From an optimization exercise on the open Yosys and OpenROAD flow, aimed at small area; shortcuts taken in it are not production practice.
Function was checked by simulation only, so behaviour that the tests miss may differ from the original.
The series may have gaps, and a smaller design here may also do less where the tests do not look.

===== design/flow/config.mk =====
export PLATFORM = sky130hd
export DESIGN_NAME = algorithm_top
export DESIGN_NICKNAME = algorithm_top
export VERILOG_FILES = /design/flow/design.v
export SDC_FILE = /design/flow/constraint.sdc
export NUM_CORES = 4
export LEC_CHECK = 0
export CAP_MARGIN = 20
export CORE_MARGIN = 2
export CORE_UTILIZATION = 40
export SLEW_MARGIN = 20

===== design/flow/constraint.sdc =====
create_clock -name core_clock -period 11.0 [get_ports {clk}]
set_input_delay 2.2000 -clock core_clock [delete_from_list [all_inputs] [get_ports {clk}]]
set_output_delay 2.2000 -clock core_clock [all_outputs]
set_load 0.01 [all_outputs]

===== design/flow/design.v =====
parameter int COEFF_WIDTH      = 16;  
parameter int COEFF_FRAC      = 13;  
parameter int DATA_WIDTH       = 16;  
parameter int DATA_FRAC       = 12;  
parameter int OUTPUT_WIDTH    = 18;  
parameter int OUTPUT_FRAC     = 14;  
parameter int ACC_WIDTH       = 32;  
parameter int PIPELINE_DEPTH  = 16;  
parameter int COEFF_COUNT = 8;  
typedef logic                    logic_t;
typedef logic [DATA_WIDTH-1:0]  data_t;
typedef logic [COEFF_WIDTH-1:0] coeff_t;
typedef logic [OUTPUT_WIDTH-1:0] out_t;
typedef struct packed {
  coeff_t re;
  coeff_t im;
} coeff_complex_t;
localparam logic [COEFF_COUNT*2*COEFF_WIDTH-1:0] TWIDDLE_ROM = {
  16'sd8173, -16'sd604,    
  16'sd8182, -16'sd402,    
  16'sd8190, -16'sd202,    
  16'sd8192, 16'sd0,    
  16'sd8173, -16'sd604,    
  16'sd8182, -16'sd402,    
  16'sd8190, -16'sd202,    
  16'sd8192, 16'sd0    
};
`timescale 1ns/1ps
module algorithm_core (
  input  logic            clk,
  input  logic            rst_n,
  input  logic            in_valid,
  output logic            in_ready,
  input  logic signed [DATA_WIDTH*2-1:0] in_data,  
  output logic            out_valid,
  input  logic            out_ready,
  output logic signed [OUTPUT_WIDTH*2-1:0] out_data
);
  localparam int DEPTH = PIPELINE_DEPTH;
  localparam int PTR_BITS = $clog2(DEPTH);
  logic [PTR_BITS-1:0] wr_ptr, rd_ptr;
  logic [PTR_BITS:0]   count;  
  logic signed [OUTPUT_WIDTH-1:0] fifo_real [0:DEPTH-1];
  logic signed [OUTPUT_WIDTH-1:0] fifo_imag [0:DEPTH-1];
  logic [PTR_BITS-1:0] sample_counter;
  logic signed [DATA_WIDTH-1:0] in_real_s, in_imag_s;
  assign in_real_s = in_data[DATA_WIDTH*2-1 -: DATA_WIDTH];
  assign in_imag_s = in_data[DATA_WIDTH-1 -: DATA_WIDTH];
  coeff_complex_t current_twiddle;
  always_comb begin
    current_twiddle = TWIDDLE_ROM[(sample_counter % COEFF_COUNT)*2*COEFF_WIDTH +: 2*COEFF_WIDTH];
  end
  logic signed [ACC_WIDTH-1:0] mul_ar;  
  logic signed [ACC_WIDTH-1:0] mul_bi;  
  logic signed [ACC_WIDTH-1:0] mul_ai;  
  logic signed [ACC_WIDTH-1:0] mul_br;  
  logic signed [ACC_WIDTH-1:0] prod_real_aligned;
  logic signed [ACC_WIDTH-1:0] prod_imag_aligned;
  always_comb begin
    mul_ar = $signed(in_real_s) * $signed(current_twiddle.re);
    mul_bi = $signed(in_imag_s) * $signed(current_twiddle.im);
    mul_ai = $signed(in_real_s) * $signed(current_twiddle.im);
    mul_br = $signed(in_imag_s) * $signed(current_twiddle.re);
    prod_real_aligned = (mul_ar - mul_bi) >>> COEFF_FRAC;
    prod_imag_aligned = (mul_ai + mul_br) >>> COEFF_FRAC;
  end
  localparam int FRAC_DIFF = OUTPUT_FRAC - DATA_FRAC;
  logic signed [ACC_WIDTH-1:0] prod_real_out_scaled;
  logic signed [ACC_WIDTH-1:0] prod_imag_out_scaled;
  always_comb begin
    if (FRAC_DIFF >= 0) begin
      prod_real_out_scaled = prod_real_aligned <<< FRAC_DIFF;
      prod_imag_out_scaled = prod_imag_aligned <<< FRAC_DIFF;
    end else begin
      prod_real_out_scaled = prod_real_aligned >>> (-FRAC_DIFF);
      prod_imag_out_scaled = prod_imag_aligned >>> (-FRAC_DIFF);
    end
  end
  function automatic logic signed [OUTPUT_WIDTH-1:0] saturate_out(input logic signed [ACC_WIDTH-1:0] val);
    logic signed [OUTPUT_WIDTH-1:0] max_v;
    logic signed [OUTPUT_WIDTH-1:0] min_v;
    max_v = $signed({1'b0, {(OUTPUT_WIDTH-1){1'b1}}});
    min_v = $signed({1'b1, {(OUTPUT_WIDTH-1){1'b0}}});
    if (val > $signed({{(ACC_WIDTH-OUTPUT_WIDTH){max_v[OUTPUT_WIDTH-1]}}, max_v}))
      saturate_out = max_v;
    else if (val < $signed({{(ACC_WIDTH-OUTPUT_WIDTH){min_v[OUTPUT_WIDTH-1]}}, min_v}))
      saturate_out = min_v;
    else
      saturate_out = val[OUTPUT_WIDTH-1:0];
  endfunction
  logic push, pop;
  assign push = in_valid && in_ready;
  assign pop  = out_valid && out_ready;
  assign in_ready  = (count < DEPTH);
  assign out_valid = (count > 0);
  always_comb begin
    if (count > 0) begin
      out_data = { fifo_real[rd_ptr], fifo_imag[rd_ptr] };
    end else begin
      out_data = '0;
    end
  end
  integer i;
  always_ff @(posedge clk or negedge rst_n) begin
    if (!rst_n) begin
      wr_ptr <= '0;
      rd_ptr <= '0;
      count  <= '0;
      sample_counter <= '0;
      for (i=0;i<DEPTH;i=i+1) begin
        fifo_real[i] <= '0;
        fifo_imag[i] <= '0;
      end
    end else begin
      if (push) begin
        sample_counter <= sample_counter + 1;
      end
      if (push && (count < DEPTH)) begin
        fifo_real[wr_ptr] <= saturate_out(prod_real_out_scaled);
        fifo_imag[wr_ptr] <= saturate_out(prod_imag_out_scaled);
        wr_ptr <= wr_ptr + 1;
      end
      if (pop && (count > 0)) begin
        rd_ptr <= rd_ptr + 1;
      end
      if ((push && (count < DEPTH)) && !(pop && (count > 0)))
        count <= count + 1;
      else if (!(push && (count < DEPTH)) && (pop && (count > 0)))
        count <= count - 1;
    end
  end
endmodule
`timescale 1ns/1ps
module algorithm_top (
  input  logic            clk,
  input  logic            rst_n,
  input  logic            s_axis_valid,
  output logic            s_axis_ready,
  input  logic signed [DATA_WIDTH*2-1:0] s_axis_data,  
  output logic            m_axis_valid,
  input  logic            m_axis_ready,
  output logic signed [OUTPUT_WIDTH*2-1:0] m_axis_data
);
  algorithm_core core_i (
    .clk      (clk),
    .rst_n    (rst_n),
    .in_valid (s_axis_valid),
    .in_ready (s_axis_ready),
    .in_data  (s_axis_data),
    .out_valid(m_axis_valid),
    .out_ready(m_axis_ready),
    .out_data (m_axis_data)
  );
endmodule

===== design/flow/run.sh =====
#!/bin/bash
# synth_recipe.tcl (not shown) runs the flow's synth.tcl, then flattens the netlist and writes it again
# the make line also repeats each setting of config.mk as NAME=value (left out here)
make -C /OpenROAD-flow-scripts/flow DESIGN_CONFIG=/design/flow/config.mk WORK_HOME=/design/flow/orfs CLKGATE_MAP_FILE= SYNTH_SCRIPT=/design/flow/synth_recipe.tcl finish

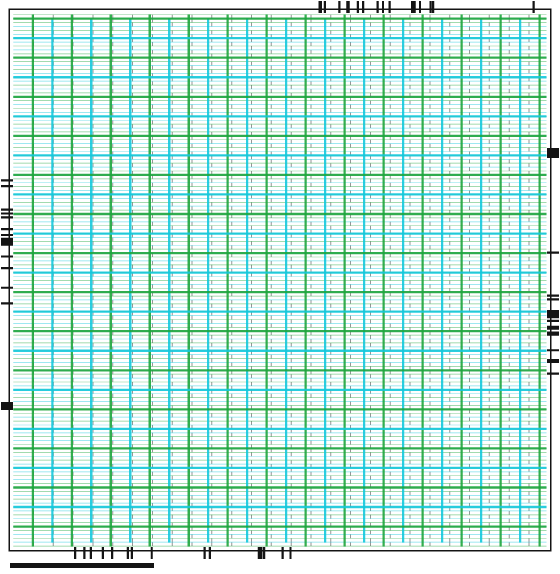
(run_1/power_grid.png)
Scale bar: 100 um. Pins as bars on the die edge. Tap cells in gray.
net	color
VDD	cyan
VSS	green
met4 straps	27
signal pins	74
met5 straps	27
rows	136
Die X: 375.9 um
core area: 137300 sq um

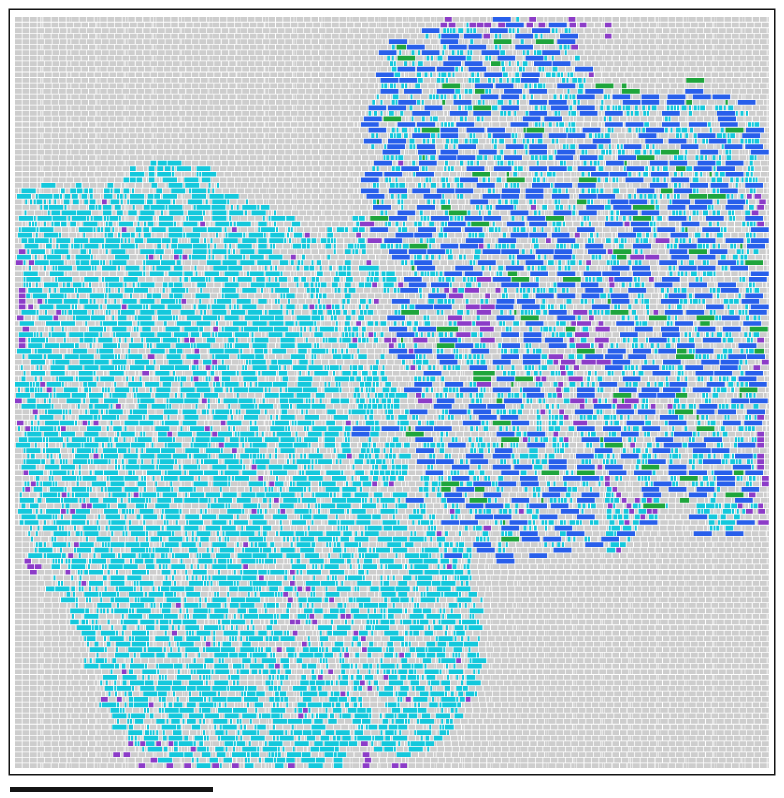
(run_1/placement_by_type.png)
Scale bar: 100 um. Fill, decap, tap and diode cells in gray.
class	color	cells
clock drivers and dummy loads	green	105
other buffers and delay cells	purple	301
combinational and other logic	cyan	4919
flops	blue	560

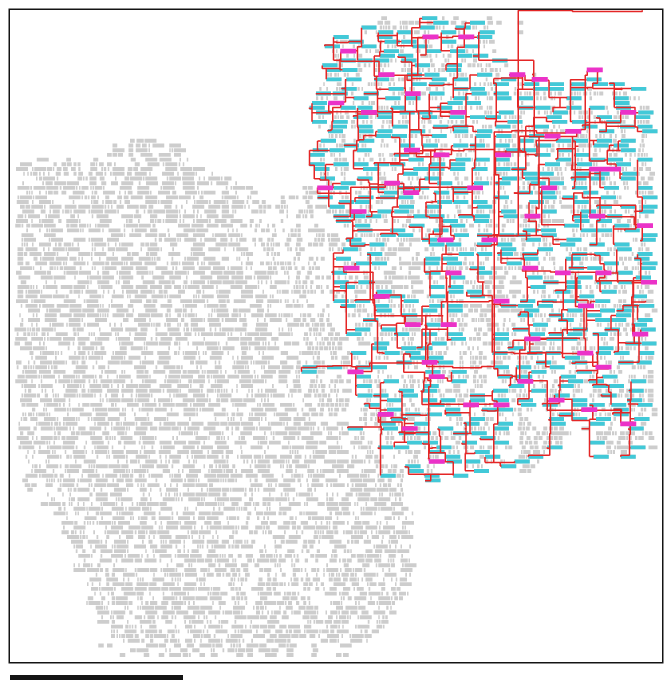
(run_1/clk_routes.png)
Scale bar: 100 um.
[clock drivers] magenta | count: 57
[clock wires] red | length: 6990 um
[flip-flops] cyan | count: 560
routed clock nets	58

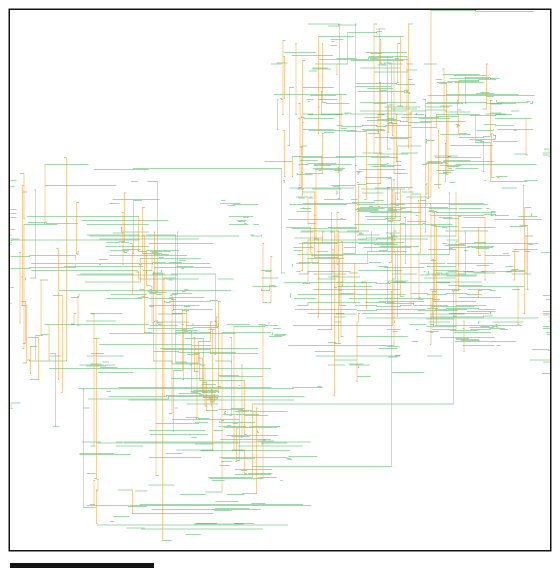
(run_1/wires.png)
Scale bar: 100 um. Two of the layers only.
layer	color	wire length
metal 3	green	15700 um
metal 4	orange	8880 um
drt total wl: 185.9 mm
WL/cell: 24.20 um
total number of vias: 41770
GRT Overall Usage: 26.74%

run 1: cells by family (layout without fill, tap and decap cells):
kind of cell / count (synthesis) / count (layout) / synth area share [%]
flip-flops: 560 / 560 / 25.32
AND/OR/NAND/NOR: 1181 / 1181 / 9.284
adder cells (fa/ha/maj): 1266 / 1266 / 40.81
AO/OA/AOI/OAI: 1137 / 1137 / 12.23
buffers and inverters: 1495 / 1614 / 10.33
multiplexers: 6 / 6 / 0.1131
XOR/XNOR: 121 / 121 / 1.915
run 1: flip-flops by register name, indices dropped and copies added, names as in the netlist:
signal / cells
core_i.count: 5
core_i.wr_ptr: 4
core_i.rd_ptr: 4
core_i.sample_counter: 3
core_i.fifo_imag: 272
core_i.fifo_real: 272
run 1: cells in the final DEF, fill, tap and decap left out, types with 11 or more instances in the layout:
cell type        instances
nand4_1                 55
nor3_1                  18
xor2_1                  29
a21oi_1                569
a221oi_1                28
o21ai_2                 14
nor2_1                 589
o21a_1                  13
and2_1                 109
nand2_1                300
a21o_1                  33
clkbuf_8                16
clkdlybuf4s50_1         72
buf_12                  35
clkbuf_1                19
a22o_1                  27
dfrtp_1                560
o21ai_1                 28
buf_4                  192
and2_2                  12
o21ai_0                169
xnor2_1                 90
nor2b_1                 18
clkbuf_16               57
ha_1                   366
nand3_1                 37
fa_1                   898
inv_1                 1205
a22oi_1                185
a21oi_2                 14
o21bai_1                11
run 1: through the flow:
step / setup slack [ps] / cells / hold WS, ps / util [%] / TNS, ps
2_1_floorplan: 667.6 / 5766 / 444.7 / - / 0
3_3_place_gp: -251.0 / 7573 / 456.0 / 43.21 / -29130
3_5_place_dp: -265.8 / 7574 / 465.8 / 43.22 / -41010
4_1_cts: 363.4 / 7679 / 479.1 / 44.61 / 0
5_1_grt: 17.83 / 7679 / 504.0 / 44.62 / 0
6_report: 374.2 / 7679 / 477.1 / 44.62 / 0
run 1: critical path: cells and delay by family:
family | cells | cell delay [ps]
AOI/OAI and AO/OA | 6 | 1710
adders and majority gates | 9 | 4460
and+or+nand+nor | 4 | 1060
buffers and inverters | 8 | 1670
run 1: repair_timing:
item | in CTS | in global routing
gates resized for setup | 0 | 1
setup endpoints to repair | 0 | 16
hold endpoints to repair | 0 | 0
==> results_dict.tcl, run 1 <==
set metrics [dict create \
    synth.cell_area_sq_um 55340 \
    place_area_sq_um 59350 \
    n_tap_cell 1794 \
    crit_path_end_kind "flop" \
    holdPathStages 2 \
    startpoint "s_axis_data[11]" \
    synthFlopType "dfrtp_1" \
    grt_use_met3_pct 5.061 \
    hold_class "reg2reg" \
    cts_sinks 560 \
    fillCellCount 13190 \
    period_minus_slack_ps 10630 \
    multi_input_area_sq_um 35680 \
    viasPerCell 5.440 \
    status "timing/DRC/antenna clean" \
    yosysSeqAreaShare_pct 25.32 \
    hold_buffers 0 \
    fin_worst_skew_ps 27.76 \
    grt_pass1_wl_mm 281.9 \
    htree_levels 2 \
    inv_count 1208 \
    use_met1_pct 35.42 \
    root_buffer "clkbuf_16" \
    antenna_found_initial 4 \
    dieArea_sq_um 141300 \
    drc 0 \
    area_growth_pct 10.73 \
    antenna_cells 0 \
    final_layout_size_suffix_gt1_share_pct 6.593 \
    r2r_end "core_i.fifo_imag[15][16]" \
]
==> run 2: changes to the inputs <==
==> design/flow/design.v (replaced) <==
parameter int DATA_WIDTH     = 16;  
parameter int OUTPUT_WIDTH   = 18;  
parameter int PIPELINE_DEPTH = 16;  
`timescale 1ns/1ps
module algorithm_core (
  input  logic            clk,
  input  logic            rst_n,
  input  logic            in_valid,
  output logic            in_ready,
  input  logic signed [DATA_WIDTH*2-1:0] in_data,  
  output logic            out_valid,
  input  logic            out_ready,
  output logic signed [OUTPUT_WIDTH*2-1:0] out_data
);
  localparam int DEPTH = PIPELINE_DEPTH;
  localparam int PTR_BITS = $clog2(DEPTH);
  logic [PTR_BITS:0] wr_ptr, rd_ptr;
  logic [DATA_WIDTH*2-1:0] mem [0:DEPTH-1];
  logic empty, full, push, pop;
  assign empty = (wr_ptr == rd_ptr);
  assign full  = (wr_ptr[PTR_BITS] != rd_ptr[PTR_BITS]) &&
                 (wr_ptr[PTR_BITS-1:0] == rd_ptr[PTR_BITS-1:0]);
  assign in_ready  = !full;
  assign out_valid = !empty;
  assign push = in_valid && !full;
  assign pop  = out_ready && !empty;
  always_ff @(posedge clk or negedge rst_n) begin
    if (!rst_n) begin
      wr_ptr <= '0;
      rd_ptr <= '0;
    end else begin
      if (push) wr_ptr <= wr_ptr + 1'b1;
      if (pop)  rd_ptr <= rd_ptr + 1'b1;
    end
  end
  always_ff @(posedge clk) begin
    if (push) mem[wr_ptr[PTR_BITS-1:0]] <= in_data;
  end
  logic [DATA_WIDTH*2-1:0] head;
  logic [1:0] k;
  assign head = mem[rd_ptr[PTR_BITS-1:0]];
  assign k = rd_ptr[1:0];
  logic signed [DATA_WIDTH-1:0] a, b;
  assign a = head[DATA_WIDTH*2-1 -: DATA_WIDTH];
  assign b = head[DATA_WIDTH-1 -: DATA_WIDTH];
  function automatic logic signed [29:0] dd_mul(input logic signed [15:0] x, input logic [1:0] kk);
    logic signed [29:0] r1, r2, r3, r4, xs;
    xs = 30'(x);
    case (kk)
      2'd1: begin r1 = xs <<< 8; r2 = -(xs <<< 6); r3 = xs <<< 3;    r4 = xs <<< 1; end
      2'd2: begin r1 = xs <<< 9; r2 = -(xs <<< 7); r3 = xs <<< 4;    r4 = xs <<< 1; end
      2'd3: begin r1 = xs <<< 9; r2 = xs <<< 7;    r3 = -(xs <<< 5); r4 = -(xs <<< 2); end
      default: begin r1 = '0; r2 = '0; r3 = '0; r4 = '0; end
    endcase
    dd_mul = r1 + r2 + r3 + r4;
  endfunction
  function automatic logic signed [29:0] dc_mul(input logic signed [15:0] x, input logic [1:0] kk);
    logic signed [29:0] r1, r2, r3, xs;
    xs = 30'(x);
    case (kk)
      2'd1: begin r1 = xs <<< 1; r2 = '0;       r3 = '0; end
      2'd2: begin r1 = xs <<< 3; r2 = xs <<< 1; r3 = '0; end
      2'd3: begin r1 = xs <<< 4; r2 = xs <<< 1; r3 = xs; end
      default: begin r1 = '0; r2 = '0; r3 = '0; end
    endcase
    dc_mul = r1 + r2 + r3;
  endfunction
  logic signed [29:0] re, im;
  assign re = (30'(a) <<< 13) + dd_mul(b, k) - dc_mul(a, k);
  assign im = (30'(b) <<< 13) - dd_mul(a, k) - dc_mul(b, k);
  function automatic logic [OUTPUT_WIDTH-1:0] scale_sat(input logic signed [29:0] x);
    logic [16:0] q;
    q = x[29:13];
    if (!q[16] && q[15])      scale_sat = 18'h1ffff;
    else if (q[16] && !q[15]) scale_sat = 18'h20000;
    else                      scale_sat = {q[15:0], 2'b00};
  endfunction
  assign out_data = {scale_sat(re), scale_sat(im)};
endmodule
`timescale 1ns/1ps
module algorithm_top (
  input  logic            clk,
  input  logic            rst_n,
  input  logic            s_axis_valid,
  output logic            s_axis_ready,
  input  logic signed [DATA_WIDTH*2-1:0] s_axis_data,  
  output logic            m_axis_valid,
  input  logic            m_axis_ready,
  output logic signed [OUTPUT_WIDTH*2-1:0] m_axis_data
);
  algorithm_core core_i (
    .clk      (clk),
    .rst_n    (rst_n),
    .in_valid (s_axis_valid),
    .in_ready (s_axis_ready),
    .in_data  (s_axis_data),
    .out_valid(m_axis_valid),
    .out_ready(m_axis_ready),
    .out_data (m_axis_data)
  );
endmodule
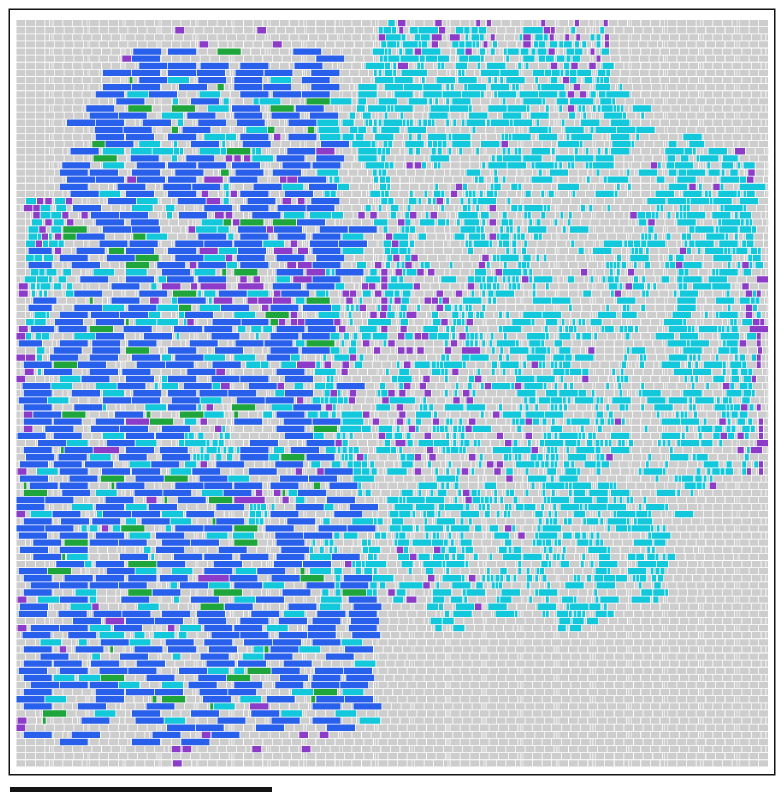
(run_2/placement_by_type.png)
Scale bar: 100 um. Fill, decap, tap and diode cells in gray.
class	color	cells
combinational and other logic	cyan	1966
clock drivers and dummy loads	green	80
other buffers and delay cells	purple	343
flops	blue	522

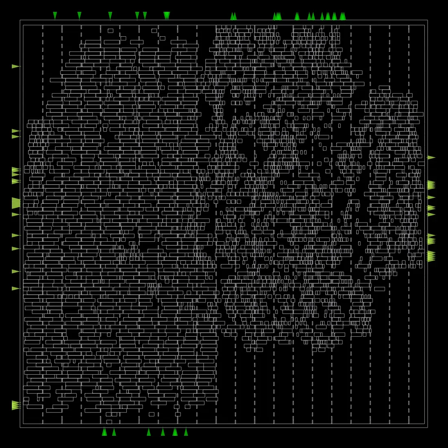
(run_2/placement.png)
core area: 82110 sq um
Site Rows: 105
Util after Layout: 47.74%

==> results_dict.tcl, run 2 <==
set metrics [dict create \
    status "timing/DRC/antenna clean" \
    dieHeight_um 292.0 \
    grt_pass1_wl_mm 147.3 \
    layout_common_cells "512 x edfxtp_1, 385 x inv_1, 330 x nand2_1" \
    largest_register_ff_count 512 \
    overflow 0 \
    drc 0 \
    hold_class "reg2reg" \
    synthAdderAreaFrac_pct 19.91 \
    fin_crit_sh_pct 97.48 \
    crit_path_start_kind "flop" \
    ctsResizeCount 114 \
    dieArea_sq_um 85250 \
    synth_compound_area_share_pct 6.907 \
    synthFlopType "edfxtp_1" \
    root_buffer "clkbuf_16" \
    area_growth_pct 18.18 \
    synth.area.mux_share_pct 9.370 \
    final_layout_size_suffix_gt1_share_pct 23.12 \
    fin_worst_skew_ps 20.95 \
    final_common_cell "edfxtp_1" \
    antenna_found_initial 3 \
    crit_path_end_kind "output pin" \
    fin_nets 3280 \
    fillCellCount 7225 \
    finalHoldWorstSlack_ps 500.7 \
    critPathKind "reg2out" \
    fmax_ghz 0.09326 \
    synth_xor_area_share_pct 2.342 \
    synth.cell_area_sq_um 33170 \
    async_reset_ff_share_pct 1.916 \
    grt_use_met3_pct 2.831 \
    viasPerCell 5.554 \
    hold_buffers 0 \
    synth_top_family_by_area "adder cells" \
    cts_sinks 522 \
    synth-simple-area-share_pct 8.212 \
    initial_core_util_pct 40.40 \
    place_area_sq_um 36580 \
    yosysSeqAreaShare_pct 47.10 \
    die_w_um 292.0 \
]
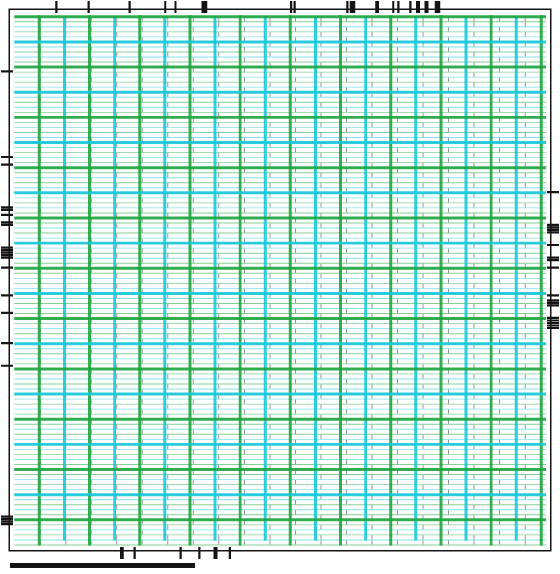
(run_2/power_grid.png)
Scale bar: 100 um. Pins as bars on the die edge. Tap cells in gray.
net	color
VSS	green
VDD	cyan
met5 straps	21
tap cells	1070
met4 straps	21

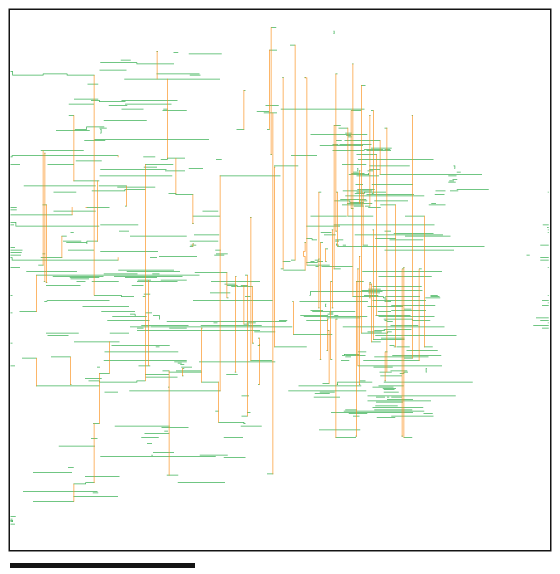
(run_2/wires.png)
Scale bar: 100 um. Two of the layers only.
layer	color	wire length
metal 4	orange	4170 um
metal 3	green	6210 um
WL/cell: 24.83 um
drt total wl: 98.88 mm
total number of vias: 22120
GRT Overall Usage: 23.18%

run 2: cell types whose count changed after synthesis, moves of 265 or more:
cell	change
dfrtp_1	-550
fa_1	-633
a21oi_1	-490
inv_1	-812
ha_1	-265
nor2_1	-502
edfxtp_1	+512
run 2: through the flow:
step / utilization (%) / setup WS, ps / setup TNS, ps / instances
final: 47.74 / 277.5 / 0 / 3982
after global routing: 47.74 / -74.06 / -518.6 / 3981
after CTS: 47.12 / -32.56 / -63.22 / 3961
after detailed placement: 44.55 / -543.2 / -11090 / 3850
after global placement: 44.55 / -430.0 / -7532 / 3850
after floorplan: - / 635.5 / 0 / 2599
run 2: final timing paths:
path                                   from                end  depth (start not counted)
hold / removal             core_i.rd_ptr[4]   core_i.rd_ptr[4]                          1
setup reg to reg           core_i.rd_ptr[3]  core_i.mem[8][22]                          9
max in group asynchronous             rst_n   core_i.rd_ptr[0]                          1
hold reg to reg            core_i.rd_ptr[4]   core_i.rd_ptr[4]                          1
min in group asynchronous             rst_n   core_i.wr_ptr[1]                          1
setup / recovery           core_i.rd_ptr[2]    m_axis_data[16]                         35
run 2: per-layer routing:
metal	vias to the layer above	wire (um)
li1	9654	-
met4	6	4172
met2	875	48490
met5	-	38
met3	183	6206
met1	11400	39970
run 2: final cells by class:
| cell class | instances | area, sq um | area share, % |
|---|---|---|---|
| Antenna cell | 1 | 2.502 | 0.006384 |
| Inverter | 397 | 1490 | 3.801 |
| Clock inverter | 24 | 224.0 | 0.5713 |
| Multi-Input combinational cell | 1569 | 16350 | 41.70 |
| Clock buffer | 56 | 1186 | 3.026 |
| Sequential cell | 522 | 15640 | 39.89 |
| Timing Repair Buffer | 343 | 2975 | 7.590 |
| Tap cell | 1070 | 1339 | 3.415 |
run 2: critical path: cells and delay by family (launching register included):
family          cells  cell delay, ps
compound gates     10            2360
fa+ha+maj           6            2560
buf+inv            10            1320
flops               1             500
xor+xnor            2             290
simple gates        5             390
mux                 2             560
==> run 3: too many edits to list; what changed since run 2 <==
design/flow/design.v: 101 -> 774 lines; modules unchanged: 1
  algorithm_core: edited, 75 -> 748 lines
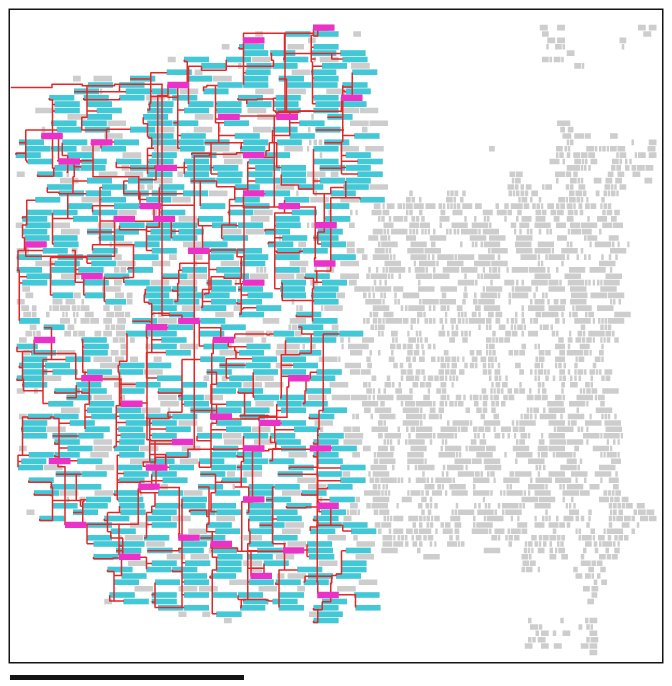
(run_3/clk_routes.png)
Scale bar: 100 um.
[flip-flops] cyan | count: 522
[clock wires] red | length: 5370 um
[clock drivers] magenta | count: 46
routed clock nets	47

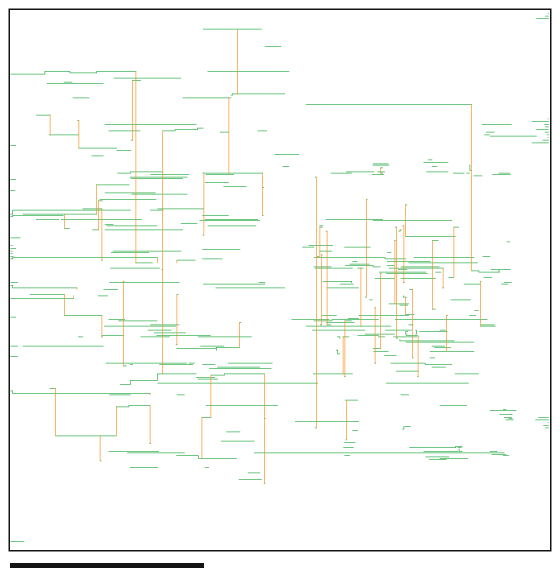
(run_3/wires.png)
Scale bar: 100 um. Two of the layers only.
layer	color	wire length
metal 4	orange	1600 um
metal 3	green	4350 um

==> results_dict.tcl, run 3 <==
set metrics [dict create \
    finalNonFillerCells 3241 \
    dieHeight_um 278.2 \
    place_ws_ps 649.2 \
    finalHoldWorstSlack_ps 499.8 \
    fmax_ghz 0.09398 \
    finish.utilization_pct 45.21 \
    num_vias 18090 \
    final_common_cell "edfxtp_1" \
    grt_pass1_wl_mm 116.9 \
    antenna_found_initial 7 \
    fin_crit_sh_pct 96.73 \
    root_buffer "clkbuf_16" \
    status "timing/DRC/antenna clean" \
    fin_ws_ps 359.9 \
    viasPerCell 5.582 \
    fillCellCount 6564 \
    largest_register_ff_count 512 \
    area_growth_pct 11.94 \
    crit_path_start_kind "flop" \
    dieArea_sq_um 77380 \
    overflow 0 \
    wl_mm 76.58 \
    dp.cells 3151 \
    fin_worst_skew_ps 22.10 \
    antenna_cells 0 \
    die_w_um 278.2 \
    hold_class "reg2reg" \
    fin_nets 2544 \
    synthFlopType "edfxtp_1" \
    core_area_sq_um 74450 \
    post_drt_wl_per_cell_um 23.63 \
    final_layout_size_suffix_gt1_share_pct 14.17 \
    placementRows 100 \
    cts_sinks 522 \
    synth.cell_area_sq_um 30070 \
    track_usage_pct 19.97 \
    crit_path_end_kind "output pin" \
    layout_common_cells "512 x edfxtp_1, 275 x inv_1, 185 x fa_1" \
    place_area_sq_um 32150 \
]
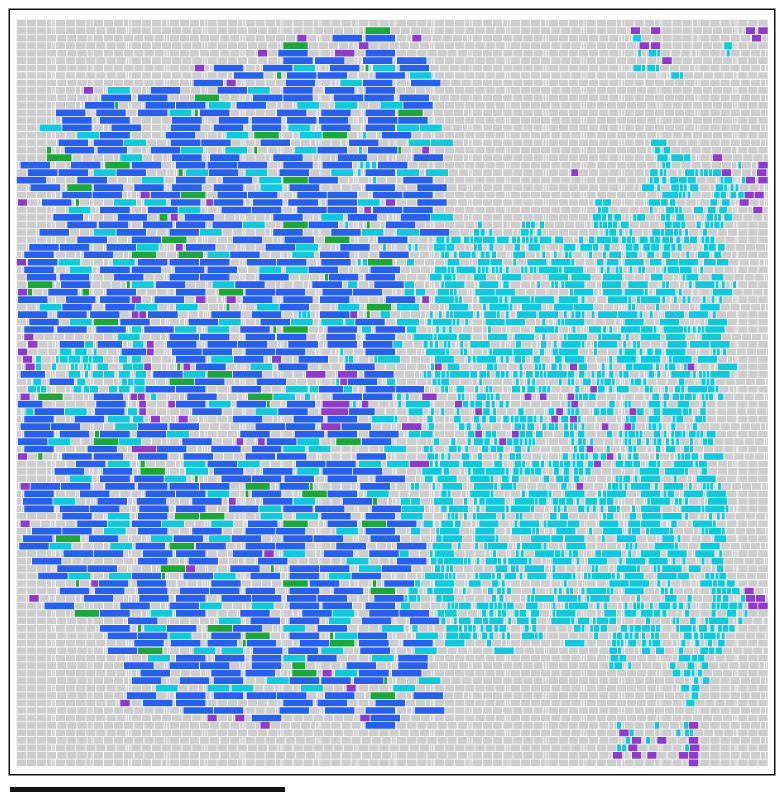
(run_3/placement_by_type.png)
Scale bar: 100 um. Fill, decap, tap and diode cells in gray.
class	color	cells
clock drivers and dummy loads	green	83
combinational and other logic	cyan	1536
flops	blue	522
other buffers and delay cells	purple	131

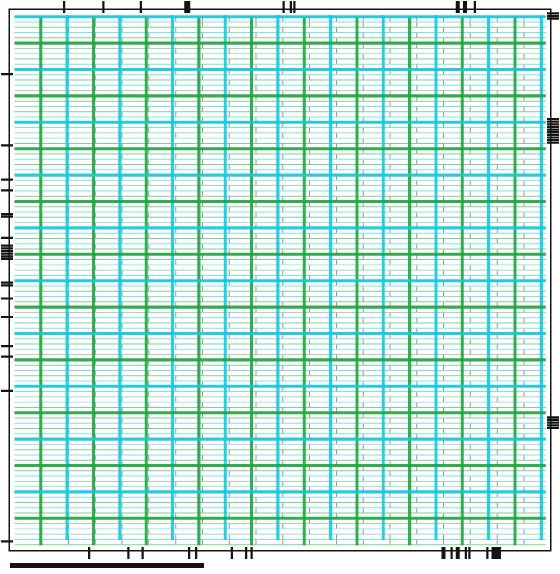
(run_3/power_grid.png)
Scale bar: 100 um. Pins as bars on the die edge. Tap cells in gray.
net	color
VDD	cyan
VSS	green
signal pins	74
tap cells	969

## run 3: cell count changes in the layout (fill, tap and decap cells not counted), sizes merged, moves of 39 or more
cell   previous run  this run
nand2           340       171
nand3            55        16
buf             270        57
fa              265       185
inv             398       279
nor2             90       143
## run 3: area by class of cell
type / instances / area [sq um] / area share (%)
sequential: 522 / 15630 / 46.45
multi-input combinational: 1257 / 13110 / 38.96
timing repair buffer: 131 / 1306 / 3.881
clock buffer: 64 / 1250 / 3.714
tap: 969 / 1212 / 3.602
inverter: 279 / 1050 / 3.119
clock inverter: 19 / 90.09 / 0.2677
## run 3: logic make-up (layout without fill, tap and decap cells)
kind of cell               count (synthesis)  after routing  share of synthesized area [%]
xor gates and xnor gates                  41             41                          1.194
DFF                                      522            522                          51.97
muxes                                    172            172                          12.05
and+or+nand+nor                          463            463                          6.945
adders and majority gates                272            272                          15.93
AOI/OAI and AO/OA                        309            309                          6.817
buffers and inverters                    393            493                          5.094
## run 3: timing repair
action / CTS / global route
endpoints found under the setup margin: 0 / 35
buffers inserted: 0 / 6
resized for setup: 0 / 20
hold endpoints to repair: 0 / 0
## run 3: worst max-delay path, delay by kind of cell, from the launching register on
kind | cells | cell delay, ps
AO/OA/AOI/OAI | 9 | 1900
AND/OR/NAND/NOR | 3 | 760
flip-flops | 1 | 550
multiplexers | 3 | 1350
adder cells (fa/ha/maj) | 5 | 2280
buffers and inverters | 4 | 990
## run 3: final timing paths
check / from / endpoint / slack [ps] / cells past startpoint
worst min-delay path: core_i.wr_ptr[4] / core_i.wr_ptr[4] / 500 / 1
min in group asynchronous: rst_n / core_i.wr_ptr[4] / 2050 / 1
worst max register to register: core_i.rd_ptr[1] / core_i.mem[7][22] / 7620 / 8
max in group asynchronous: rst_n / core_i.rd_ptr[1] / 8450 / 1
worst min register to register: core_i.wr_ptr[4] / core_i.wr_ptr[4] / 500 / 1
worst max-delay path: core_i.rd_ptr[0] / m_axis_data[26] / 360 / 24
## run 3: layer usage
layer  global-route usage (%)  wire length, um  part of all wire (%)
met1                    26.80            32020                    42
met2                    34.73            38560                    50
met3                    2.275             4347                   5.7
met4                    5.003             1596                   2.1
met5                        0               60                 0.078
==> run 4: changes to the inputs <==
--- a/design/flow/design.v
+++ b/design/flow/design.v
@@ -38,7 +38,14 @@
   end
   logic [DATA_WIDTH*2-1:0] head;
   logic [1:0] k;
-  assign head = mem[rd_ptr[PTR_BITS-1:0]];
+  logic [DEPTH-1:0] rd_sel;
+  always_comb begin
+    head = '0;
+    for (int j = 0; j < DEPTH; j++) begin
+      rd_sel[j] = (rd_ptr[PTR_BITS-1:0] == j);
+      head = head | ({(DATA_WIDTH*2){rd_sel[j]}} & mem[j]);
+    end
+  end
   assign k = rd_ptr[1:0];
   logic [DATA_WIDTH-1:0] a, b;
   assign a = head[DATA_WIDTH*2-1 -: DATA_WIDTH];
--- a/design/flow/config.mk
+++ b/design/flow/config.mk
@@ -8,4 +8,5 @@
 export CAP_MARGIN = 20
 export CORE_MARGIN = 2
 export CORE_UTILIZATION = 40
+export CTS_BUF_LIST = sky130_fd_sc_hd__clkbuf_4 sky130_fd_sc_hd__clkbuf_8
 export SLEW_MARGIN = 20
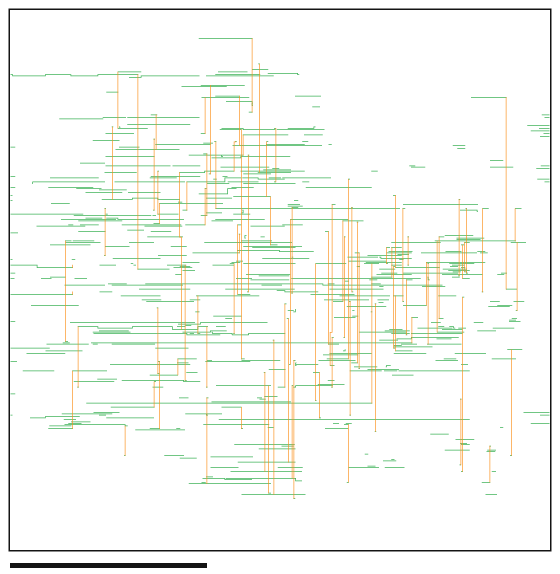
(run_4/wires.png)
Scale bar: 100 um. Two of the layers only.
layer	color	wire length
metal 3	green	6850 um
metal 4	orange	3620 um
WL/cell: 25.64 um
total number of vias: 20530
drt total wl: 90.25 mm

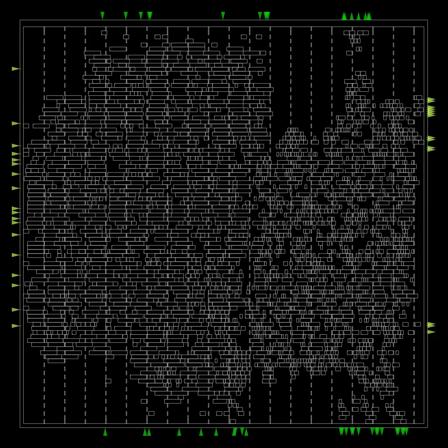
(run_4/placement.png)
Seq/total area: 46.79%
Non-Filler Instances: 3520
Seq Cell Count: 522
Site Rows: 98

==> results_dict.tcl, run 4 <==
set metrics [dict create \
    antenna_found_initial 2 \
    largest_register_ff_count 512 \
    status "timing/DRC/antenna clean" \
    crit_path_start_kind "flop" \
    final_layout_size_suffix_gt1_share_pct 14.01 \
    fin_nets 2830 \
    fin_crit_sh_pct 97.08 \
    synthFlopType "edfxtp_1" \
    final_common_cell "edfxtp_1" \
    grt_pass1_wl_mm 134.5 \
    cp.buffers_inverters 7 \
    top_layer_used "met5" \
    dieArea_sq_um 74990 \
    fmax_ghz 0.09364 \
    grt_use_met3_pct 3.202 \
    area_growth_pct 14.70 \
    track_usage_pct 24.20 \
    wl_met3_mm 6.848 \
    layout_common_cells "512 x edfxtp_1, 244 x inv_1, 210 x nand2_1" \
    busiest_layer "met2" \
    dieHeight_um 273.8 \
    dp.cells 3375 \
    hold_class "reg2reg" \
    m1WireLength_mm 35.76 \
    core_area_sq_um 71730 \
    synth.cell_area_sq_um 29130 \
    cts_sinks 522 \
    antenna_cells 0 \
    path_delay_family "adder cells" \
    crit_path_end_kind "output pin" \
    use_met2_pct 40.84 \
    overflow 0 \
    fillCellCount 6396 \
    viasPerCell 5.832 \
    wl_met2_mm 44.00 \
    root_buffer "clkbuf_8" \
]
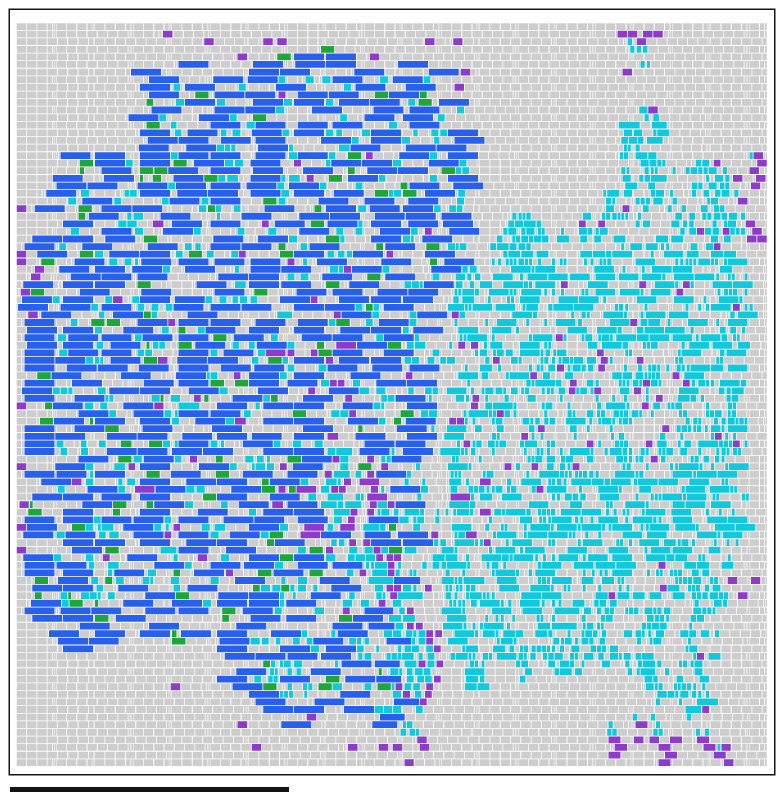
(run_4/placement_by_type.png)
Scale bar: 100 um. Fill, decap, tap and diode cells in gray.
class	color	cells
clock drivers and dummy loads	green	122
combinational and other logic	cyan	1701
flops	blue	522
other buffers and delay cells	purple	225

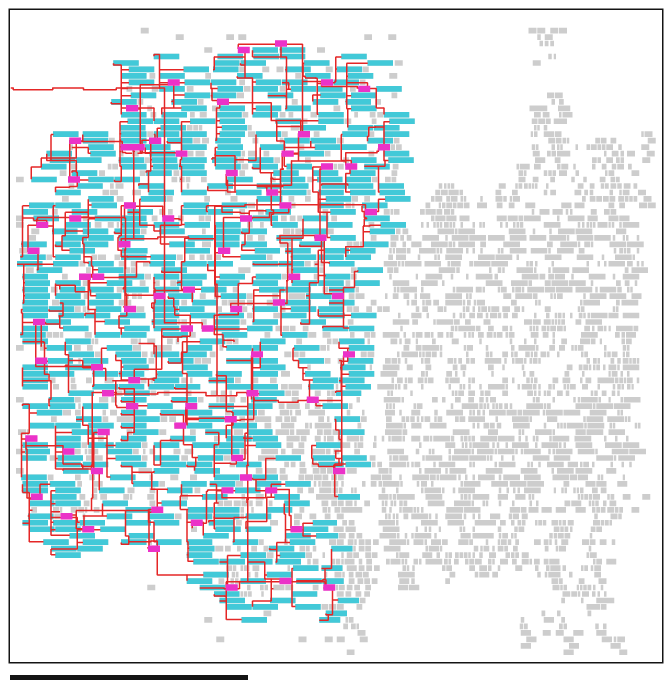
(run_4/clk_routes.png)
Scale bar: 100 um.
[clock wires] red | length: 5740 um
[clock drivers] magenta | count: 74
[flip-flops] cyan | count: 522
routed clock nets	75
Worst Clk Skew: 30.00 ps
later-pin clock latency in the skew report: 630 ps

-- run 4: through the flow --
| step | hold slack, ps | util (%) | setup WS (ps) | instance area, sq um |
|---|---|---|---|---|
| 2_1_floorplan | 461.7 | - | 1719 | 29130 |
| 3_3_place_gp | 478.3 | 44.04 | 281.8 | 31590 |
| 3_5_place_dp | 477.1 | 44.06 | 311.1 | 31600 |
| 4_1_cts | 489.1 | 46.08 | 16.06 | 33050 |
| 5_1_grt | 516.8 | 46.57 | 2.739 | 33410 |
| 6_report | 486.6 | 46.57 | 321.3 | 33410 |
-- run 4: cells by family (layout without fill, tap and decap cells) --
group                      Yosys count  count (layout)  share of synthesized area, %
adders and majority gates          270             270                         16.34
DFF                                522             522                         53.64
and+or+nand+nor                    555             555                         9.262
xor gates and xnor gates            41              41                         1.233
buffers and inverters              380             601                         5.352
AOI/OAI and AO/OA                  574             574                         13.91
muxes                                7               7                        0.2577
-- run 4: timing repair --
action | in CTS | in global routing
pin swaps | 2 | 15
buffers inserted | 1 | 22
gates resized for setup | 21 | 52
cloned | 0 | 0
hold buffers | 0 | 0
endpoints found under the setup margin | 34 | 34
-- run 4: final cells by class --
| cell class | count | area, sq um | area share (%) |
|---|---|---|---|
| Sequential cell | 522 | 15630 | 46.79 |
| Multi-Input combinational cell | 1447 | 12220 | 36.57 |
| Timing Repair Buffer | 225 | 2046 | 6.124 |
| Clock buffer | 105 | 1270 | 3.802 |
| Tap cell | 950 | 1189 | 3.558 |
| Inverter | 254 | 958.4 | 2.869 |
| Clock inverter | 17 | 93.84 | 0.2809 |
-- run 4: final timing paths --
| kind | start | cells past startpoint | slack, ps | endpoint |
|---|---|---|---|---|
| max in group asynchronous | rst_n | 1 | 8730 | core_i.rd_ptr[3] |
| hold reg to reg | core_i.wr_ptr[4] | 1 | 490 | core_i.wr_ptr[4] |
| setup reg to reg | core_i.rd_ptr[2] | 8 | 8020 | core_i.mem[15][20] |
| min in group asynchronous | rst_n | 1 | 1900 | core_i.rd_ptr[2] |
| hold / removal | core_i.wr_ptr[4] | 1 | 490 | core_i.wr_ptr[4] |
| setup / recovery | core_i.rd_ptr[0] | 28 | 320 | m_axis_data[29] |
==> run 5: changes to the inputs <==
==> design/flow/config.mk (replaced) <==
export PLATFORM = sky130hd
export DESIGN_NAME = algorithm_top
export DESIGN_NICKNAME = algorithm_top
export VERILOG_FILES = /design/flow/design.v
export SDC_FILE = /design/flow/constraint.sdc
export NUM_CORES = 4
export LEC_CHECK = 0
export CAP_MARGIN = 10
export CORE_MARGIN = 2
export CORE_UTILIZATION = 65
export CTS_BUF_LIST = sky130_fd_sc_hd__clkbuf_4 sky130_fd_sc_hd__clkbuf_8
export SLEW_MARGIN = 10
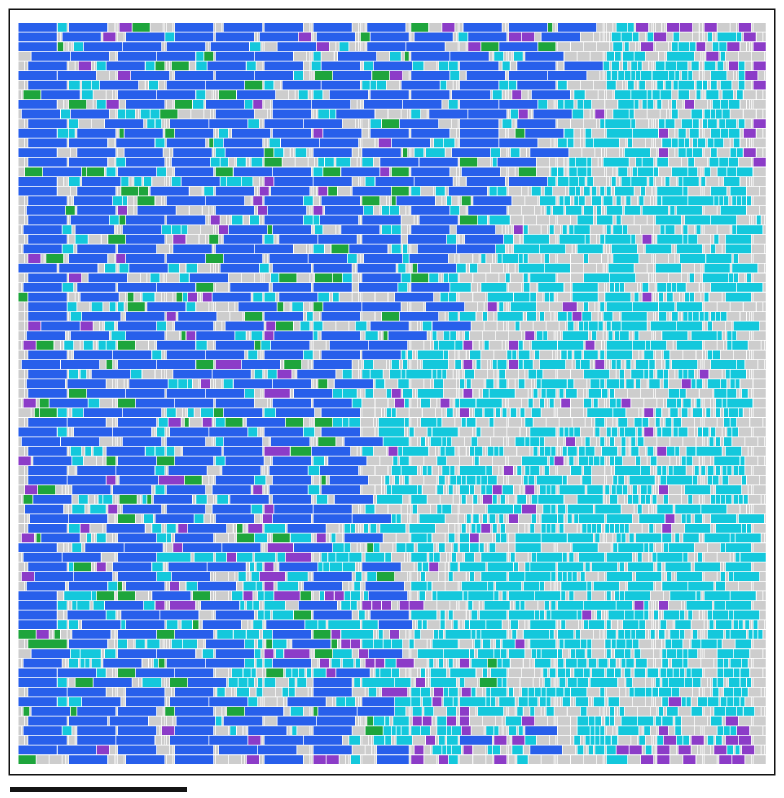
(run_5/placement_by_type.png)
Scale bar: 50 um. Fill, decap, tap and diode cells in gray.
class	color	cells
clock drivers and dummy loads	green	134
flops	blue	522
combinational and other logic	cyan	1702
other buffers and delay cells	purple	209

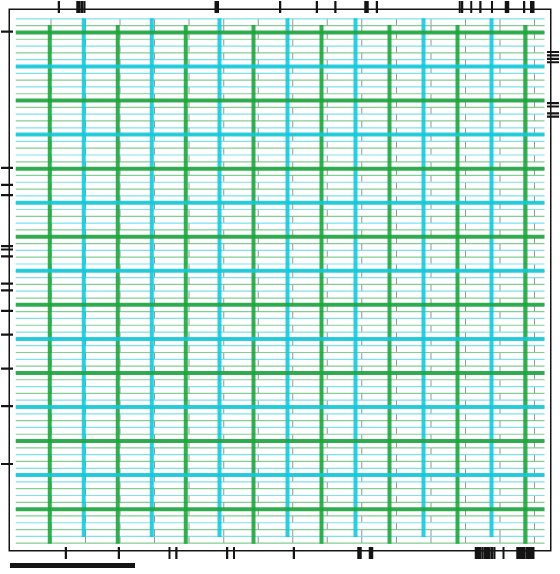
(run_5/power_grid.png)
Scale bar: 50 um. Pins as bars on the die edge. Tap cells in gray.
net	color
VSS	green
VDD	cyan
met4 straps	15
met1 rails	78
rows	77
signal pins	74
met5 straps	15
die extent in y: 215.7 um

==> results_dict.tcl, run 5 <==
set metrics [dict create \
    status "timing/DRC/antenna clean" \
    core_area_sq_um 44220 \
    m1WireLength_mm 30.47 \
    viasPerCell 6.624 \
    use_met2_pct 60.83 \
    hold_class "reg2reg" \
    dieArea_sq_um 46520 \
    drv_slew 0 \
    clock_latency_ps 630 \
    min_from "core_i.wr_ptr[4]" \
    wl_met3_mm 9.217 \
    num_vias 20940 \
    r2r-start "core_i.rd_ptr[3]" \
    fin_worst_skew_ps 32.11 \
    clk_pin_slew_ps 80 \
    final_layout_size_suffix_gt1_share_pct 13.79 \
    crit_path_start_kind "flop" \
    hold_buffers 0 \
    fin_nets 2816 \
    holdPathStages 1 \
    synthFlopType "edfxtp_1" \
    fmax_ghz 0.09267 \
    layout_common_cells "512 x edfxtp_1, 243 x inv_1, 210 x nand2_1" \
    r2r_end "core_i.mem[15][17]" \
    overflow 0 \
    syn_nets 2655 \
    async_reset_ff_share_pct 1.916 \
    post_drt_wl_per_cell_um 27.14 \
    design_area_sq_um 32920 \
    grt_pass1_wl_mm 127.5 \
    relSlewSlack_pct 24.84 \
    wl_met2_mm 41.66 \
    antenna_found_initial 2 \
    cts_sinks 522 \
    synth.cell_area_sq_um 29130 \
    dr.pass1.iters 8 \
    top_layer_used "met4" \
    wl_mm 85.78 \
    rrSetupSlack_ps 7910 \
    track_usage_pct 37.06 \
    busiest_layer "met2" \
    place_area_sq_um 31000 \
    grt_use_met3_pct 6.977 \
    die_w_um 215.7 \
    placementRows 77 \
    largest_register_ff_count 512 \
    area_growth_pct 13.02 \
    final_common_cell "edfxtp_1" \
    critPathMaxFanout 13 \
    hold_end "core_i.wr_ptr[4]" \
    crit_path_end_kind "output pin" \
    root_buffer "clkbuf_8" \
    fin_crit_sh_pct 98.10 \
    r2r_cells 8 \
]
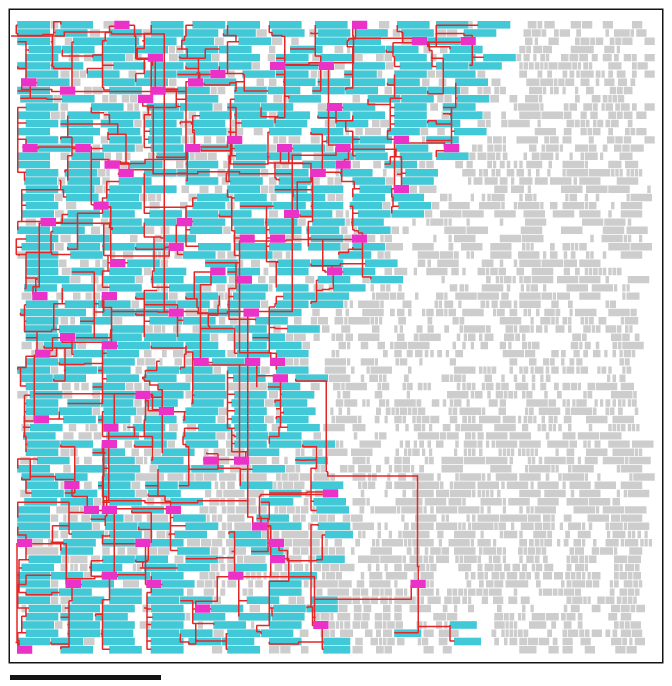
(run_5/clk_routes.png)
Scale bar: 50 um.
[clock drivers] magenta | count: 75
[flip-flops] cyan | count: 522
[clock wires] red | length: 5360 um
routed clock nets	76

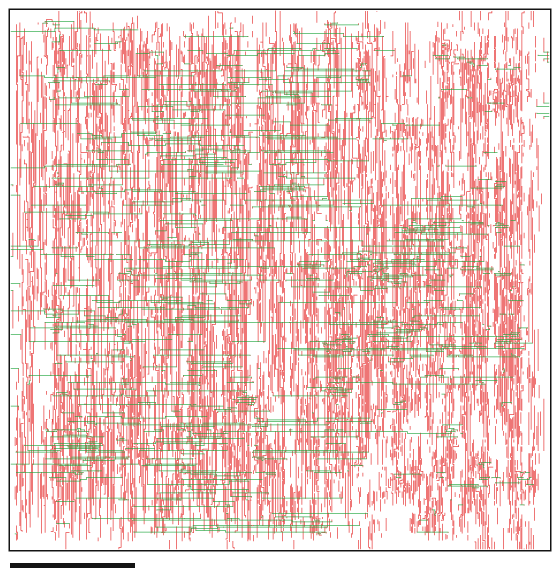
(run_5/wires.png)
Scale bar: 50 um. Two of the layers only.
layer	color	wire length
metal 3	green	9220 um
metal 2	red	41.7 mm

[run 5: worst max path at each step]
stage                           from         endpoint  slack (ps)  cells after the start
floorplan           core_i.rd_ptr[0]  m_axis_data[19]        1720                     31
global placement    core_i.rd_ptr[0]   m_axis_data[2]         330                     28
detailed placement  core_i.rd_ptr[0]   m_axis_data[5]         230                     28
CTS                 core_i.rd_ptr[1]   m_axis_data[5]          10                     30
global route        core_i.rd_ptr[1]   m_axis_data[5]         -30                     30
finish              core_i.rd_ptr[0]  m_axis_data[15]         210                     30
[run 5: cell type report]
class	instances	area [sq um]
multi-input cells	1448	12260
repair buffers	209	1914
clock inverters	42	237.7
fillers	2886	11300
inverters	254	970.9
flip-flops and latches	522	15630
well taps	592	740.7
diodes	2	5.005
clock buffers	92	1160
[run 5: critical path: cells and delay by family (launching register included)]
family	cells	cell delay, ps
adders and majority gates	6	2650
AOI/OAI and AO/OA	8	2330
buffers and inverters	9	1620
and+or+nand+nor	6	790
DFF	1	430
xor gates and xnor gates	1	120
[run 5: logic make-up (layout without fill, tap and decap cells)]
kind of cell | count (synthesis) | after routing | share of synthesized area (%)
buffers and inverters | 380 | 597 | 5.352
AOI/OAI and AO/OA | 574 | 574 | 13.91
xor gates and xnor gates | 41 | 41 | 1.233
other | 0 | 2 | 0
DFF | 522 | 522 | 53.64
adders and majority gates | 270 | 270 | 16.34
and+or+nand+nor | 555 | 556 | 9.262
muxes | 7 | 7 | 0.2577
[run 5: stage by stage]
stage,hold slack (ps),util (%),setup slack (ps),instances
finish,499.3,74.44,208.9,3161
global route,520.6,74.44,-31.85,3160
CTS,501.6,73.37,12.94,3129
detailed placement,482.7,70.10,229.0,2994
global placement,474.7,70.10,330.8,2994
floorplan,461.7,-,1719,2349
[run 5: timing repair]
| action | 4_1_cts | 5_1_grt |
|---|---|---|
| endpoints found under the hold margin | 0 | 0 |
| pin swaps | 1 | 15 |
| buffers inserted | 1 | 29 |
| gates resized for setup | 17 | 58 |
| cloned | 0 | 1 |
| setup endpoints to repair | 34 | 35 |
==> run 6: changes to the inputs <==
--- a/design/flow/design.v
+++ b/design/flow/design.v
@@ -13,40 +13,44 @@
   output logic signed [OUTPUT_WIDTH*2-1:0] out_data
 );
   localparam int DEPTH = PIPELINE_DEPTH;
-  localparam int PTR_BITS = $clog2(DEPTH);
-  logic [PTR_BITS:0] wr_ptr, rd_ptr;
+  localparam int CNT_BITS = $clog2(DEPTH) + 1;
+  logic [CNT_BITS-1:0] count;    
+  logic [1:0] rd_k;              
   logic [DATA_WIDTH*2-1:0] mem [0:DEPTH-1];
   logic empty, full, push, pop;
-  assign empty = (wr_ptr == rd_ptr);
-  assign full  = (wr_ptr[PTR_BITS] != rd_ptr[PTR_BITS]) &&
-                 (wr_ptr[PTR_BITS-1:0] == rd_ptr[PTR_BITS-1:0]);
+  assign empty = (count == 0);
+  assign full  = (count == DEPTH);
   assign in_ready  = !full;
   assign out_valid = !empty;
   assign push = in_valid && !full;
   assign pop  = out_ready && !empty;
   always_ff @(posedge clk or negedge rst_n) begin
     if (!rst_n) begin
-      wr_ptr <= '0;
-      rd_ptr <= '0;
+      count <= '0;
+      rd_k  <= '0;
     end else begin
-      if (push) wr_ptr <= wr_ptr + 1'b1;
-      if (pop)  rd_ptr <= rd_ptr + 1'b1;
+      if (push && !pop) count <= count + 1'b1;
+      else if (pop && !push) count <= count - 1'b1;
+      if (pop) rd_k <= rd_k + 1'b1;
     end
   end
   always_ff @(posedge clk) begin
-    if (push) mem[wr_ptr[PTR_BITS-1:0]] <= in_data;
+    if (push) begin
+      mem[0] <= in_data;
+      for (int j = 1; j < DEPTH; j++) mem[j] <= mem[j-1];
+    end
   end
   logic [DATA_WIDTH*2-1:0] head;
   logic [1:0] k;
+  assign k = rd_k;
   logic [DEPTH-1:0] rd_sel;
   always_comb begin
     head = '0;
     for (int j = 0; j < DEPTH; j++) begin
-      rd_sel[j] = (rd_ptr[PTR_BITS-1:0] == j);
+      rd_sel[j] = (count == j + 1);
       head = head | ({(DATA_WIDTH*2){rd_sel[j]}} & mem[j]);
     end
   end
-  assign k = rd_ptr[1:0];
   logic [DATA_WIDTH-1:0] a, b;
   assign a = head[DATA_WIDTH*2-1 -: DATA_WIDTH];
   assign b = head[DATA_WIDTH-1 -: DATA_WIDTH];
@@ -389,8 +393,186 @@
   assign {r_335, r_334} = 1'b1 + a[14];
   wire [29:0] r_x = {1'b1, r_335, r_333, r_331, r_329, r_327, r_325, r_323, r_321, r_319, r_317, r_315, r_313, r_311, r_309, r_307, r_305, r_303, r_301, r_299, r_297, r_295, r_293, r_291, r_289, r_287, r_285, r_283, r_282, r_105};
   wire [29:0] r_y = {1'b0, ~a[15], r_334, r_332, r_330, r_328, r_326, r_324, r_322, r_320, r_318, r_316, r_314, r_312, r_310, r_308, r_306, r_304, r_302, r_300, r_298, r_296, r_294, r_292, r_290, r_288, r_286, r_284, r_236, r_121};
-  wire [29:0] r_v = r_x + r_y;
-  assign q_r = r_v[29:13];
+  wire r_336 = r_105 ^ r_121;
+  wire r_337 = r_282 ^ r_236;
+  wire r_338 = r_283 ^ r_284;
+  wire r_339 = r_285 ^ r_286;
+  wire r_340 = r_287 ^ r_288;
+  wire r_341 = r_289 ^ r_290;
+  wire r_342 = r_291 ^ r_292;
+  wire r_343 = r_293 ^ r_294;
+  wire r_344 = r_295 ^ r_296;
+  wire r_345 = r_297 ^ r_298;
+  wire r_346 = r_299 ^ r_300;
+  wire r_347 = r_301 ^ r_302;
+  wire r_348 = r_303 ^ r_304;
+  wire r_349 = r_305 ^ r_306;
+  wire r_350 = r_307 ^ r_308;
+  wire r_351 = r_309 ^ r_310;
+  wire r_352 = r_311 ^ r_312;
+  wire r_353 = r_313 ^ r_314;
+  wire r_354 = r_315 ^ r_316;
+  wire r_355 = r_317 ^ r_318;
+  wire r_356 = r_319 ^ r_320;
+  wire r_357 = r_321 ^ r_322;
+  wire r_358 = r_323 ^ r_324;
+  wire r_359 = r_325 ^ r_326;
+  wire r_360 = r_327 ^ r_328;
+  wire r_361 = r_329 ^ r_330;
+  wire r_362 = r_331 ^ r_332;
+  wire r_363 = r_333 ^ r_334;
+  wire r_364 = r_335 ^ ~a[15];
+  wire r_365 = 1'b1 ^ 1'b0;
+  wire r_366 = r_105 & r_121;
+  wire r_367 = r_282 & r_236;
+  wire r_368 = r_283 & r_284;
+  wire r_369 = r_285 & r_286;
+  wire r_370 = r_287 & r_288;
+  wire r_371 = r_289 & r_290;
+  wire r_372 = r_291 & r_292;
+  wire r_373 = r_293 & r_294;
+  wire r_374 = r_295 & r_296;
+  wire r_375 = r_297 & r_298;
+  wire r_376 = r_299 & r_300;
+  wire r_377 = r_301 & r_302;
+  wire r_378 = r_303 & r_304;
+  wire r_379 = r_305 & r_306;
+  wire r_380 = r_307 & r_308;
+  wire r_381 = r_309 & r_310;
+  wire r_382 = r_311 & r_312;
+  wire r_383 = r_313 & r_314;
+  wire r_384 = r_315 & r_316;
+  wire r_385 = r_317 & r_318;
+  wire r_386 = r_319 & r_320;
+  wire r_387 = r_321 & r_322;
+  wire r_388 = r_323 & r_324;
+  wire r_389 = r_325 & r_326;
+  wire r_390 = r_327 & r_328;
+  wire r_391 = r_329 & r_330;
+  wire r_392 = r_331 & r_332;
+  wire r_393 = r_333 & r_334;
+  wire r_394 = r_335 & ~a[15];
+  wire r_395 = 1'b1 & 1'b0;
+  wire r_396 = r_367 | (r_337 & r_366);
+  wire r_397 = r_337 & r_336;
+  wire r_398 = r_369 | (r_339 & r_368);
+  wire r_399 = r_339 & r_338;
+  wire r_400 = r_371 | (r_341 & r_370);
+  wire r_401 = r_341 & r_340;
+  wire r_402 = r_373 | (r_343 & r_372);
+  wire r_403 = r_343 & r_342;
+  wire r_404 = r_375 | (r_345 & r_374);
+  wire r_405 = r_345 & r_344;
+  wire r_406 = r_377 | (r_347 & r_376);
+  wire r_407 = r_347 & r_346;
+  wire r_408 = r_379 | (r_349 & r_378);
+  wire r_409 = r_349 & r_348;
+  wire r_410 = r_381 | (r_351 & r_380);
+  wire r_411 = r_351 & r_350;
+  wire r_412 = r_383 | (r_353 & r_382);
+  wire r_413 = r_353 & r_352;
+  wire r_414 = r_385 | (r_355 & r_384);
+  wire r_415 = r_355 & r_354;
+  wire r_416 = r_387 | (r_357 & r_386);
+  wire r_417 = r_357 & r_356;
+  wire r_418 = r_389 | (r_359 & r_388);
+  wire r_419 = r_359 & r_358;
+  wire r_420 = r_391 | (r_361 & r_390);
+  wire r_421 = r_361 & r_360;
+  wire r_422 = r_393 | (r_363 & r_392);
+  wire r_423 = r_363 & r_362;
+  wire r_424 = r_395 | (r_365 & r_394);
+  wire r_425 = r_365 & r_364;
+  wire r_426 = r_398 | (r_399 & r_396);
+  wire r_427 = r_399 & r_397;
+  wire r_428 = r_402 | (r_403 & r_400);
+  wire r_429 = r_403 & r_401;
+  wire r_430 = r_406 | (r_407 & r_404);
+  wire r_431 = r_407 & r_405;
+  wire r_432 = r_410 | (r_411 & r_408);
+  wire r_433 = r_411 & r_409;
+  wire r_434 = r_414 | (r_415 & r_412);
+  wire r_435 = r_415 & r_413;
+  wire r_436 = r_418 | (r_419 & r_416);
+  wire r_437 = r_419 & r_417;
+  wire r_438 = r_422 | (r_423 & r_420);
+  wire r_439 = r_423 & r_421;
+  wire r_440 = r_428 | (r_429 & r_426);
+  wire r_441 = r_429 & r_427;
+  wire r_442 = r_432 | (r_433 & r_430);
+  wire r_443 = r_433 & r_431;
+  wire r_444 = r_436 | (r_437 & r_434);
+  wire r_445 = r_437 & r_435;
+  wire r_446 = r_442 | (r_443 & r_440);
+  wire r_447 = r_443 & r_441;
+  wire r_448 = r_444 | (r_445 & r_446);
+  wire r_449 = r_445 & r_447;
+  wire r_450 = r_430 | (r_431 & r_440);
+  wire r_451 = r_431 & r_441;
+  wire r_452 = r_434 | (r_435 & r_446);
+  wire r_453 = r_435 & r_447;
+  wire r_454 = r_438 | (r_439 & r_448);
+  wire r_455 = r_439 & r_449;
+  wire r_456 = r_400 | (r_401 & r_426);
+  wire r_457 = r_401 & r_427;
+  wire r_458 = r_404 | (r_405 & r_440);
+  wire r_459 = r_405 & r_441;
+  wire r_460 = r_408 | (r_409 & r_450);
+  wire r_461 = r_409 & r_451;
+  wire r_462 = r_412 | (r_413 & r_446);
+  wire r_463 = r_413 & r_447;
+  wire r_464 = r_416 | (r_417 & r_452);
+  wire r_465 = r_417 & r_453;
+  wire r_466 = r_420 | (r_421 & r_448);
+  wire r_467 = r_421 & r_449;
+  wire r_468 = r_424 | (r_425 & r_454);
+  wire r_469 = r_425 & r_455;
+  wire r_470 = r_368 | (r_338 & r_396);
+  wire r_471 = r_338 & r_397;
+  wire r_472 = r_370 | (r_340 & r_426);
+  wire r_473 = r_340 & r_427;
+  wire r_474 = r_372 | (r_342 & r_456);
+  wire r_475 = r_342 & r_457;
+  wire r_476 = r_374 | (r_344 & r_440);
+  wire r_477 = r_344 & r_441;
+  wire r_478 = r_376 | (r_346 & r_458);
+  wire r_479 = r_346 & r_459;
+  wire r_480 = r_378 | (r_348 & r_450);
+  wire r_481 = r_348 & r_451;
+  wire r_482 = r_380 | (r_350 & r_460);
+  wire r_483 = r_350 & r_461;
+  wire r_484 = r_382 | (r_352 & r_446);
+  wire r_485 = r_352 & r_447;
+  wire r_486 = r_384 | (r_354 & r_462);
+  wire r_487 = r_354 & r_463;
+  wire r_488 = r_386 | (r_356 & r_452);
+  wire r_489 = r_356 & r_453;
+  wire r_490 = r_388 | (r_358 & r_464);
+  wire r_491 = r_358 & r_465;
+  wire r_492 = r_390 | (r_360 & r_448);
+  wire r_493 = r_360 & r_449;
+  wire r_494 = r_392 | (r_362 & r_466);
+  wire r_495 = r_362 & r_467;
+  wire r_496 = r_394 | (r_364 & r_454);
+  wire r_497 = r_364 & r_455;
+  wire r_498 = r_349 ^ r_480;
+  wire r_499 = r_350 ^ r_460;
+  wire r_500 = r_351 ^ r_482;
+  wire r_501 = r_352 ^ r_446;
+  wire r_502 = r_353 ^ r_484;
+  wire r_503 = r_354 ^ r_462;
+  wire r_504 = r_355 ^ r_486;
+  wire r_505 = r_356 ^ r_452;
+  wire r_506 = r_357 ^ r_488;
+  wire r_507 = r_358 ^ r_464;
+  wire r_508 = r_359 ^ r_490;
+  wire r_509 = r_360 ^ r_448;
+  wire r_510 = r_361 ^ r_492;
+  wire r_511 = r_362 ^ r_466;
+  wire r_512 = r_363 ^ r_494;
+  wire r_513 = r_364 ^ r_454;
+  wire r_514 = r_365 ^ r_496;
+  assign q_r = {r_514, r_513, r_512, r_511, r_510, r_509, r_508, r_507, r_506, r_505, r_504, r_503, r_502, r_501, r_500, r_499, r_498};
   wire i_0 = (k == 2'd0) ? 1'b0 : (k == 2'd1) ? ~a[0] : (k == 2'd2) ? 1'b0 : 1'b0;
   wire i_1 = (k == 2'd0) ? 1'b0 : (k == 2'd1) ? ~a[1] : (k == 2'd2) ? ~a[0] : 1'b0;
   wire i_2 = (k == 2'd0) ? 1'b0 : (k == 2'd1) ? ~a[2] : (k == 2'd2) ? ~a[1] : ~a[0];
@@ -748,8 +930,186 @@
   assign {i_354, i_353} = 1'b1 + b[14];
   wire [29:0] i_x = {1'b1, i_354, i_352, i_350, i_348, i_346, i_344, i_342, i_340, i_338, i_336, i_334, i_332, i_330, i_328, i_326, i_324, i_322, i_320, i_318, i_316, i_314, i_312, i_310, i_308, i_306, i_304, i_302, i_301, i_105};
   wire [29:0] i_y = {1'b0, ~b[15], i_353, i_351, i_349, i_347, i_345, i_343, i_341, i_339, i_337, i_335, i_333, i_331, i_329, i_327, i_325, i_323, i_321, i_319, i_317, i_315, i_313, i_311, i_309, i_307, i_305, i_303, i_255, i_121};
-  wire [29:0] i_v = i_x + i_y;
-  assign q_i = i_v[29:13];
+  wire i_355 = i_105 ^ i_121;
+  wire i_356 = i_301 ^ i_255;
+  wire i_357 = i_302 ^ i_303;
+  wire i_358 = i_304 ^ i_305;
+  wire i_359 = i_306 ^ i_307;
+  wire i_360 = i_308 ^ i_309;
+  wire i_361 = i_310 ^ i_311;
+  wire i_362 = i_312 ^ i_313;
+  wire i_363 = i_314 ^ i_315;
+  wire i_364 = i_316 ^ i_317;
+  wire i_365 = i_318 ^ i_319;
+  wire i_366 = i_320 ^ i_321;
+  wire i_367 = i_322 ^ i_323;
+  wire i_368 = i_324 ^ i_325;
+  wire i_369 = i_326 ^ i_327;
+  wire i_370 = i_328 ^ i_329;
+  wire i_371 = i_330 ^ i_331;
+  wire i_372 = i_332 ^ i_333;
+  wire i_373 = i_334 ^ i_335;
+  wire i_374 = i_336 ^ i_337;
+  wire i_375 = i_338 ^ i_339;
+  wire i_376 = i_340 ^ i_341;
+  wire i_377 = i_342 ^ i_343;
+  wire i_378 = i_344 ^ i_345;
+  wire i_379 = i_346 ^ i_347;
+  wire i_380 = i_348 ^ i_349;
+  wire i_381 = i_350 ^ i_351;
+  wire i_382 = i_352 ^ i_353;
+  wire i_383 = i_354 ^ ~b[15];
+  wire i_384 = 1'b1 ^ 1'b0;
+  wire i_385 = i_105 & i_121;
+  wire i_386 = i_301 & i_255;
+  wire i_387 = i_302 & i_303;
+  wire i_388 = i_304 & i_305;
+  wire i_389 = i_306 & i_307;
+  wire i_390 = i_308 & i_309;
+  wire i_391 = i_310 & i_311;
+  wire i_392 = i_312 & i_313;
+  wire i_393 = i_314 & i_315;
+  wire i_394 = i_316 & i_317;
+  wire i_395 = i_318 & i_319;
+  wire i_396 = i_320 & i_321;
+  wire i_397 = i_322 & i_323;
+  wire i_398 = i_324 & i_325;
+  wire i_399 = i_326 & i_327;
+  wire i_400 = i_328 & i_329;
+  wire i_401 = i_330 & i_331;
+  wire i_402 = i_332 & i_333;
+  wire i_403 = i_334 & i_335;
+  wire i_404 = i_336 & i_337;
+  wire i_405 = i_338 & i_339;
+  wire i_406 = i_340 & i_341;
+  wire i_407 = i_342 & i_343;
+  wire i_408 = i_344 & i_345;
+  wire i_409 = i_346 & i_347;
+  wire i_410 = i_348 & i_349;
+  wire i_411 = i_350 & i_351;
+  wire i_412 = i_352 & i_353;
+  wire i_413 = i_354 & ~b[15];
+  wire i_414 = 1'b1 & 1'b0;
+  wire i_415 = i_386 | (i_356 & i_385);
+  wire i_416 = i_356 & i_355;
+  wire i_417 = i_388 | (i_358 & i_387);
+  wire i_418 = i_358 & i_357;
+  wire i_419 = i_390 | (i_360 & i_389);
+  wire i_420 = i_360 & i_359;
+  wire i_421 = i_392 | (i_362 & i_391);
+  wire i_422 = i_362 & i_361;
+  wire i_423 = i_394 | (i_364 & i_393);
+  wire i_424 = i_364 & i_363;
+  wire i_425 = i_396 | (i_366 & i_395);
+  wire i_426 = i_366 & i_365;
+  wire i_427 = i_398 | (i_368 & i_397);
+  wire i_428 = i_368 & i_367;
+  wire i_429 = i_400 | (i_370 & i_399);
+  wire i_430 = i_370 & i_369;
+  wire i_431 = i_402 | (i_372 & i_401);
+  wire i_432 = i_372 & i_371;
+  wire i_433 = i_404 | (i_374 & i_403);
+  wire i_434 = i_374 & i_373;
+  wire i_435 = i_406 | (i_376 & i_405);
+  wire i_436 = i_376 & i_375;
+  wire i_437 = i_408 | (i_378 & i_407);
+  wire i_438 = i_378 & i_377;
+  wire i_439 = i_410 | (i_380 & i_409);
+  wire i_440 = i_380 & i_379;
+  wire i_441 = i_412 | (i_382 & i_411);
+  wire i_442 = i_382 & i_381;
+  wire i_443 = i_414 | (i_384 & i_413);
+  wire i_444 = i_384 & i_383;
+  wire i_445 = i_417 | (i_418 & i_415);
+  wire i_446 = i_418 & i_416;
+  wire i_447 = i_421 | (i_422 & i_419);
+  wire i_448 = i_422 & i_420;
+  wire i_449 = i_425 | (i_426 & i_423);
+  wire i_450 = i_426 & i_424;
+  wire i_451 = i_429 | (i_430 & i_427);
+  wire i_452 = i_430 & i_428;
+  wire i_453 = i_433 | (i_434 & i_431);
+  wire i_454 = i_434 & i_432;
+  wire i_455 = i_437 | (i_438 & i_435);
+  wire i_456 = i_438 & i_436;
+  wire i_457 = i_441 | (i_442 & i_439);
+  wire i_458 = i_442 & i_440;
+  wire i_459 = i_447 | (i_448 & i_445);
+  wire i_460 = i_448 & i_446;
+  wire i_461 = i_451 | (i_452 & i_449);
+  wire i_462 = i_452 & i_450;
+  wire i_463 = i_455 | (i_456 & i_453);
+  wire i_464 = i_456 & i_454;
+  wire i_465 = i_461 | (i_462 & i_459);
+  wire i_466 = i_462 & i_460;
+  wire i_467 = i_463 | (i_464 & i_465);
+  wire i_468 = i_464 & i_466;
+  wire i_469 = i_449 | (i_450 & i_459);
+  wire i_470 = i_450 & i_460;
+  wire i_471 = i_453 | (i_454 & i_465);
+  wire i_472 = i_454 & i_466;
+  wire i_473 = i_457 | (i_458 & i_467);
+  wire i_474 = i_458 & i_468;
+  wire i_475 = i_419 | (i_420 & i_445);
+  wire i_476 = i_420 & i_446;
+  wire i_477 = i_423 | (i_424 & i_459);
+  wire i_478 = i_424 & i_460;
+  wire i_479 = i_427 | (i_428 & i_469);
+  wire i_480 = i_428 & i_470;
+  wire i_481 = i_431 | (i_432 & i_465);
+  wire i_482 = i_432 & i_466;
+  wire i_483 = i_435 | (i_436 & i_471);
+  wire i_484 = i_436 & i_472;
+  wire i_485 = i_439 | (i_440 & i_467);
+  wire i_486 = i_440 & i_468;
+  wire i_487 = i_443 | (i_444 & i_473);
+  wire i_488 = i_444 & i_474;
+  wire i_489 = i_387 | (i_357 & i_415);
+  wire i_490 = i_357 & i_416;
+  wire i_491 = i_389 | (i_359 & i_445);
+  wire i_492 = i_359 & i_446;
+  wire i_493 = i_391 | (i_361 & i_475);
+  wire i_494 = i_361 & i_476;
+  wire i_495 = i_393 | (i_363 & i_459);
+  wire i_496 = i_363 & i_460;
+  wire i_497 = i_395 | (i_365 & i_477);
+  wire i_498 = i_365 & i_478;
+  wire i_499 = i_397 | (i_367 & i_469);
+  wire i_500 = i_367 & i_470;
+  wire i_501 = i_399 | (i_369 & i_479);
+  wire i_502 = i_369 & i_480;
+  wire i_503 = i_401 | (i_371 & i_465);
+  wire i_504 = i_371 & i_466;
+  wire i_505 = i_403 | (i_373 & i_481);
+  wire i_506 = i_373 & i_482;
+  wire i_507 = i_405 | (i_375 & i_471);
+  wire i_508 = i_375 & i_472;
+  wire i_509 = i_407 | (i_377 & i_483);
+  wire i_510 = i_377 & i_484;
+  wire i_511 = i_409 | (i_379 & i_467);
+  wire i_512 = i_379 & i_468;
+  wire i_513 = i_411 | (i_381 & i_485);
+  wire i_514 = i_381 & i_486;
+  wire i_515 = i_413 | (i_383 & i_473);
+  wire i_516 = i_383 & i_474;
+  wire i_517 = i_368 ^ i_499;
+  wire i_518 = i_369 ^ i_479;
+  wire i_519 = i_370 ^ i_501;
+  wire i_520 = i_371 ^ i_465;
+  wire i_521 = i_372 ^ i_503;
+  wire i_522 = i_373 ^ i_481;
+  wire i_523 = i_374 ^ i_505;
+  wire i_524 = i_375 ^ i_471;
+  wire i_525 = i_376 ^ i_507;
+  wire i_526 = i_377 ^ i_483;
+  wire i_527 = i_378 ^ i_509;
+  wire i_528 = i_379 ^ i_467;
+  wire i_529 = i_380 ^ i_511;
+  wire i_530 = i_381 ^ i_485;
+  wire i_531 = i_382 ^ i_513;
+  wire i_532 = i_383 ^ i_473;
+  wire i_533 = i_384 ^ i_515;
+  assign q_i = {i_533, i_532, i_531, i_530, i_529, i_528, i_527, i_526, i_525, i_524, i_523, i_522, i_521, i_520, i_519, i_518, i_517};
   function automatic logic [OUTPUT_WIDTH-1:0] scale_sat(input logic [16:0] q);
     if (!q[16] && q[15])      scale_sat = 18'h1ffff;
     else if (q[16] && !q[15]) scale_sat = 18'h20000;
==> design/flow/flow/run.sh (new file) <==
#!/bin/bash
# Own layout flow: the standard ORFS flow (standard.sh) with a few make settings changed:
#  - SYNTH_ARGS=-noabc: skip the quick ABC pass inside Yosys's synth so that the full-adder
#    extraction sees the adder logic as written (registers are unaffected)
#  - port buffers are buf_1 instead of the default choice
#  - clock tree synthesis without dummy loads, with larger sink clusters of clkbuf_16
set -o pipefail
bash standard.sh \
  SYNTH_ARGS=-noabc \
  BUFFER_PORTS_ARGS="-buffer_cell sky130_fd_sc_hd__buf_1" \
  CTS_ARGS="-sink_clustering_enable -repair_clock_nets -dont_use_dummy_load -sink_clustering_size 25 -sink_clustering_max_diameter 80 -buf_list sky130_fd_sc_hd__clkbuf_16" \
   finish > standard_flow.log 2>&1
==> design/flow/standard.sh (new file) <==
#!/bin/bash
# synth_recipe.tcl (not shown) runs the flow's synth.tcl, then flattens the netlist and writes it again
# the make line also repeats each setting of config.mk as NAME=value (left out here)
make -C /OpenROAD-flow-scripts/flow DESIGN_CONFIG=/design/flow/config.mk WORK_HOME=/design/flow/orfs CLKGATE_MAP_FILE= SYNTH_SCRIPT=/design/flow/synth_recipe.tcl "${@:-finish}"
==> design/flow/config.mk (replaced) <==
export PLATFORM = sky130hd
export DESIGN_NAME = algorithm_top
export DESIGN_NICKNAME = algorithm_top
export VERILOG_FILES = /design/flow/design.v
export SDC_FILE = /design/flow/constraint.sdc
export NUM_CORES = 4
export LEC_CHECK = 0
export CAP_MARGIN = 20
export CORE_MARGIN = 2
export CORE_UTILIZATION = 40
export SLEW_MARGIN = 20
removed: design/flow/run.sh
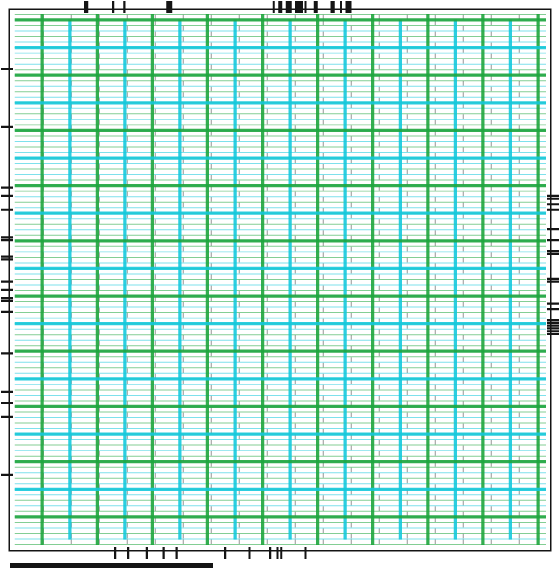
(run_6/power_grid.png)
Scale bar: 100 um. Pins as bars on the die edge. Tap cells in gray.
net	color
VSS	green
VDD	cyan
rows	96
tap cells	882
met4 straps	19
met5 straps	19
core area: 68350 sq um
die extent in y: 266.0 um
Die X: 266.0 um

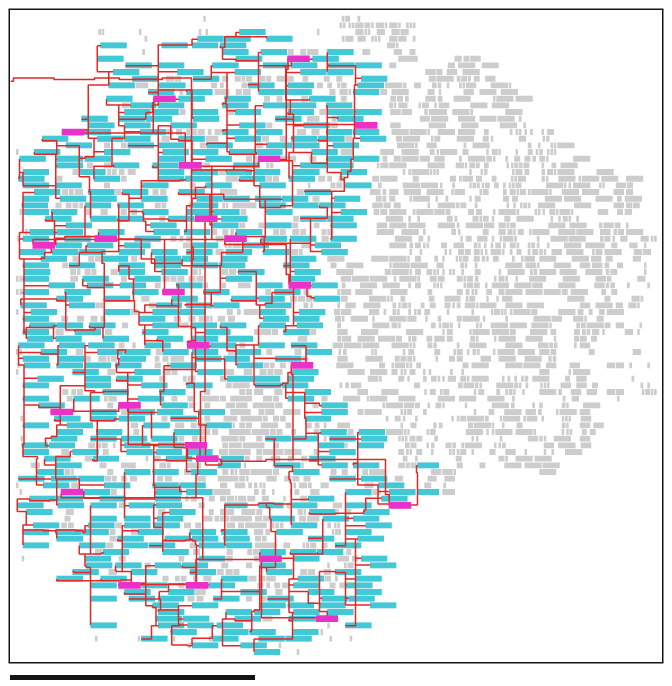
(run_6/clk_routes.png)
Scale bar: 100 um.
[clock drivers] magenta | count: 24
[clock wires] red | length: 5300 um
[flip-flops] cyan | count: 519
routed clock nets	25

==> results_dict.tcl, run 6 <==
set metrics [dict create \
    fmax_ghz 0.09337 \
    rrSetupSlack_ps 7050 \
    synthFlopType "edfxtp_1" \
    cts_sinks 519 \
    placementRows 96 \
    relSlewSlack_pct 28.98 \
    antenna_found_initial 0 \
    dr.pass1.iters 7 \
    startpoint "core_i.count[1]" \
    fin_nets 2409 \
    synth.cell_area_sq_um 27470 \
    post_drt_wl_per_cell_um 26.24 \
    largest_register_ff_count 512 \
    final_common_cell "edfxtp_1" \
    wl_met2_mm 36.79 \
    place_ws_ps 47.30 \
    r2r-start "core_i.count[0]" \
    final_layout_size_suffix_gt1_share_pct 14.44 \
    root_buffer "clkbuf_16" \
    track_usage_pct 21.76 \
    m1WireLength_mm 32.70 \
    fin_ws_ps 290.2 \
    place_area_sq_um 29440 \
    wl_mm 77.86 \
    viasPerCell 5.935 \
    hold_class "reg2reg" \
    clock_latency_ps 560 \
    r2r_cells 8 \
    num_vias 17610 \
    top_layer_used "met4" \
    finish.utilization_pct 45.10 \
    wl_met3_mm 6.271 \
    dp.cells 2894 \
    dieArea_sq_um 70780 \
    grt_pass1_wl_mm 116.2 \
    crit_path_start_kind "flop" \
    crit_end "m_axis_data[33]" \
    finalNonFillerCells 2967 \
    antenna_cells 0 \
    status "timing/DRC/antenna clean" \
    async_reset_ff_share_pct 1.349 \
    fin_worst_skew_ps 23.64 \
    syn_nets 2270 \
    area_growth_pct 12.23 \
]
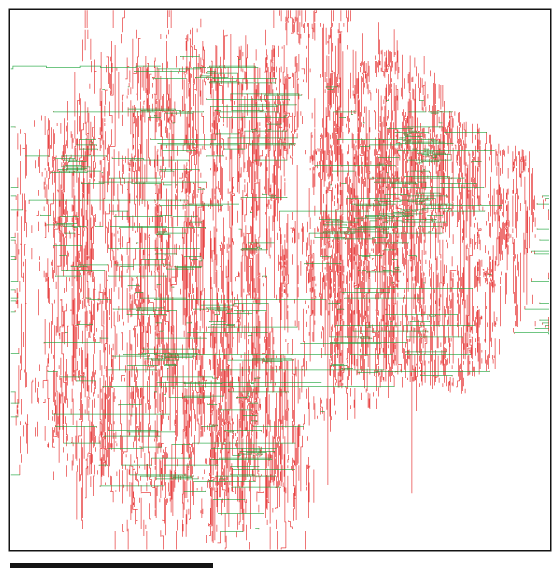
(run_6/wires.png)
Scale bar: 100 um. Two of the layers only.
layer	color	wire length
metal 2	red	36.8 mm
metal 3	green	6270 um

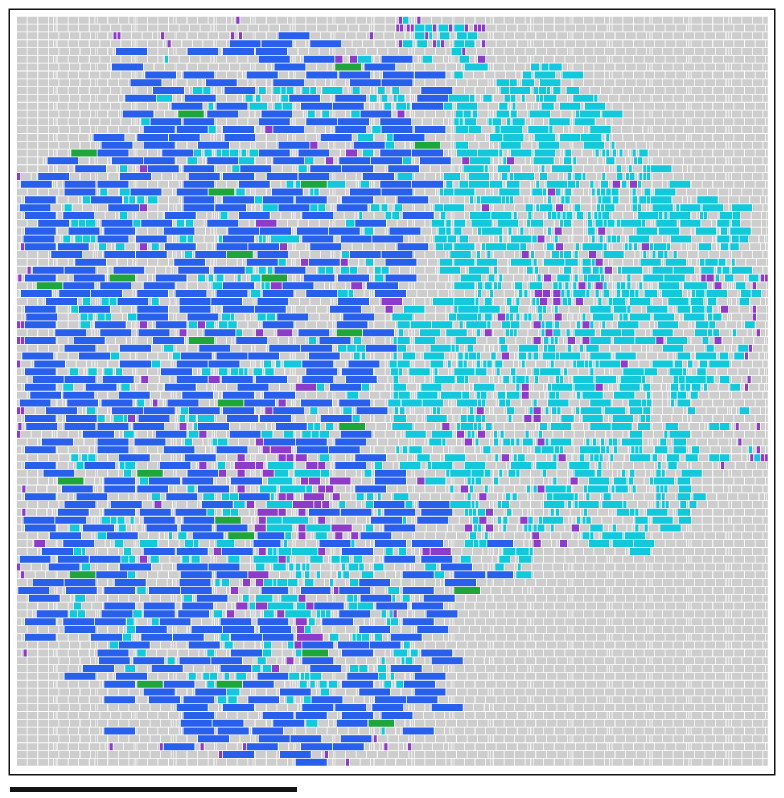
(run_6/placement_by_type.png)
Scale bar: 100 um. Fill, decap, tap and diode cells in gray.
class	color	cells
combinational and other logic	cyan	1300
clock drivers	green	24
other buffers and delay cells	purple	242
flops	blue	519
Seq/total area: 50.48%
Finished Cell Area: 30830 sq um

## run 6: what timing repair did
action	CTS	global route
pin swaps	4	33
setup endpoints to repair	36	35
gates resized for setup	40	71
gates cloned	0	2
setup buffers	6	41
## run 6: cell families (layout without fill, tap and decap cells)
family | count (synthesis) | in the layout | share of synthesized area (%)
DFF | 519 | 519 | 56.61
xor gates and xnor gates | 23 | 23 | 0.7334
adders and majority gates | 315 | 315 | 19.58
AOI/OAI and AO/OA | 433 | 433 | 11.77
muxes | 17 | 17 | 0.6742
buffers and inverters | 196 | 333 | 3.016
and+or+nand+nor | 445 | 445 | 7.617
## run 6: how the worst min path moves through the flow
stage | startpoint | endpoint | cells after the start
CTS | core_i.mem[6][2] | core_i.mem[7][2] | 0
detailed placement | core_i.mem[14][21] | core_i.mem[15][21] | 0
global route | core_i.mem[6][2] | core_i.mem[7][2] | 0
global placement | core_i.mem[14][21] | core_i.mem[15][21] | 0
finish | core_i.mem[6][2] | core_i.mem[7][2] | 0
floorplan | core_i.mem[12][0] | core_i.mem[13][0] | 0
## run 6: critical path: cells and delay by family, from the launching register on
kind / cells / cell delay, ps
AOI/OAI and AO/OA: 12 / 1930
adders and majority gates: 7 / 3200
buffers and inverters: 6 / 1020
DFF: 1 / 450
and+or+nand+nor: 5 / 1320
## run 6: layout make-up
class | instances | area [sq um]
flip-flops and latches | 519 | 15560
clock buffers | 24 | 600.6
multi-input cells | 1233 | 11550
inverters | 67 | 251.5
repair buffers | 242 | 1759
well taps | 882 | 1104
fillers | 6097 | 37520
## run 6: metrics by stage
stage / hold slack (ps) / TNS [ps]
floorplan: 420.4 / -542.6
global placement: 426.1 / 0
detailed placement: 429.5 / 0
CTS: 438.9 / 0
global route: 449.9 / -52.43
finish: 438.9 / 0
## run 6: routing by layer
metal | vias to the layer above | track usage, %
li1 | 7599 | -
met1 | 9045 | 31.16
met2 | 847 | 35.15
met3 | 117 | 2.542
met4 | 0 | 6.271
met5 | - | 0
==> run 7: changes to the inputs <==
--- a/design/flow/config.mk
+++ b/design/flow/config.mk
@@ -7,5 +7,5 @@
 export LEC_CHECK = 0
 export CAP_MARGIN = 20
 export CORE_MARGIN = 2
-export CORE_UTILIZATION = 40
+export CORE_UTILIZATION = 65
 export SLEW_MARGIN = 20
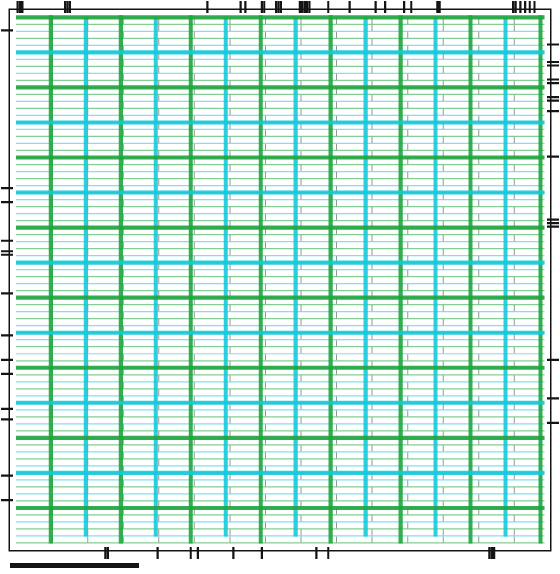
(run_7/power_grid.png)
Scale bar: 50 um. Pins as bars on the die edge. Tap cells in gray.
net	color
VSS	green
VDD	cyan
rows	75
met5 straps	15
signal pins	74
met1 rails	76
core area: 41850 sq um
die extent in y: 209.6 um
Die X: 209.6 um

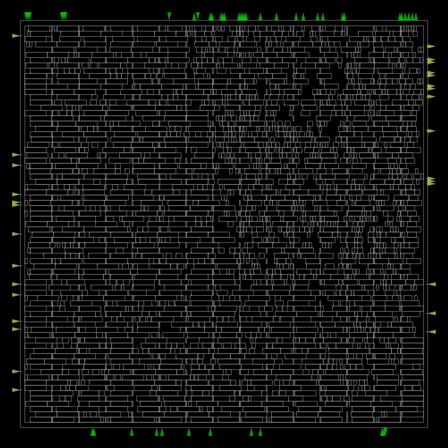
(run_7/placement.png)
Site Rows: 75
Util after Layout: 72.57%

==> results_dict.tcl, run 7 <==
set metrics [dict create \
    clk_pin_slew_ps 100 \
    finalNonFillerCells 2625 \
    dp.cells 2566 \
    area_growth_pct 10.58 \
    crit_end "m_axis_data[29]" \
    synthDistinctLibCells 72 \
    path_delay_family "adder cells" \
    root_buffer "clkbuf_16" \
    dr.pass1.iters 8 \
    clock_latency_ps 570 \
    startpoint "core_i.count[0]" \
    status "timing/DRC/antenna clean" \
    fillCellCount 2791 \
    final_common_cell "edfxtp_1" \
    post_drt_wl_per_cell_um 28.22 \
    cp_num_cells 28 \
    antenna_cells 0 \
    hold_class "reg2reg" \
    critPathMaxStageDelay_ps 600 \
    rrSetupSlack_ps 6650 \
    grt_pass1_wl_mm 111.5 \
    viasPerCell 6.833 \
    ioPinCount 74 \
    gp_congestion 0.9851 \
    async_reset_ff_share_pct 1.349 \
    synthFlopType "edfxtp_1" \
    place_area_sq_um 29140 \
    syn_nets 2270 \
    final_layout_size_suffix_gt1_share_pct 14.00 \
    synth.cell_area_sq_um 27470 \
    antenna_found_initial 1 \
    cp.buffers_inverters 6 \
    dieArea_sq_um 43920 \
    fin_nets 2410 \
    crit_path_start_kind "flop" \
    r2r-start "core_i.count[0]" \
    relSlewSlack_pct 28.68 \
    r2r_cells 8 \
    fin_worst_skew_ps 28.66 \
]
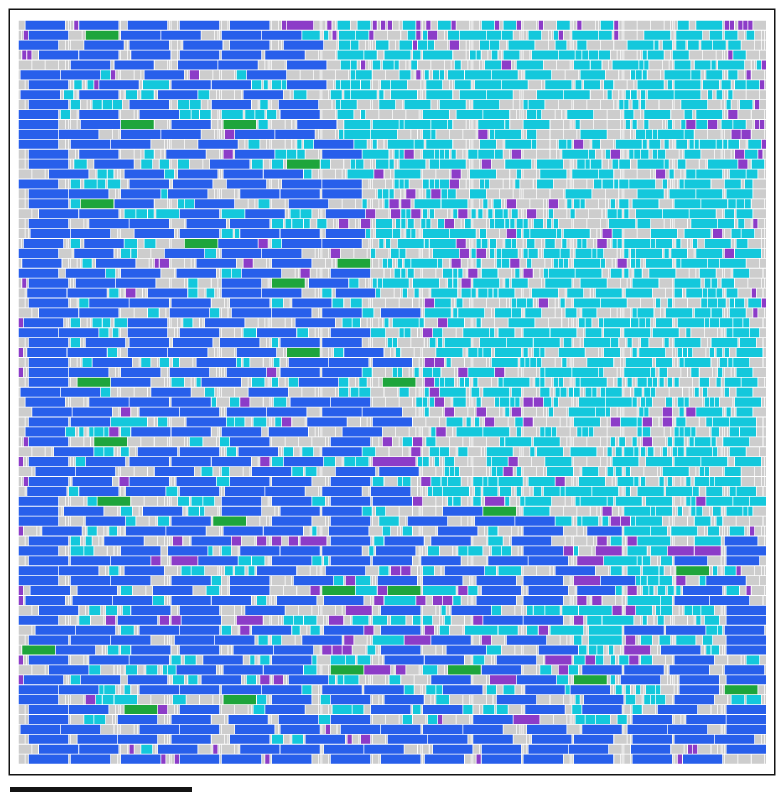
(run_7/placement_by_type.png)
Scale bar: 50 um. Fill, decap, tap and diode cells in gray.
class	color	cells
flops	blue	519
clock drivers	green	25
combinational and other logic	cyan	1300
other buffers and delay cells	purple	242
Seq/total area: 51.22%
Finished Cell Area: 30370 sq um

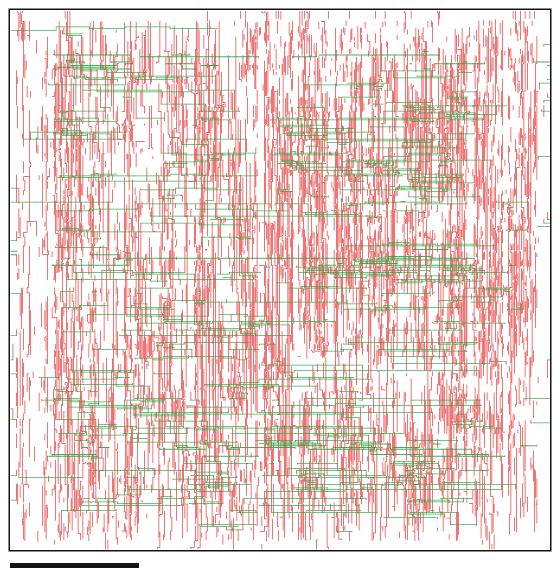
(run_7/wires.png)
Scale bar: 50 um. Two of the layers only.
layer	color	wire length
metal 2	red	33.4 mm
metal 3	green	8510 um
GRT Overall Usage: 34.46%
drt total wl: 74.08 mm
total number of vias: 17940

## run 7: cell counts after synthesis
Identical to the previous run, type by type.
## run 7: how the worst min path moves through the flow
stage / start / endpoint / slack, ps / cells past startpoint
2_1_floorplan: core_i.mem[12][0] / core_i.mem[13][0] / 420 / 0
3_3_place_gp: core_i.mem[3][4] / core_i.mem[4][4] / 430 / 0
3_5_place_dp: core_i.mem[2][13] / core_i.mem[3][13] / 430 / 0
4_1_cts: core_i.mem[13][3] / core_i.mem[14][3] / 440 / 0
5_1_grt: core_i.mem[2][20] / core_i.mem[3][20] / 450 / 0
6_report: core_i.mem[2][20] / core_i.mem[3][20] / 440 / 0
## run 7: per-layer routing
metal  global-route usage, %  share of wire, %  up-vias
met3                   6.315                11      193
met1                   51.05                39     8919
li1                        -                 -     7615
met2                   52.23                45     1209
met5                       0                 0        -
met4                   12.50               4.1        0
## run 7: final cells by class
type | instances | share of cell area (%)
Sequential cell | 519 | 51.22
Tap cell | 539 | 2.220
Timing Repair Buffer | 242 | 5.858
Clock buffer | 25 | 2.060
Multi-Input combinational cell | 1233 | 37.81
Inverter | 67 | 0.8280
## run 7: worst reg2reg max path, stage by stage (launching register included)
cell and delay [ps]:
dfrtp_2 440, inv_2 100, ha_4 210, and4bb_2 350
buf_4 210, buf_4 200, nor2b_4 560, buf_4 860
buf_4 990
## run 7: timing repair
item,4_1_cts,5_1_grt
gates resized for setup,29,52
buffers inserted,15,18
endpoints found under the hold margin,0,0
cloned,1,0
setup endpoints to repair,35,34
pin swaps,10,21
## run 7: kinds of logic (layout without fill, tap and decap cells)
| family | count (synthesis) | in the layout | synth area share (%) |
|---|---|---|---|
| DFF | 519 | 519 | 56.61 |
| and+or+nand+nor | 445 | 445 | 7.617 |
| AOI/OAI and AO/OA | 433 | 433 | 11.77 |
| buffers and inverters | 196 | 334 | 3.016 |
| adders and majority gates | 315 | 315 | 19.58 |
| xor gates and xnor gates | 23 | 23 | 0.7334 |
| muxes | 17 | 17 | 0.6742 |
## run 7: per-stage QoR
stage	utilization (%)	worst slack (ps)	setup TNS, ps
floorplan	-	-185.9	-542.6
global placement	69.64	205.1	0
detailed placement	69.64	54.73	0
CTS	71.68	0.08615	0
global route	72.57	-30.15	-345.9
finish	72.57	269.5	0
--- run 8: outline of the changes from run 7 ---
design/flow/design.v: 1141 -> 1113 lines; modules unchanged: 1
  algorithm_core: edited, 1115 -> 1087 lines
==> design/flow/flow/run.sh (replaced) <==
#!/bin/bash
# Own layout flow: the standard ORFS flow (standard.sh) with a few make settings changed:
#  - SYNTH_ARGS=-noabc: skip the quick ABC pass inside Yosys's synth so that the full-adder
#    extraction sees the adder logic as written (registers are unaffected)
#  - port buffers are buf_1 instead of the default choice
#  - clock tree synthesis without dummy loads, larger sink clusters
set -o pipefail
bash standard.sh \
  SYNTH_ARGS=-noabc \
  BUFFER_PORTS_ARGS="-buffer_cell sky130_fd_sc_hd__buf_1" \
  CTS_ARGS="-sink_clustering_enable -repair_clock_nets -dont_use_dummy_load -sink_clustering_size 25 -sink_clustering_max_diameter 80 -buf_list sky130_fd_sc_hd__clkbuf_16" \
  finish > standard_flow.log 2>&1
--- a/design/flow/config.mk
+++ b/design/flow/config.mk
@@ -8,4 +8,4 @@
 export CAP_MARGIN = 20
 export CORE_MARGIN = 2
-export CORE_UTILIZATION = 65
+export CORE_UTILIZATION = 40
 export SLEW_MARGIN = 20
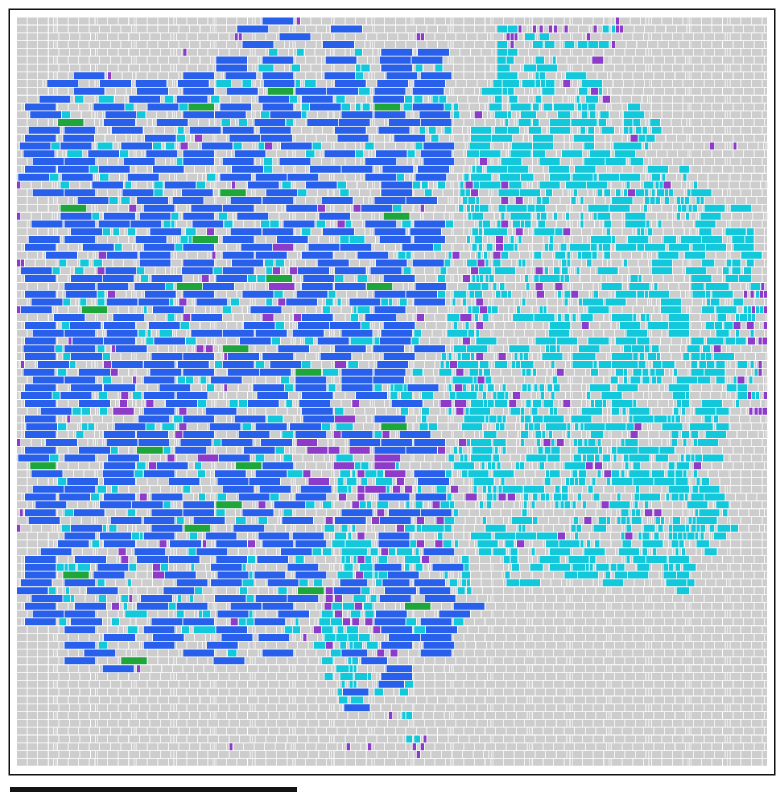
(run_8/placement_by_type.png)
Scale bar: 100 um. Fill, decap, tap and diode cells in gray.
class	color	cells
other buffers and delay cells	purple	245
combinational and other logic	cyan	1314
clock drivers	green	24
flops	blue	522

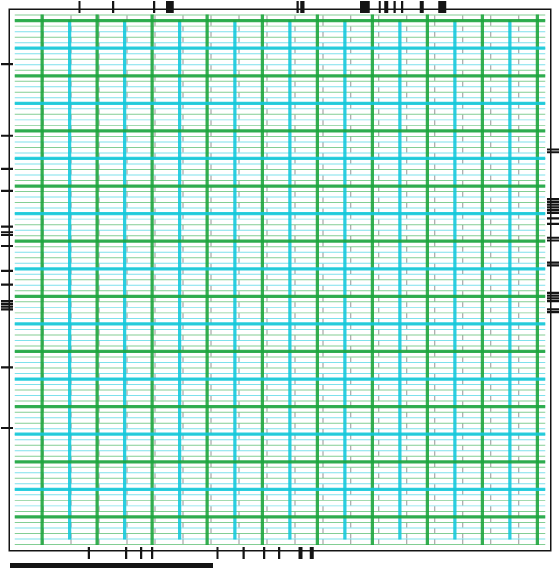
(run_8/power_grid.png)
Scale bar: 100 um. Pins as bars on the die edge. Tap cells in gray.
net	color
VDD	cyan
VSS	green
met1 rails	97
met4 straps	19
rows	96
core area: 68350 sq um
Die X: 266.4 um
die extent in y: 266.4 um

==> results_dict.tcl, run 8 <==
set metrics [dict create \
    place_area_sq_um 29590 \
    critPathMaxStageDelay_ps 530 \
    place_ws_ps 15.27 \
    num_vias 17950 \
    root_buffer "clkbuf_16" \
    setup_tns_ps 0 \
    finalNonFillerCells 2989 \
    wl_mm 84.09 \
    final_common_cell "edfxtp_1" \
    fin_nets 2422 \
    synthDistinctLibCells 70 \
    dr.pass1.iters 6 \
    post_drt_wl_per_cell_um 28.13 \
    r2r-start "core_i.rd_ptr[3]" \
    viasPerCell 6.006 \
    area_growth_pct 12.52 \
    ioPinCount 74 \
    startpoint "core_i.rd_ptr[0]" \
    status "timing/DRC/antenna clean" \
    fin_ws_ps 275.6 \
    syn_nets 2278 \
    final_layout_size_suffix_gt1_share_pct 15.44 \
    dieArea_sq_um 70950 \
]
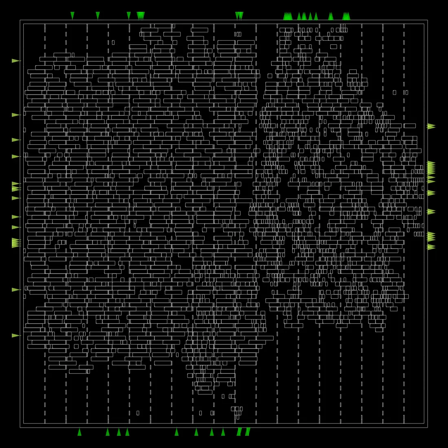
(run_8/placement.png)
Util after Layout: 45.33%
Seq/total area: 50.45%
Site Rows: 96

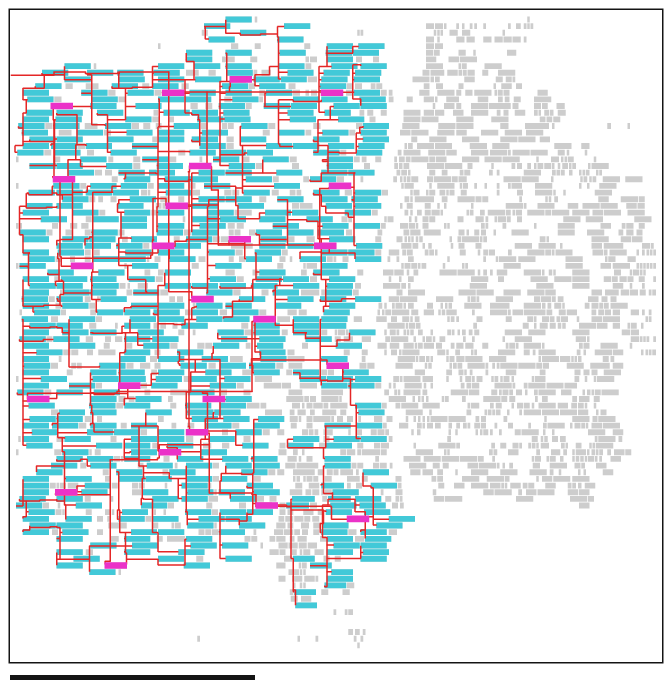
(run_8/clk_routes.png)
Scale bar: 100 um.
[clock wires] red | length: 4740 um
[clock drivers] magenta | count: 24
[flip-flops] cyan | count: 522
routed clock nets	25
later-pin clock latency in the skew report: 570 ps
Worst Clk Skew: 15.34 ps

run 8: cell types whose count changed after synthesis, moves of 13 or more:
cell | previous run | this run
a221oi_1 | 33 | 60
a22oi_1 | 128 | 115
nor2b_1 | 8 | 24
a222oi_1 | 21 | 0
a21oi_1 | 57 | 80
nor3_1 | 13 | 26
a22o_1 | 32 | 68
inv_1 | 64 | 36
run 8: critical path, delay by kind of cell, from the launching register on:
family | cells | cell delay, ps
DFF | 1 | 460
AOI/OAI and AO/OA | 9 | 1670
adders and majority gates | 8 | 3530
and+or+nand+nor | 6 | 1120
buffers and inverters | 7 | 1160
run 8: path summary, 6_finish.rpt:
check,endpoint,slack [ps],cells past startpoint
hold / removal,core_i.rd_ptr[4],490,1
hold reg to reg,core_i.rd_ptr[4],490,1
max in group asynchronous,core_i.rd_ptr[2],8970,1
min in group asynchronous,core_i.wr_ptr[0],1610,1
setup / recovery,m_axis_data[21],280,30
setup reg to reg,core_i.mem[15][17],7950,8
run 8: per-layer routing:
layer	track usage (%)	share of wire, %
met3	2.089	7.3
met1	32.84	41
met5	0	0
met4	5.815	2.2
met2	39.47	49
run 8: repair_timing:
action	4_1_cts	5_1_grt
resized for setup	23	70
buffers inserted	9	38
pin swaps	7	47
endpoints found under the setup margin	35	35
cloned	0	2
run 8: cell type report:
type | count | area, sq um
fill | 6043 | 37370
sequential | 522 | 15630
multi-input combinational | 1269 | 11680
timing repair buffer | 245 | 1788
tap | 882 | 1104
clock buffer | 24 | 600.6
inverter | 45 | 168.9
antenna | 2 | 5.005
run 8: logic make-up (layout without fill, tap and decap cells):
logic type,after synthesis,in the layout,share of synthesized area (%)
flip-flops,522,522,56.75
XOR/XNOR,30,30,0.9543
buffers and inverters,172,314,2.658
adder cells (fa/ha/maj),302,302,18.78
other,0,2,0
AND/OR/NAND/NOR,468,468,8.130
AO/OA/AOI/OAI,460,460,12.40
multiplexers,9,9,0.3318
==> run 9: changes to the inputs <==
--- a/design/flow/flow/run.sh
+++ b/design/flow/flow/run.sh
@@ -8,5 +8,5 @@
 bash standard.sh \
   SYNTH_ARGS=-noabc \
   BUFFER_PORTS_ARGS="-buffer_cell sky130_fd_sc_hd__buf_1" \
-  CTS_ARGS="-sink_clustering_enable -repair_clock_nets -dont_use_dummy_load -sink_clustering_size 25 -sink_clustering_max_diameter 80 -buf_list sky130_fd_sc_hd__clkbuf_16" \
+  CTS_ARGS="-sink_clustering_enable -repair_clock_nets -dont_use_dummy_load -sink_clustering_size 18 -sink_clustering_max_diameter 60 -buf_list sky130_fd_sc_hd__clkbuf_16" \
   finish > standard_flow.log 2>&1
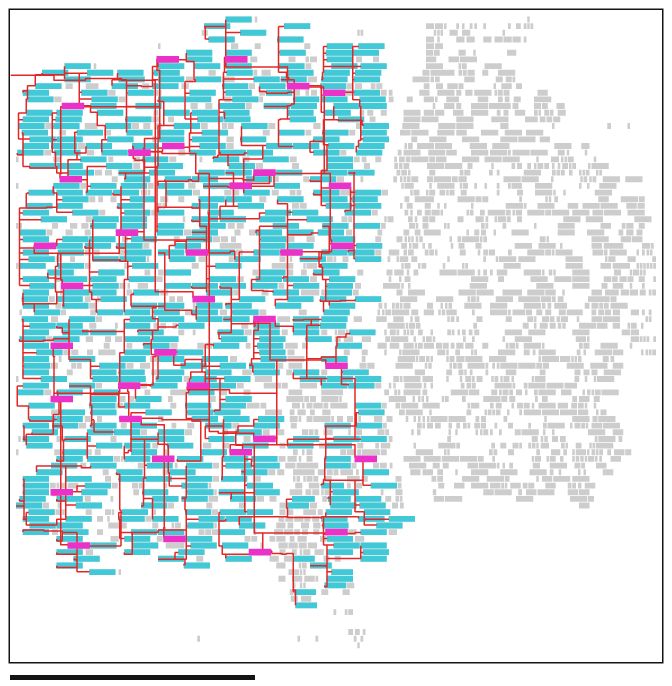
(run_9/clk_routes.png)
Scale bar: 100 um.
[clock wires] red | length: 5100 um
[clock drivers] magenta | count: 35
[flip-flops] cyan | count: 522
routed clock nets	36

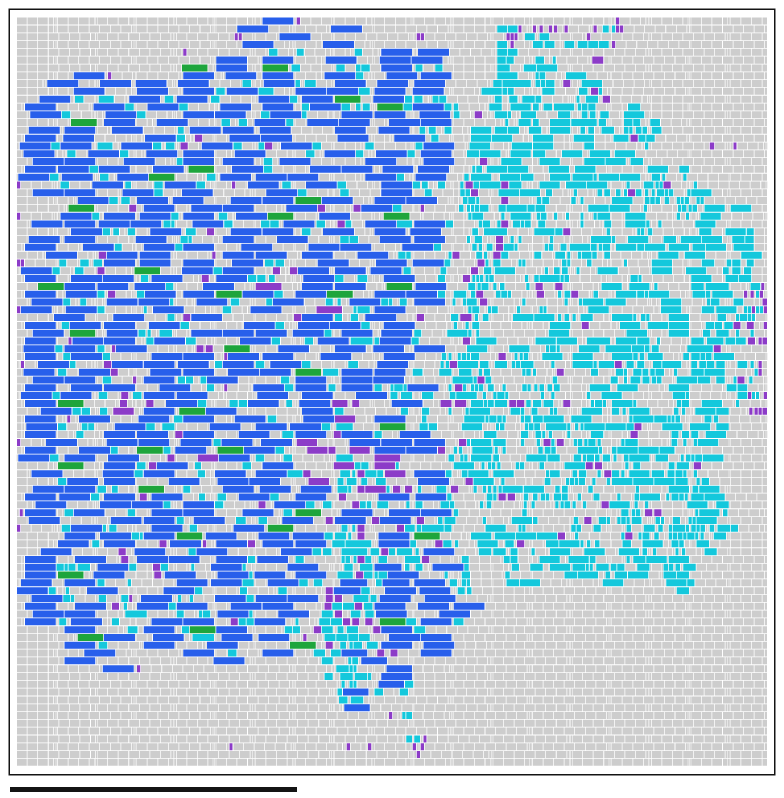
(run_9/placement_by_type.png)
Scale bar: 100 um. Fill, decap, tap and diode cells in gray.
class	color	cells
flops	blue	522
combinational and other logic	cyan	1314
other buffers and delay cells	purple	228
clock drivers	green	35
Util after Layout: 45.50%
Seq/total area: 50.26%

==> results_dict.tcl, run 9 <==
set metrics [dict create \
    numPortBuffers 73 \
    holdPathStages 1 \
    final_layout_size_suffix_gt1_share_pct 14.86 \
    critPathMaxStageDelay_ps 770 \
    root_buffer "clkbuf_16" \
    dr.pass1.iters 5 \
    syn_nets 2278 \
    overflow 0 \
    dieHeight_um 266.4 \
    cp.buffers_inverters 7 \
    fin_worst_skew_ps 28.13 \
    arrival_ps 8540 \
    fin_ws_ps 256.1 \
    numCtsBuffers 35 \
    yosysTopAreaCell "edfxtp_1" \
    status "timing/DRC/antenna clean" \
    ys_ff_latch 522 \
    ys_top_cells_by_area "edfxtp_1 56%, fa_1 14%, ha_1 3.9%, a22oi_1 3.1%, nor2_1 2.7%" \
    area_growth_pct 12.94 \
    fin_nets 2416 \
    viasPerCell 6.067 \
    r2r_cells 8 \
    clock_latency_ps 540 \
    path_delay_family "adder cells" \
    synthDistinctLibCells 70 \
    final_common_cell "edfxtp_1" \
    core_area_sq_um 68350 \
    maxCapViolCount 0 \
    wl_mm 84.56 \
    dieArea_sq_um 70950 \
    place_area_sq_um 29590 \
    ioPinCount 74 \
    htree_levels 2 \
]
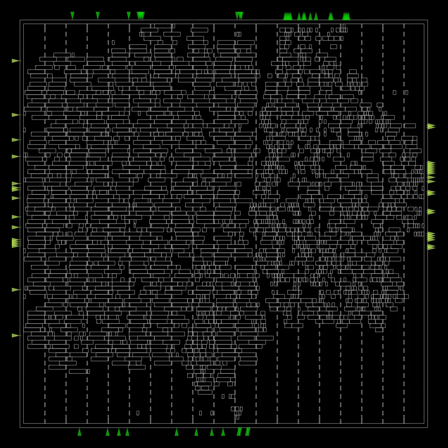
(run_9/placement.png)
Fill cells: 6008
Non-Filler Instances: 2984
Tap Count: 882

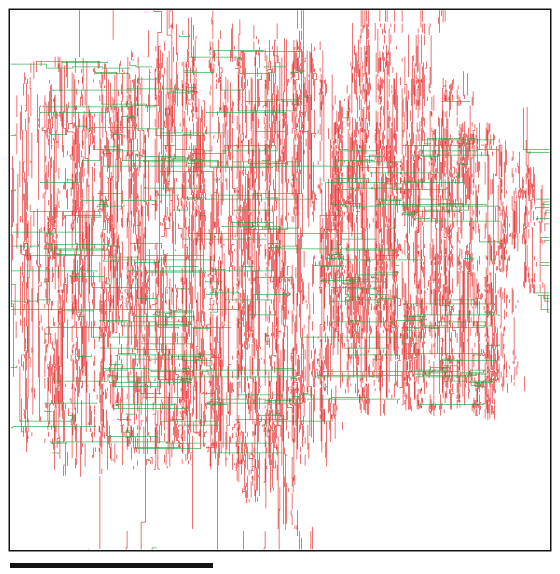
(run_9/wires.png)
Scale bar: 100 um. Two of the layers only.
layer	color	wire length
metal 3	green	6490 um
metal 2	red	41.1 mm
GRT Overall Usage: 23.59%
total number of vias: 18100

==> run 9: what timing repair did <==
action | 4_1_cts | 5_1_grt
setup endpoints to repair | 35 | 35
buffers inserted | 8 | 22
pin swaps | 6 | 39
cloned | 0 | 2
resized for setup | 20 | 63
==> run 9: cell families after synthesis <==
kind of cell | share of synthesized area, %
simple gates | 8.130
fa+ha+maj | 18.78
mux | 0.3318
compound gates | 12.40
xor+xnor | 0.9543
buf+inv | 2.658
flops | 56.75
==> run 9: path summary, 6_finish.rpt <==
| kind | slack (ps) | endpoint | startpoint |
|---|---|---|---|
| max in group asynchronous | 8940 | core_i.rd_ptr[2] | rst_n |
| hold reg to reg | 490 | core_i.rd_ptr[4] | core_i.rd_ptr[4] |
| min in group asynchronous | 1630 | core_i.rd_ptr[4] | rst_n |
| hold / removal | 490 | core_i.rd_ptr[4] | core_i.rd_ptr[4] |
| setup / recovery | 260 | m_axis_data[5] | core_i.rd_ptr[0] |
| setup reg to reg | 7860 | core_i.mem[6][29] | core_i.rd_ptr[3] |
==> run 9: layer usage <==
| layer | global-route usage, % | up-vias | share of wire (%) |
|---|---|---|---|
| li1 | - | 7702 | - |
| met1 | 32.67 | 9397 | 41 |
| met2 | 39.44 | 871 | 49 |
| met3 | 2.579 | 134 | 7.7 |
| met4 | 6.787 | 0 | 2.8 |
| met5 | 0 | - | 0 |
==> run 9: final cells by class <==
class	count	area [sq um]
multi-input combinational	1269	11650
fill	6008	37250
clock buffer	35	875.8
tap	882	1104
antenna	3	7.507
inverter	45	168.9
timing repair buffer	228	1655
sequential	522	15630
==> run 9: stage by stage <==
stage | setup TNS (ps) | hold WS, ps
4_1_cts | -130.4 | 497.4
6_report | 0 | 488.7
3_3_place_gp | 0 | 479.6
2_1_floorplan | 0 | 461.7
5_1_grt | -44.58 | 513.0
3_5_place_dp | 0 | 487.3
==> run 10: changes to the inputs <==
==> design/flow/flow/run.sh (replaced) <==
#!/bin/bash
# Own layout flow: the standard ORFS flow (standard.sh) with a few make settings changed:
#  - SYNTH_ARGS=-noabc: skip the quick ABC pass inside Yosys's synth so that the full-adder
#    extraction sees the adder logic as written (registers are unaffected)
#  - port buffers are buf_1 instead of the default choice
#  - clock tree synthesis without dummy loads, with larger sink clusters of clkbuf_16
set -o pipefail
bash standard.sh \
  SYNTH_ARGS=-noabc \
  BUFFER_PORTS_ARGS="-buffer_cell sky130_fd_sc_hd__buf_1" \
  CTS_ARGS="-sink_clustering_enable -repair_clock_nets -dont_use_dummy_load -sink_clustering_size 25 -sink_clustering_max_diameter 80 -buf_list sky130_fd_sc_hd__clkbuf_16" \
   finish > standard_flow.log 2>&1
--- a/design/flow/config.mk
+++ b/design/flow/config.mk
@@ -7,5 +7,5 @@
 export LEC_CHECK = 0
 export CAP_MARGIN = 20
 export CORE_MARGIN = 2
-export CORE_UTILIZATION = 40
+export CORE_UTILIZATION = 65
 export SLEW_MARGIN = 20
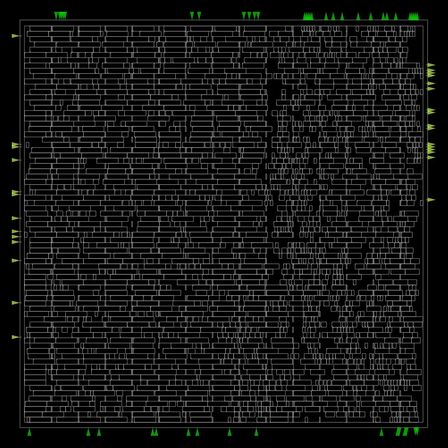
(run_10/placement.png)
Non-Filler Instances: 2621
Tap Count: 539
core area: 41850 sq um
Site Rows: 75

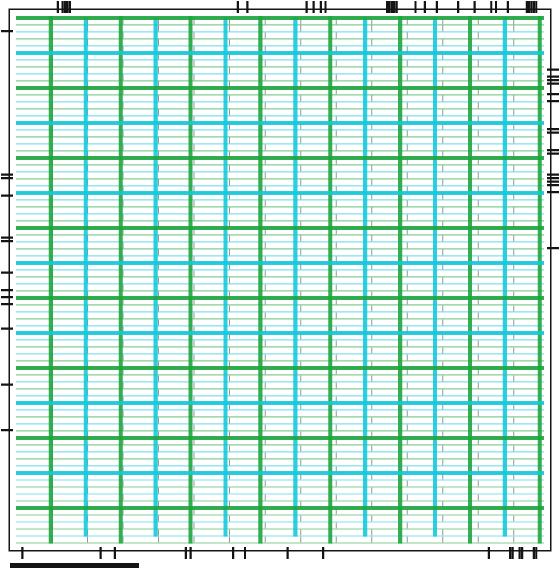
(run_10/power_grid.png)
Scale bar: 50 um. Pins as bars on the die edge. Tap cells in gray.
net	color
VSS	green
VDD	cyan
signal pins	74
met1 rails	76
rows	75
met5 straps	15

==> results_dict.tcl, run 10 <==
set metrics [dict create \
    yosysTopAreaCell "edfxtp_1" \
    fin_ws_ps 219.0 \
    synthDistinctLibCells 70 \
    crit_path_frequent_cell "buf_4" \
    cp.buffers_inverters 6 \
    die_w_um 209.8 \
    status "timing/DRC/antenna clean" \
    rrSetupSlack_ps 7510 \
    final_common_cell "edfxtp_1" \
    cts_sinks 522 \
    numCtsBuffers 24 \
    clock_latency_ps 550 \
    r2r_cells 7 \
    fmax_ghz 0.09276 \
    critPathMaxStageDelay_ps 630 \
    numPortBuffers 73 \
    syn_nets 2278 \
    r2r-start "core_i.wr_ptr[2]" \
    viasPerCell 6.985 \
    first_global_vias 18230 \
    setup_tns_ps 0 \
    r2r_end "core_i.mem[2][7]" \
    ioPinCount 74 \
    dr.pass1.iters 6 \
    fin_worst_skew_ps 17.46 \
    final_layout_size_suffix_gt1_share_pct 14.62 \
    dieHeight_um 209.8 \
    root_buffer "clkbuf_16" \
    period_minus_slack_ps 10780 \
    startpoint "core_i.rd_ptr[1]" \
    ys_top_cells_by_area "edfxtp_1 56%, fa_1 14%, ha_1 3.9%, a22oi_1 3.1%, nor2_1 2.7%" \
    ys_ff_latch 522 \
    htree_levels 1 \
    area_growth_pct 10.13 \
    maxCapViolCount 0 \
    arrival_ps 8580 \
    path_delay_family "adder cells" \
    overflow 0 \
    synth_edf_count 512 \
    dieArea_sq_um 44020 \
    fin_nets 2397 \
    wl_mm 80.95 \
    crit_end "m_axis_data[7]" \
    place_area_sq_um 29020 \
    track_usage_pct 37.00 \
    num_vias 18310 \
    finalHoldWorstSlack_ps 492.4 \
]
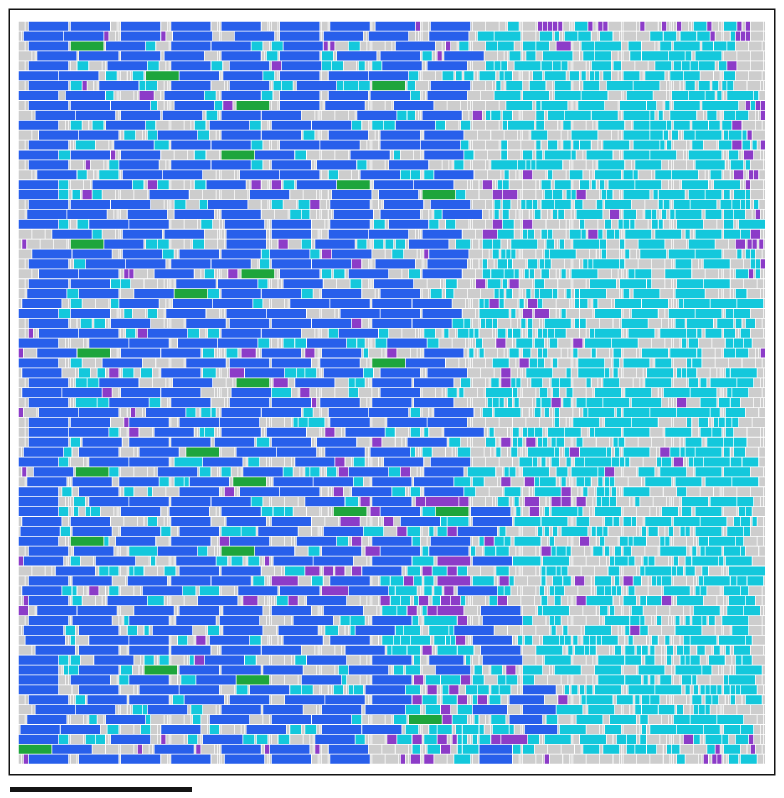
(run_10/placement_by_type.png)
Scale bar: 50 um. Fill, decap, tap and diode cells in gray.
class	color	cells
clock drivers	green	24
combinational and other logic	cyan	1315
other buffers and delay cells	purple	219
flops	blue	522
Seq/total area: 51.55%
Util after Layout: 72.45%
Finished Cell Area: 30320 sq um

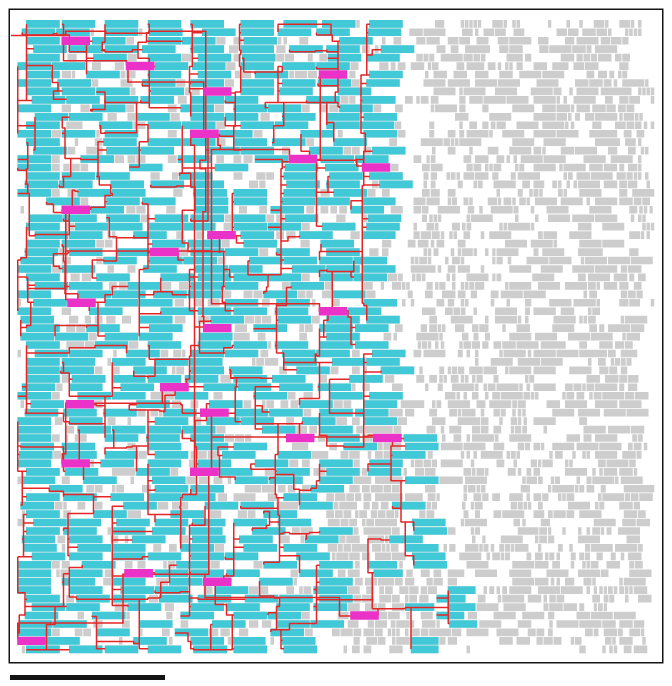
(run_10/clk_routes.png)
Scale bar: 50 um.
[flip-flops] cyan | count: 522
[clock drivers] magenta | count: 24
[clock wires] red | length: 4410 um
routed clock nets	25

run 10: cell count changes in the layout (fill, tap and decap cells not counted), sizes merged:
cell / delta
clkinvlp: +2
buf: -5
clkbuf: -15
diode: -1
and3: +1
inv: -2
run 10: worst reg2reg max path, delay by kind of cell (launching register included):
kind	cells	cell delay, ps
buffers and inverters	1	600
xor gates and xnor gates	1	190
and+or+nand+nor	5	1680
DFF	1	660
run 10: repair_timing:
item                       CTS  global route
setup buffers                6            24
cloned                       0             3
setup endpoints to repair   35            35
pin swaps                    6            42
gates resized for setup     20            82
run 10: cells by family (layout without fill, tap and decap cells):
| logic type | count (synthesis) | in the layout | share of synthesized area (%) |
|---|---|---|---|
| flops | 522 | 522 | 56.75 |
| simple gates | 468 | 469 | 8.130 |
| compound gates | 460 | 460 | 12.40 |
| fa+ha+maj | 302 | 302 | 18.78 |
| buf+inv | 172 | 288 | 2.658 |
| xor+xnor | 30 | 30 | 0.9543 |
| mux | 9 | 9 | 0.3318 |
| other cells | 0 | 2 | 0 |
run 10: layout make-up:
class / count / area [sq um]
antenna: 2 / 5.005
clock buffer: 24 / 600.6
fill: 2779 / 11530
inverter: 45 / 176.4
multi-input combinational: 1270 / 11710
sequential: 522 / 15630
tap: 539 / 674.4
timing repair buffer: 219 / 1525
run 10: worst min-delay path by stage:
stage,startpoint,end,slack (ps),cells after the start
after global placement,core_i.wr_ptr[4],core_i.wr_ptr[4],470,1
after CTS,core_i.wr_ptr[4],core_i.wr_ptr[4],500,1
final,core_i.wr_ptr[4],core_i.wr_ptr[4],490,1
after floorplan,core_i.wr_ptr[4],core_i.wr_ptr[4],460,1
after global routing,core_i.rd_ptr[4],core_i.rd_ptr[4],520,1
after detailed placement,core_i.wr_ptr[4],core_i.wr_ptr[4],480,1
run 10: metal layers:
metal	GRT usage (%)	wire length (um)
met3	5.043	8009
met1	50.34	29840
met2	60.82	39080
met4	16.17	4002
met5	0	11

## re-timing with driven ports
How much do the figures lean on ideal ports? The routed layouts below were timed once more, with nothing changed but the port constraints.
Step 1: set_driving_cell puts a clkbuf_16 on clk and a buf_2 on each other input, an assumption about the parent block.
Step 2, shift: input delay + t, output delay - t, t = (earliest + latest rising clock arrival at the registers) / 2. This alone moves slack from input paths to output paths.
Slacks: ideal ports / drivers / drivers and shift; pairs: ideal ports / drivers.
run | t (ns) | setup WS [ns] | hold slack, ns | worst setup path at the end
run 1 | 0.692 | 0.374 / 0.349 / -0.343 | 0.477 / 0.477 / 0.477 | input to register
run 2 | 0.611 | 0.277 / 0.221 / 0.832 | 0.501 / 0.501 / 0.501 | register to output
run 3 | 0.602 | 0.360 / 0.308 / 0.910 | 0.500 / 0.500 / 0.500 | register to output
run 4 | 0.668 | 0.321 / 0.272 / 0.940 | 0.487 / 0.487 / 0.487 | register to output
run 5 | 0.665 | 0.209 / 0.158 / 0.823 | 0.499 / 0.499 / 0.499 | register to output
run 6 | 0.609 | 0.290 / 0.235 / 0.844 | 0.439 / 0.439 / 0.439 | register to output
run 7 | 0.619 | 0.270 / 0.213 / 0.832 | 0.444 / 0.444 / 0.444 | register to output
run 8 | 0.613 | 0.276 / 0.223 / 0.835 | 0.491 / 0.491 / 0.491 | register to output
run 9 | 0.580 | 0.256 / 0.202 / 0.782 | 0.489 / 0.489 / 0.489 | register to output
run 10 | 0.601 | 0.219 / 0.168 / 0.769 | 0.492 / 0.492 / 0.492 | register to output
Met with ideal ports but missed after step 2: setup timing in run 1. For run 1, which loses most, drivers alone change the setup slack by -0.025 ns; drivers and shift together by -0.717 ns.
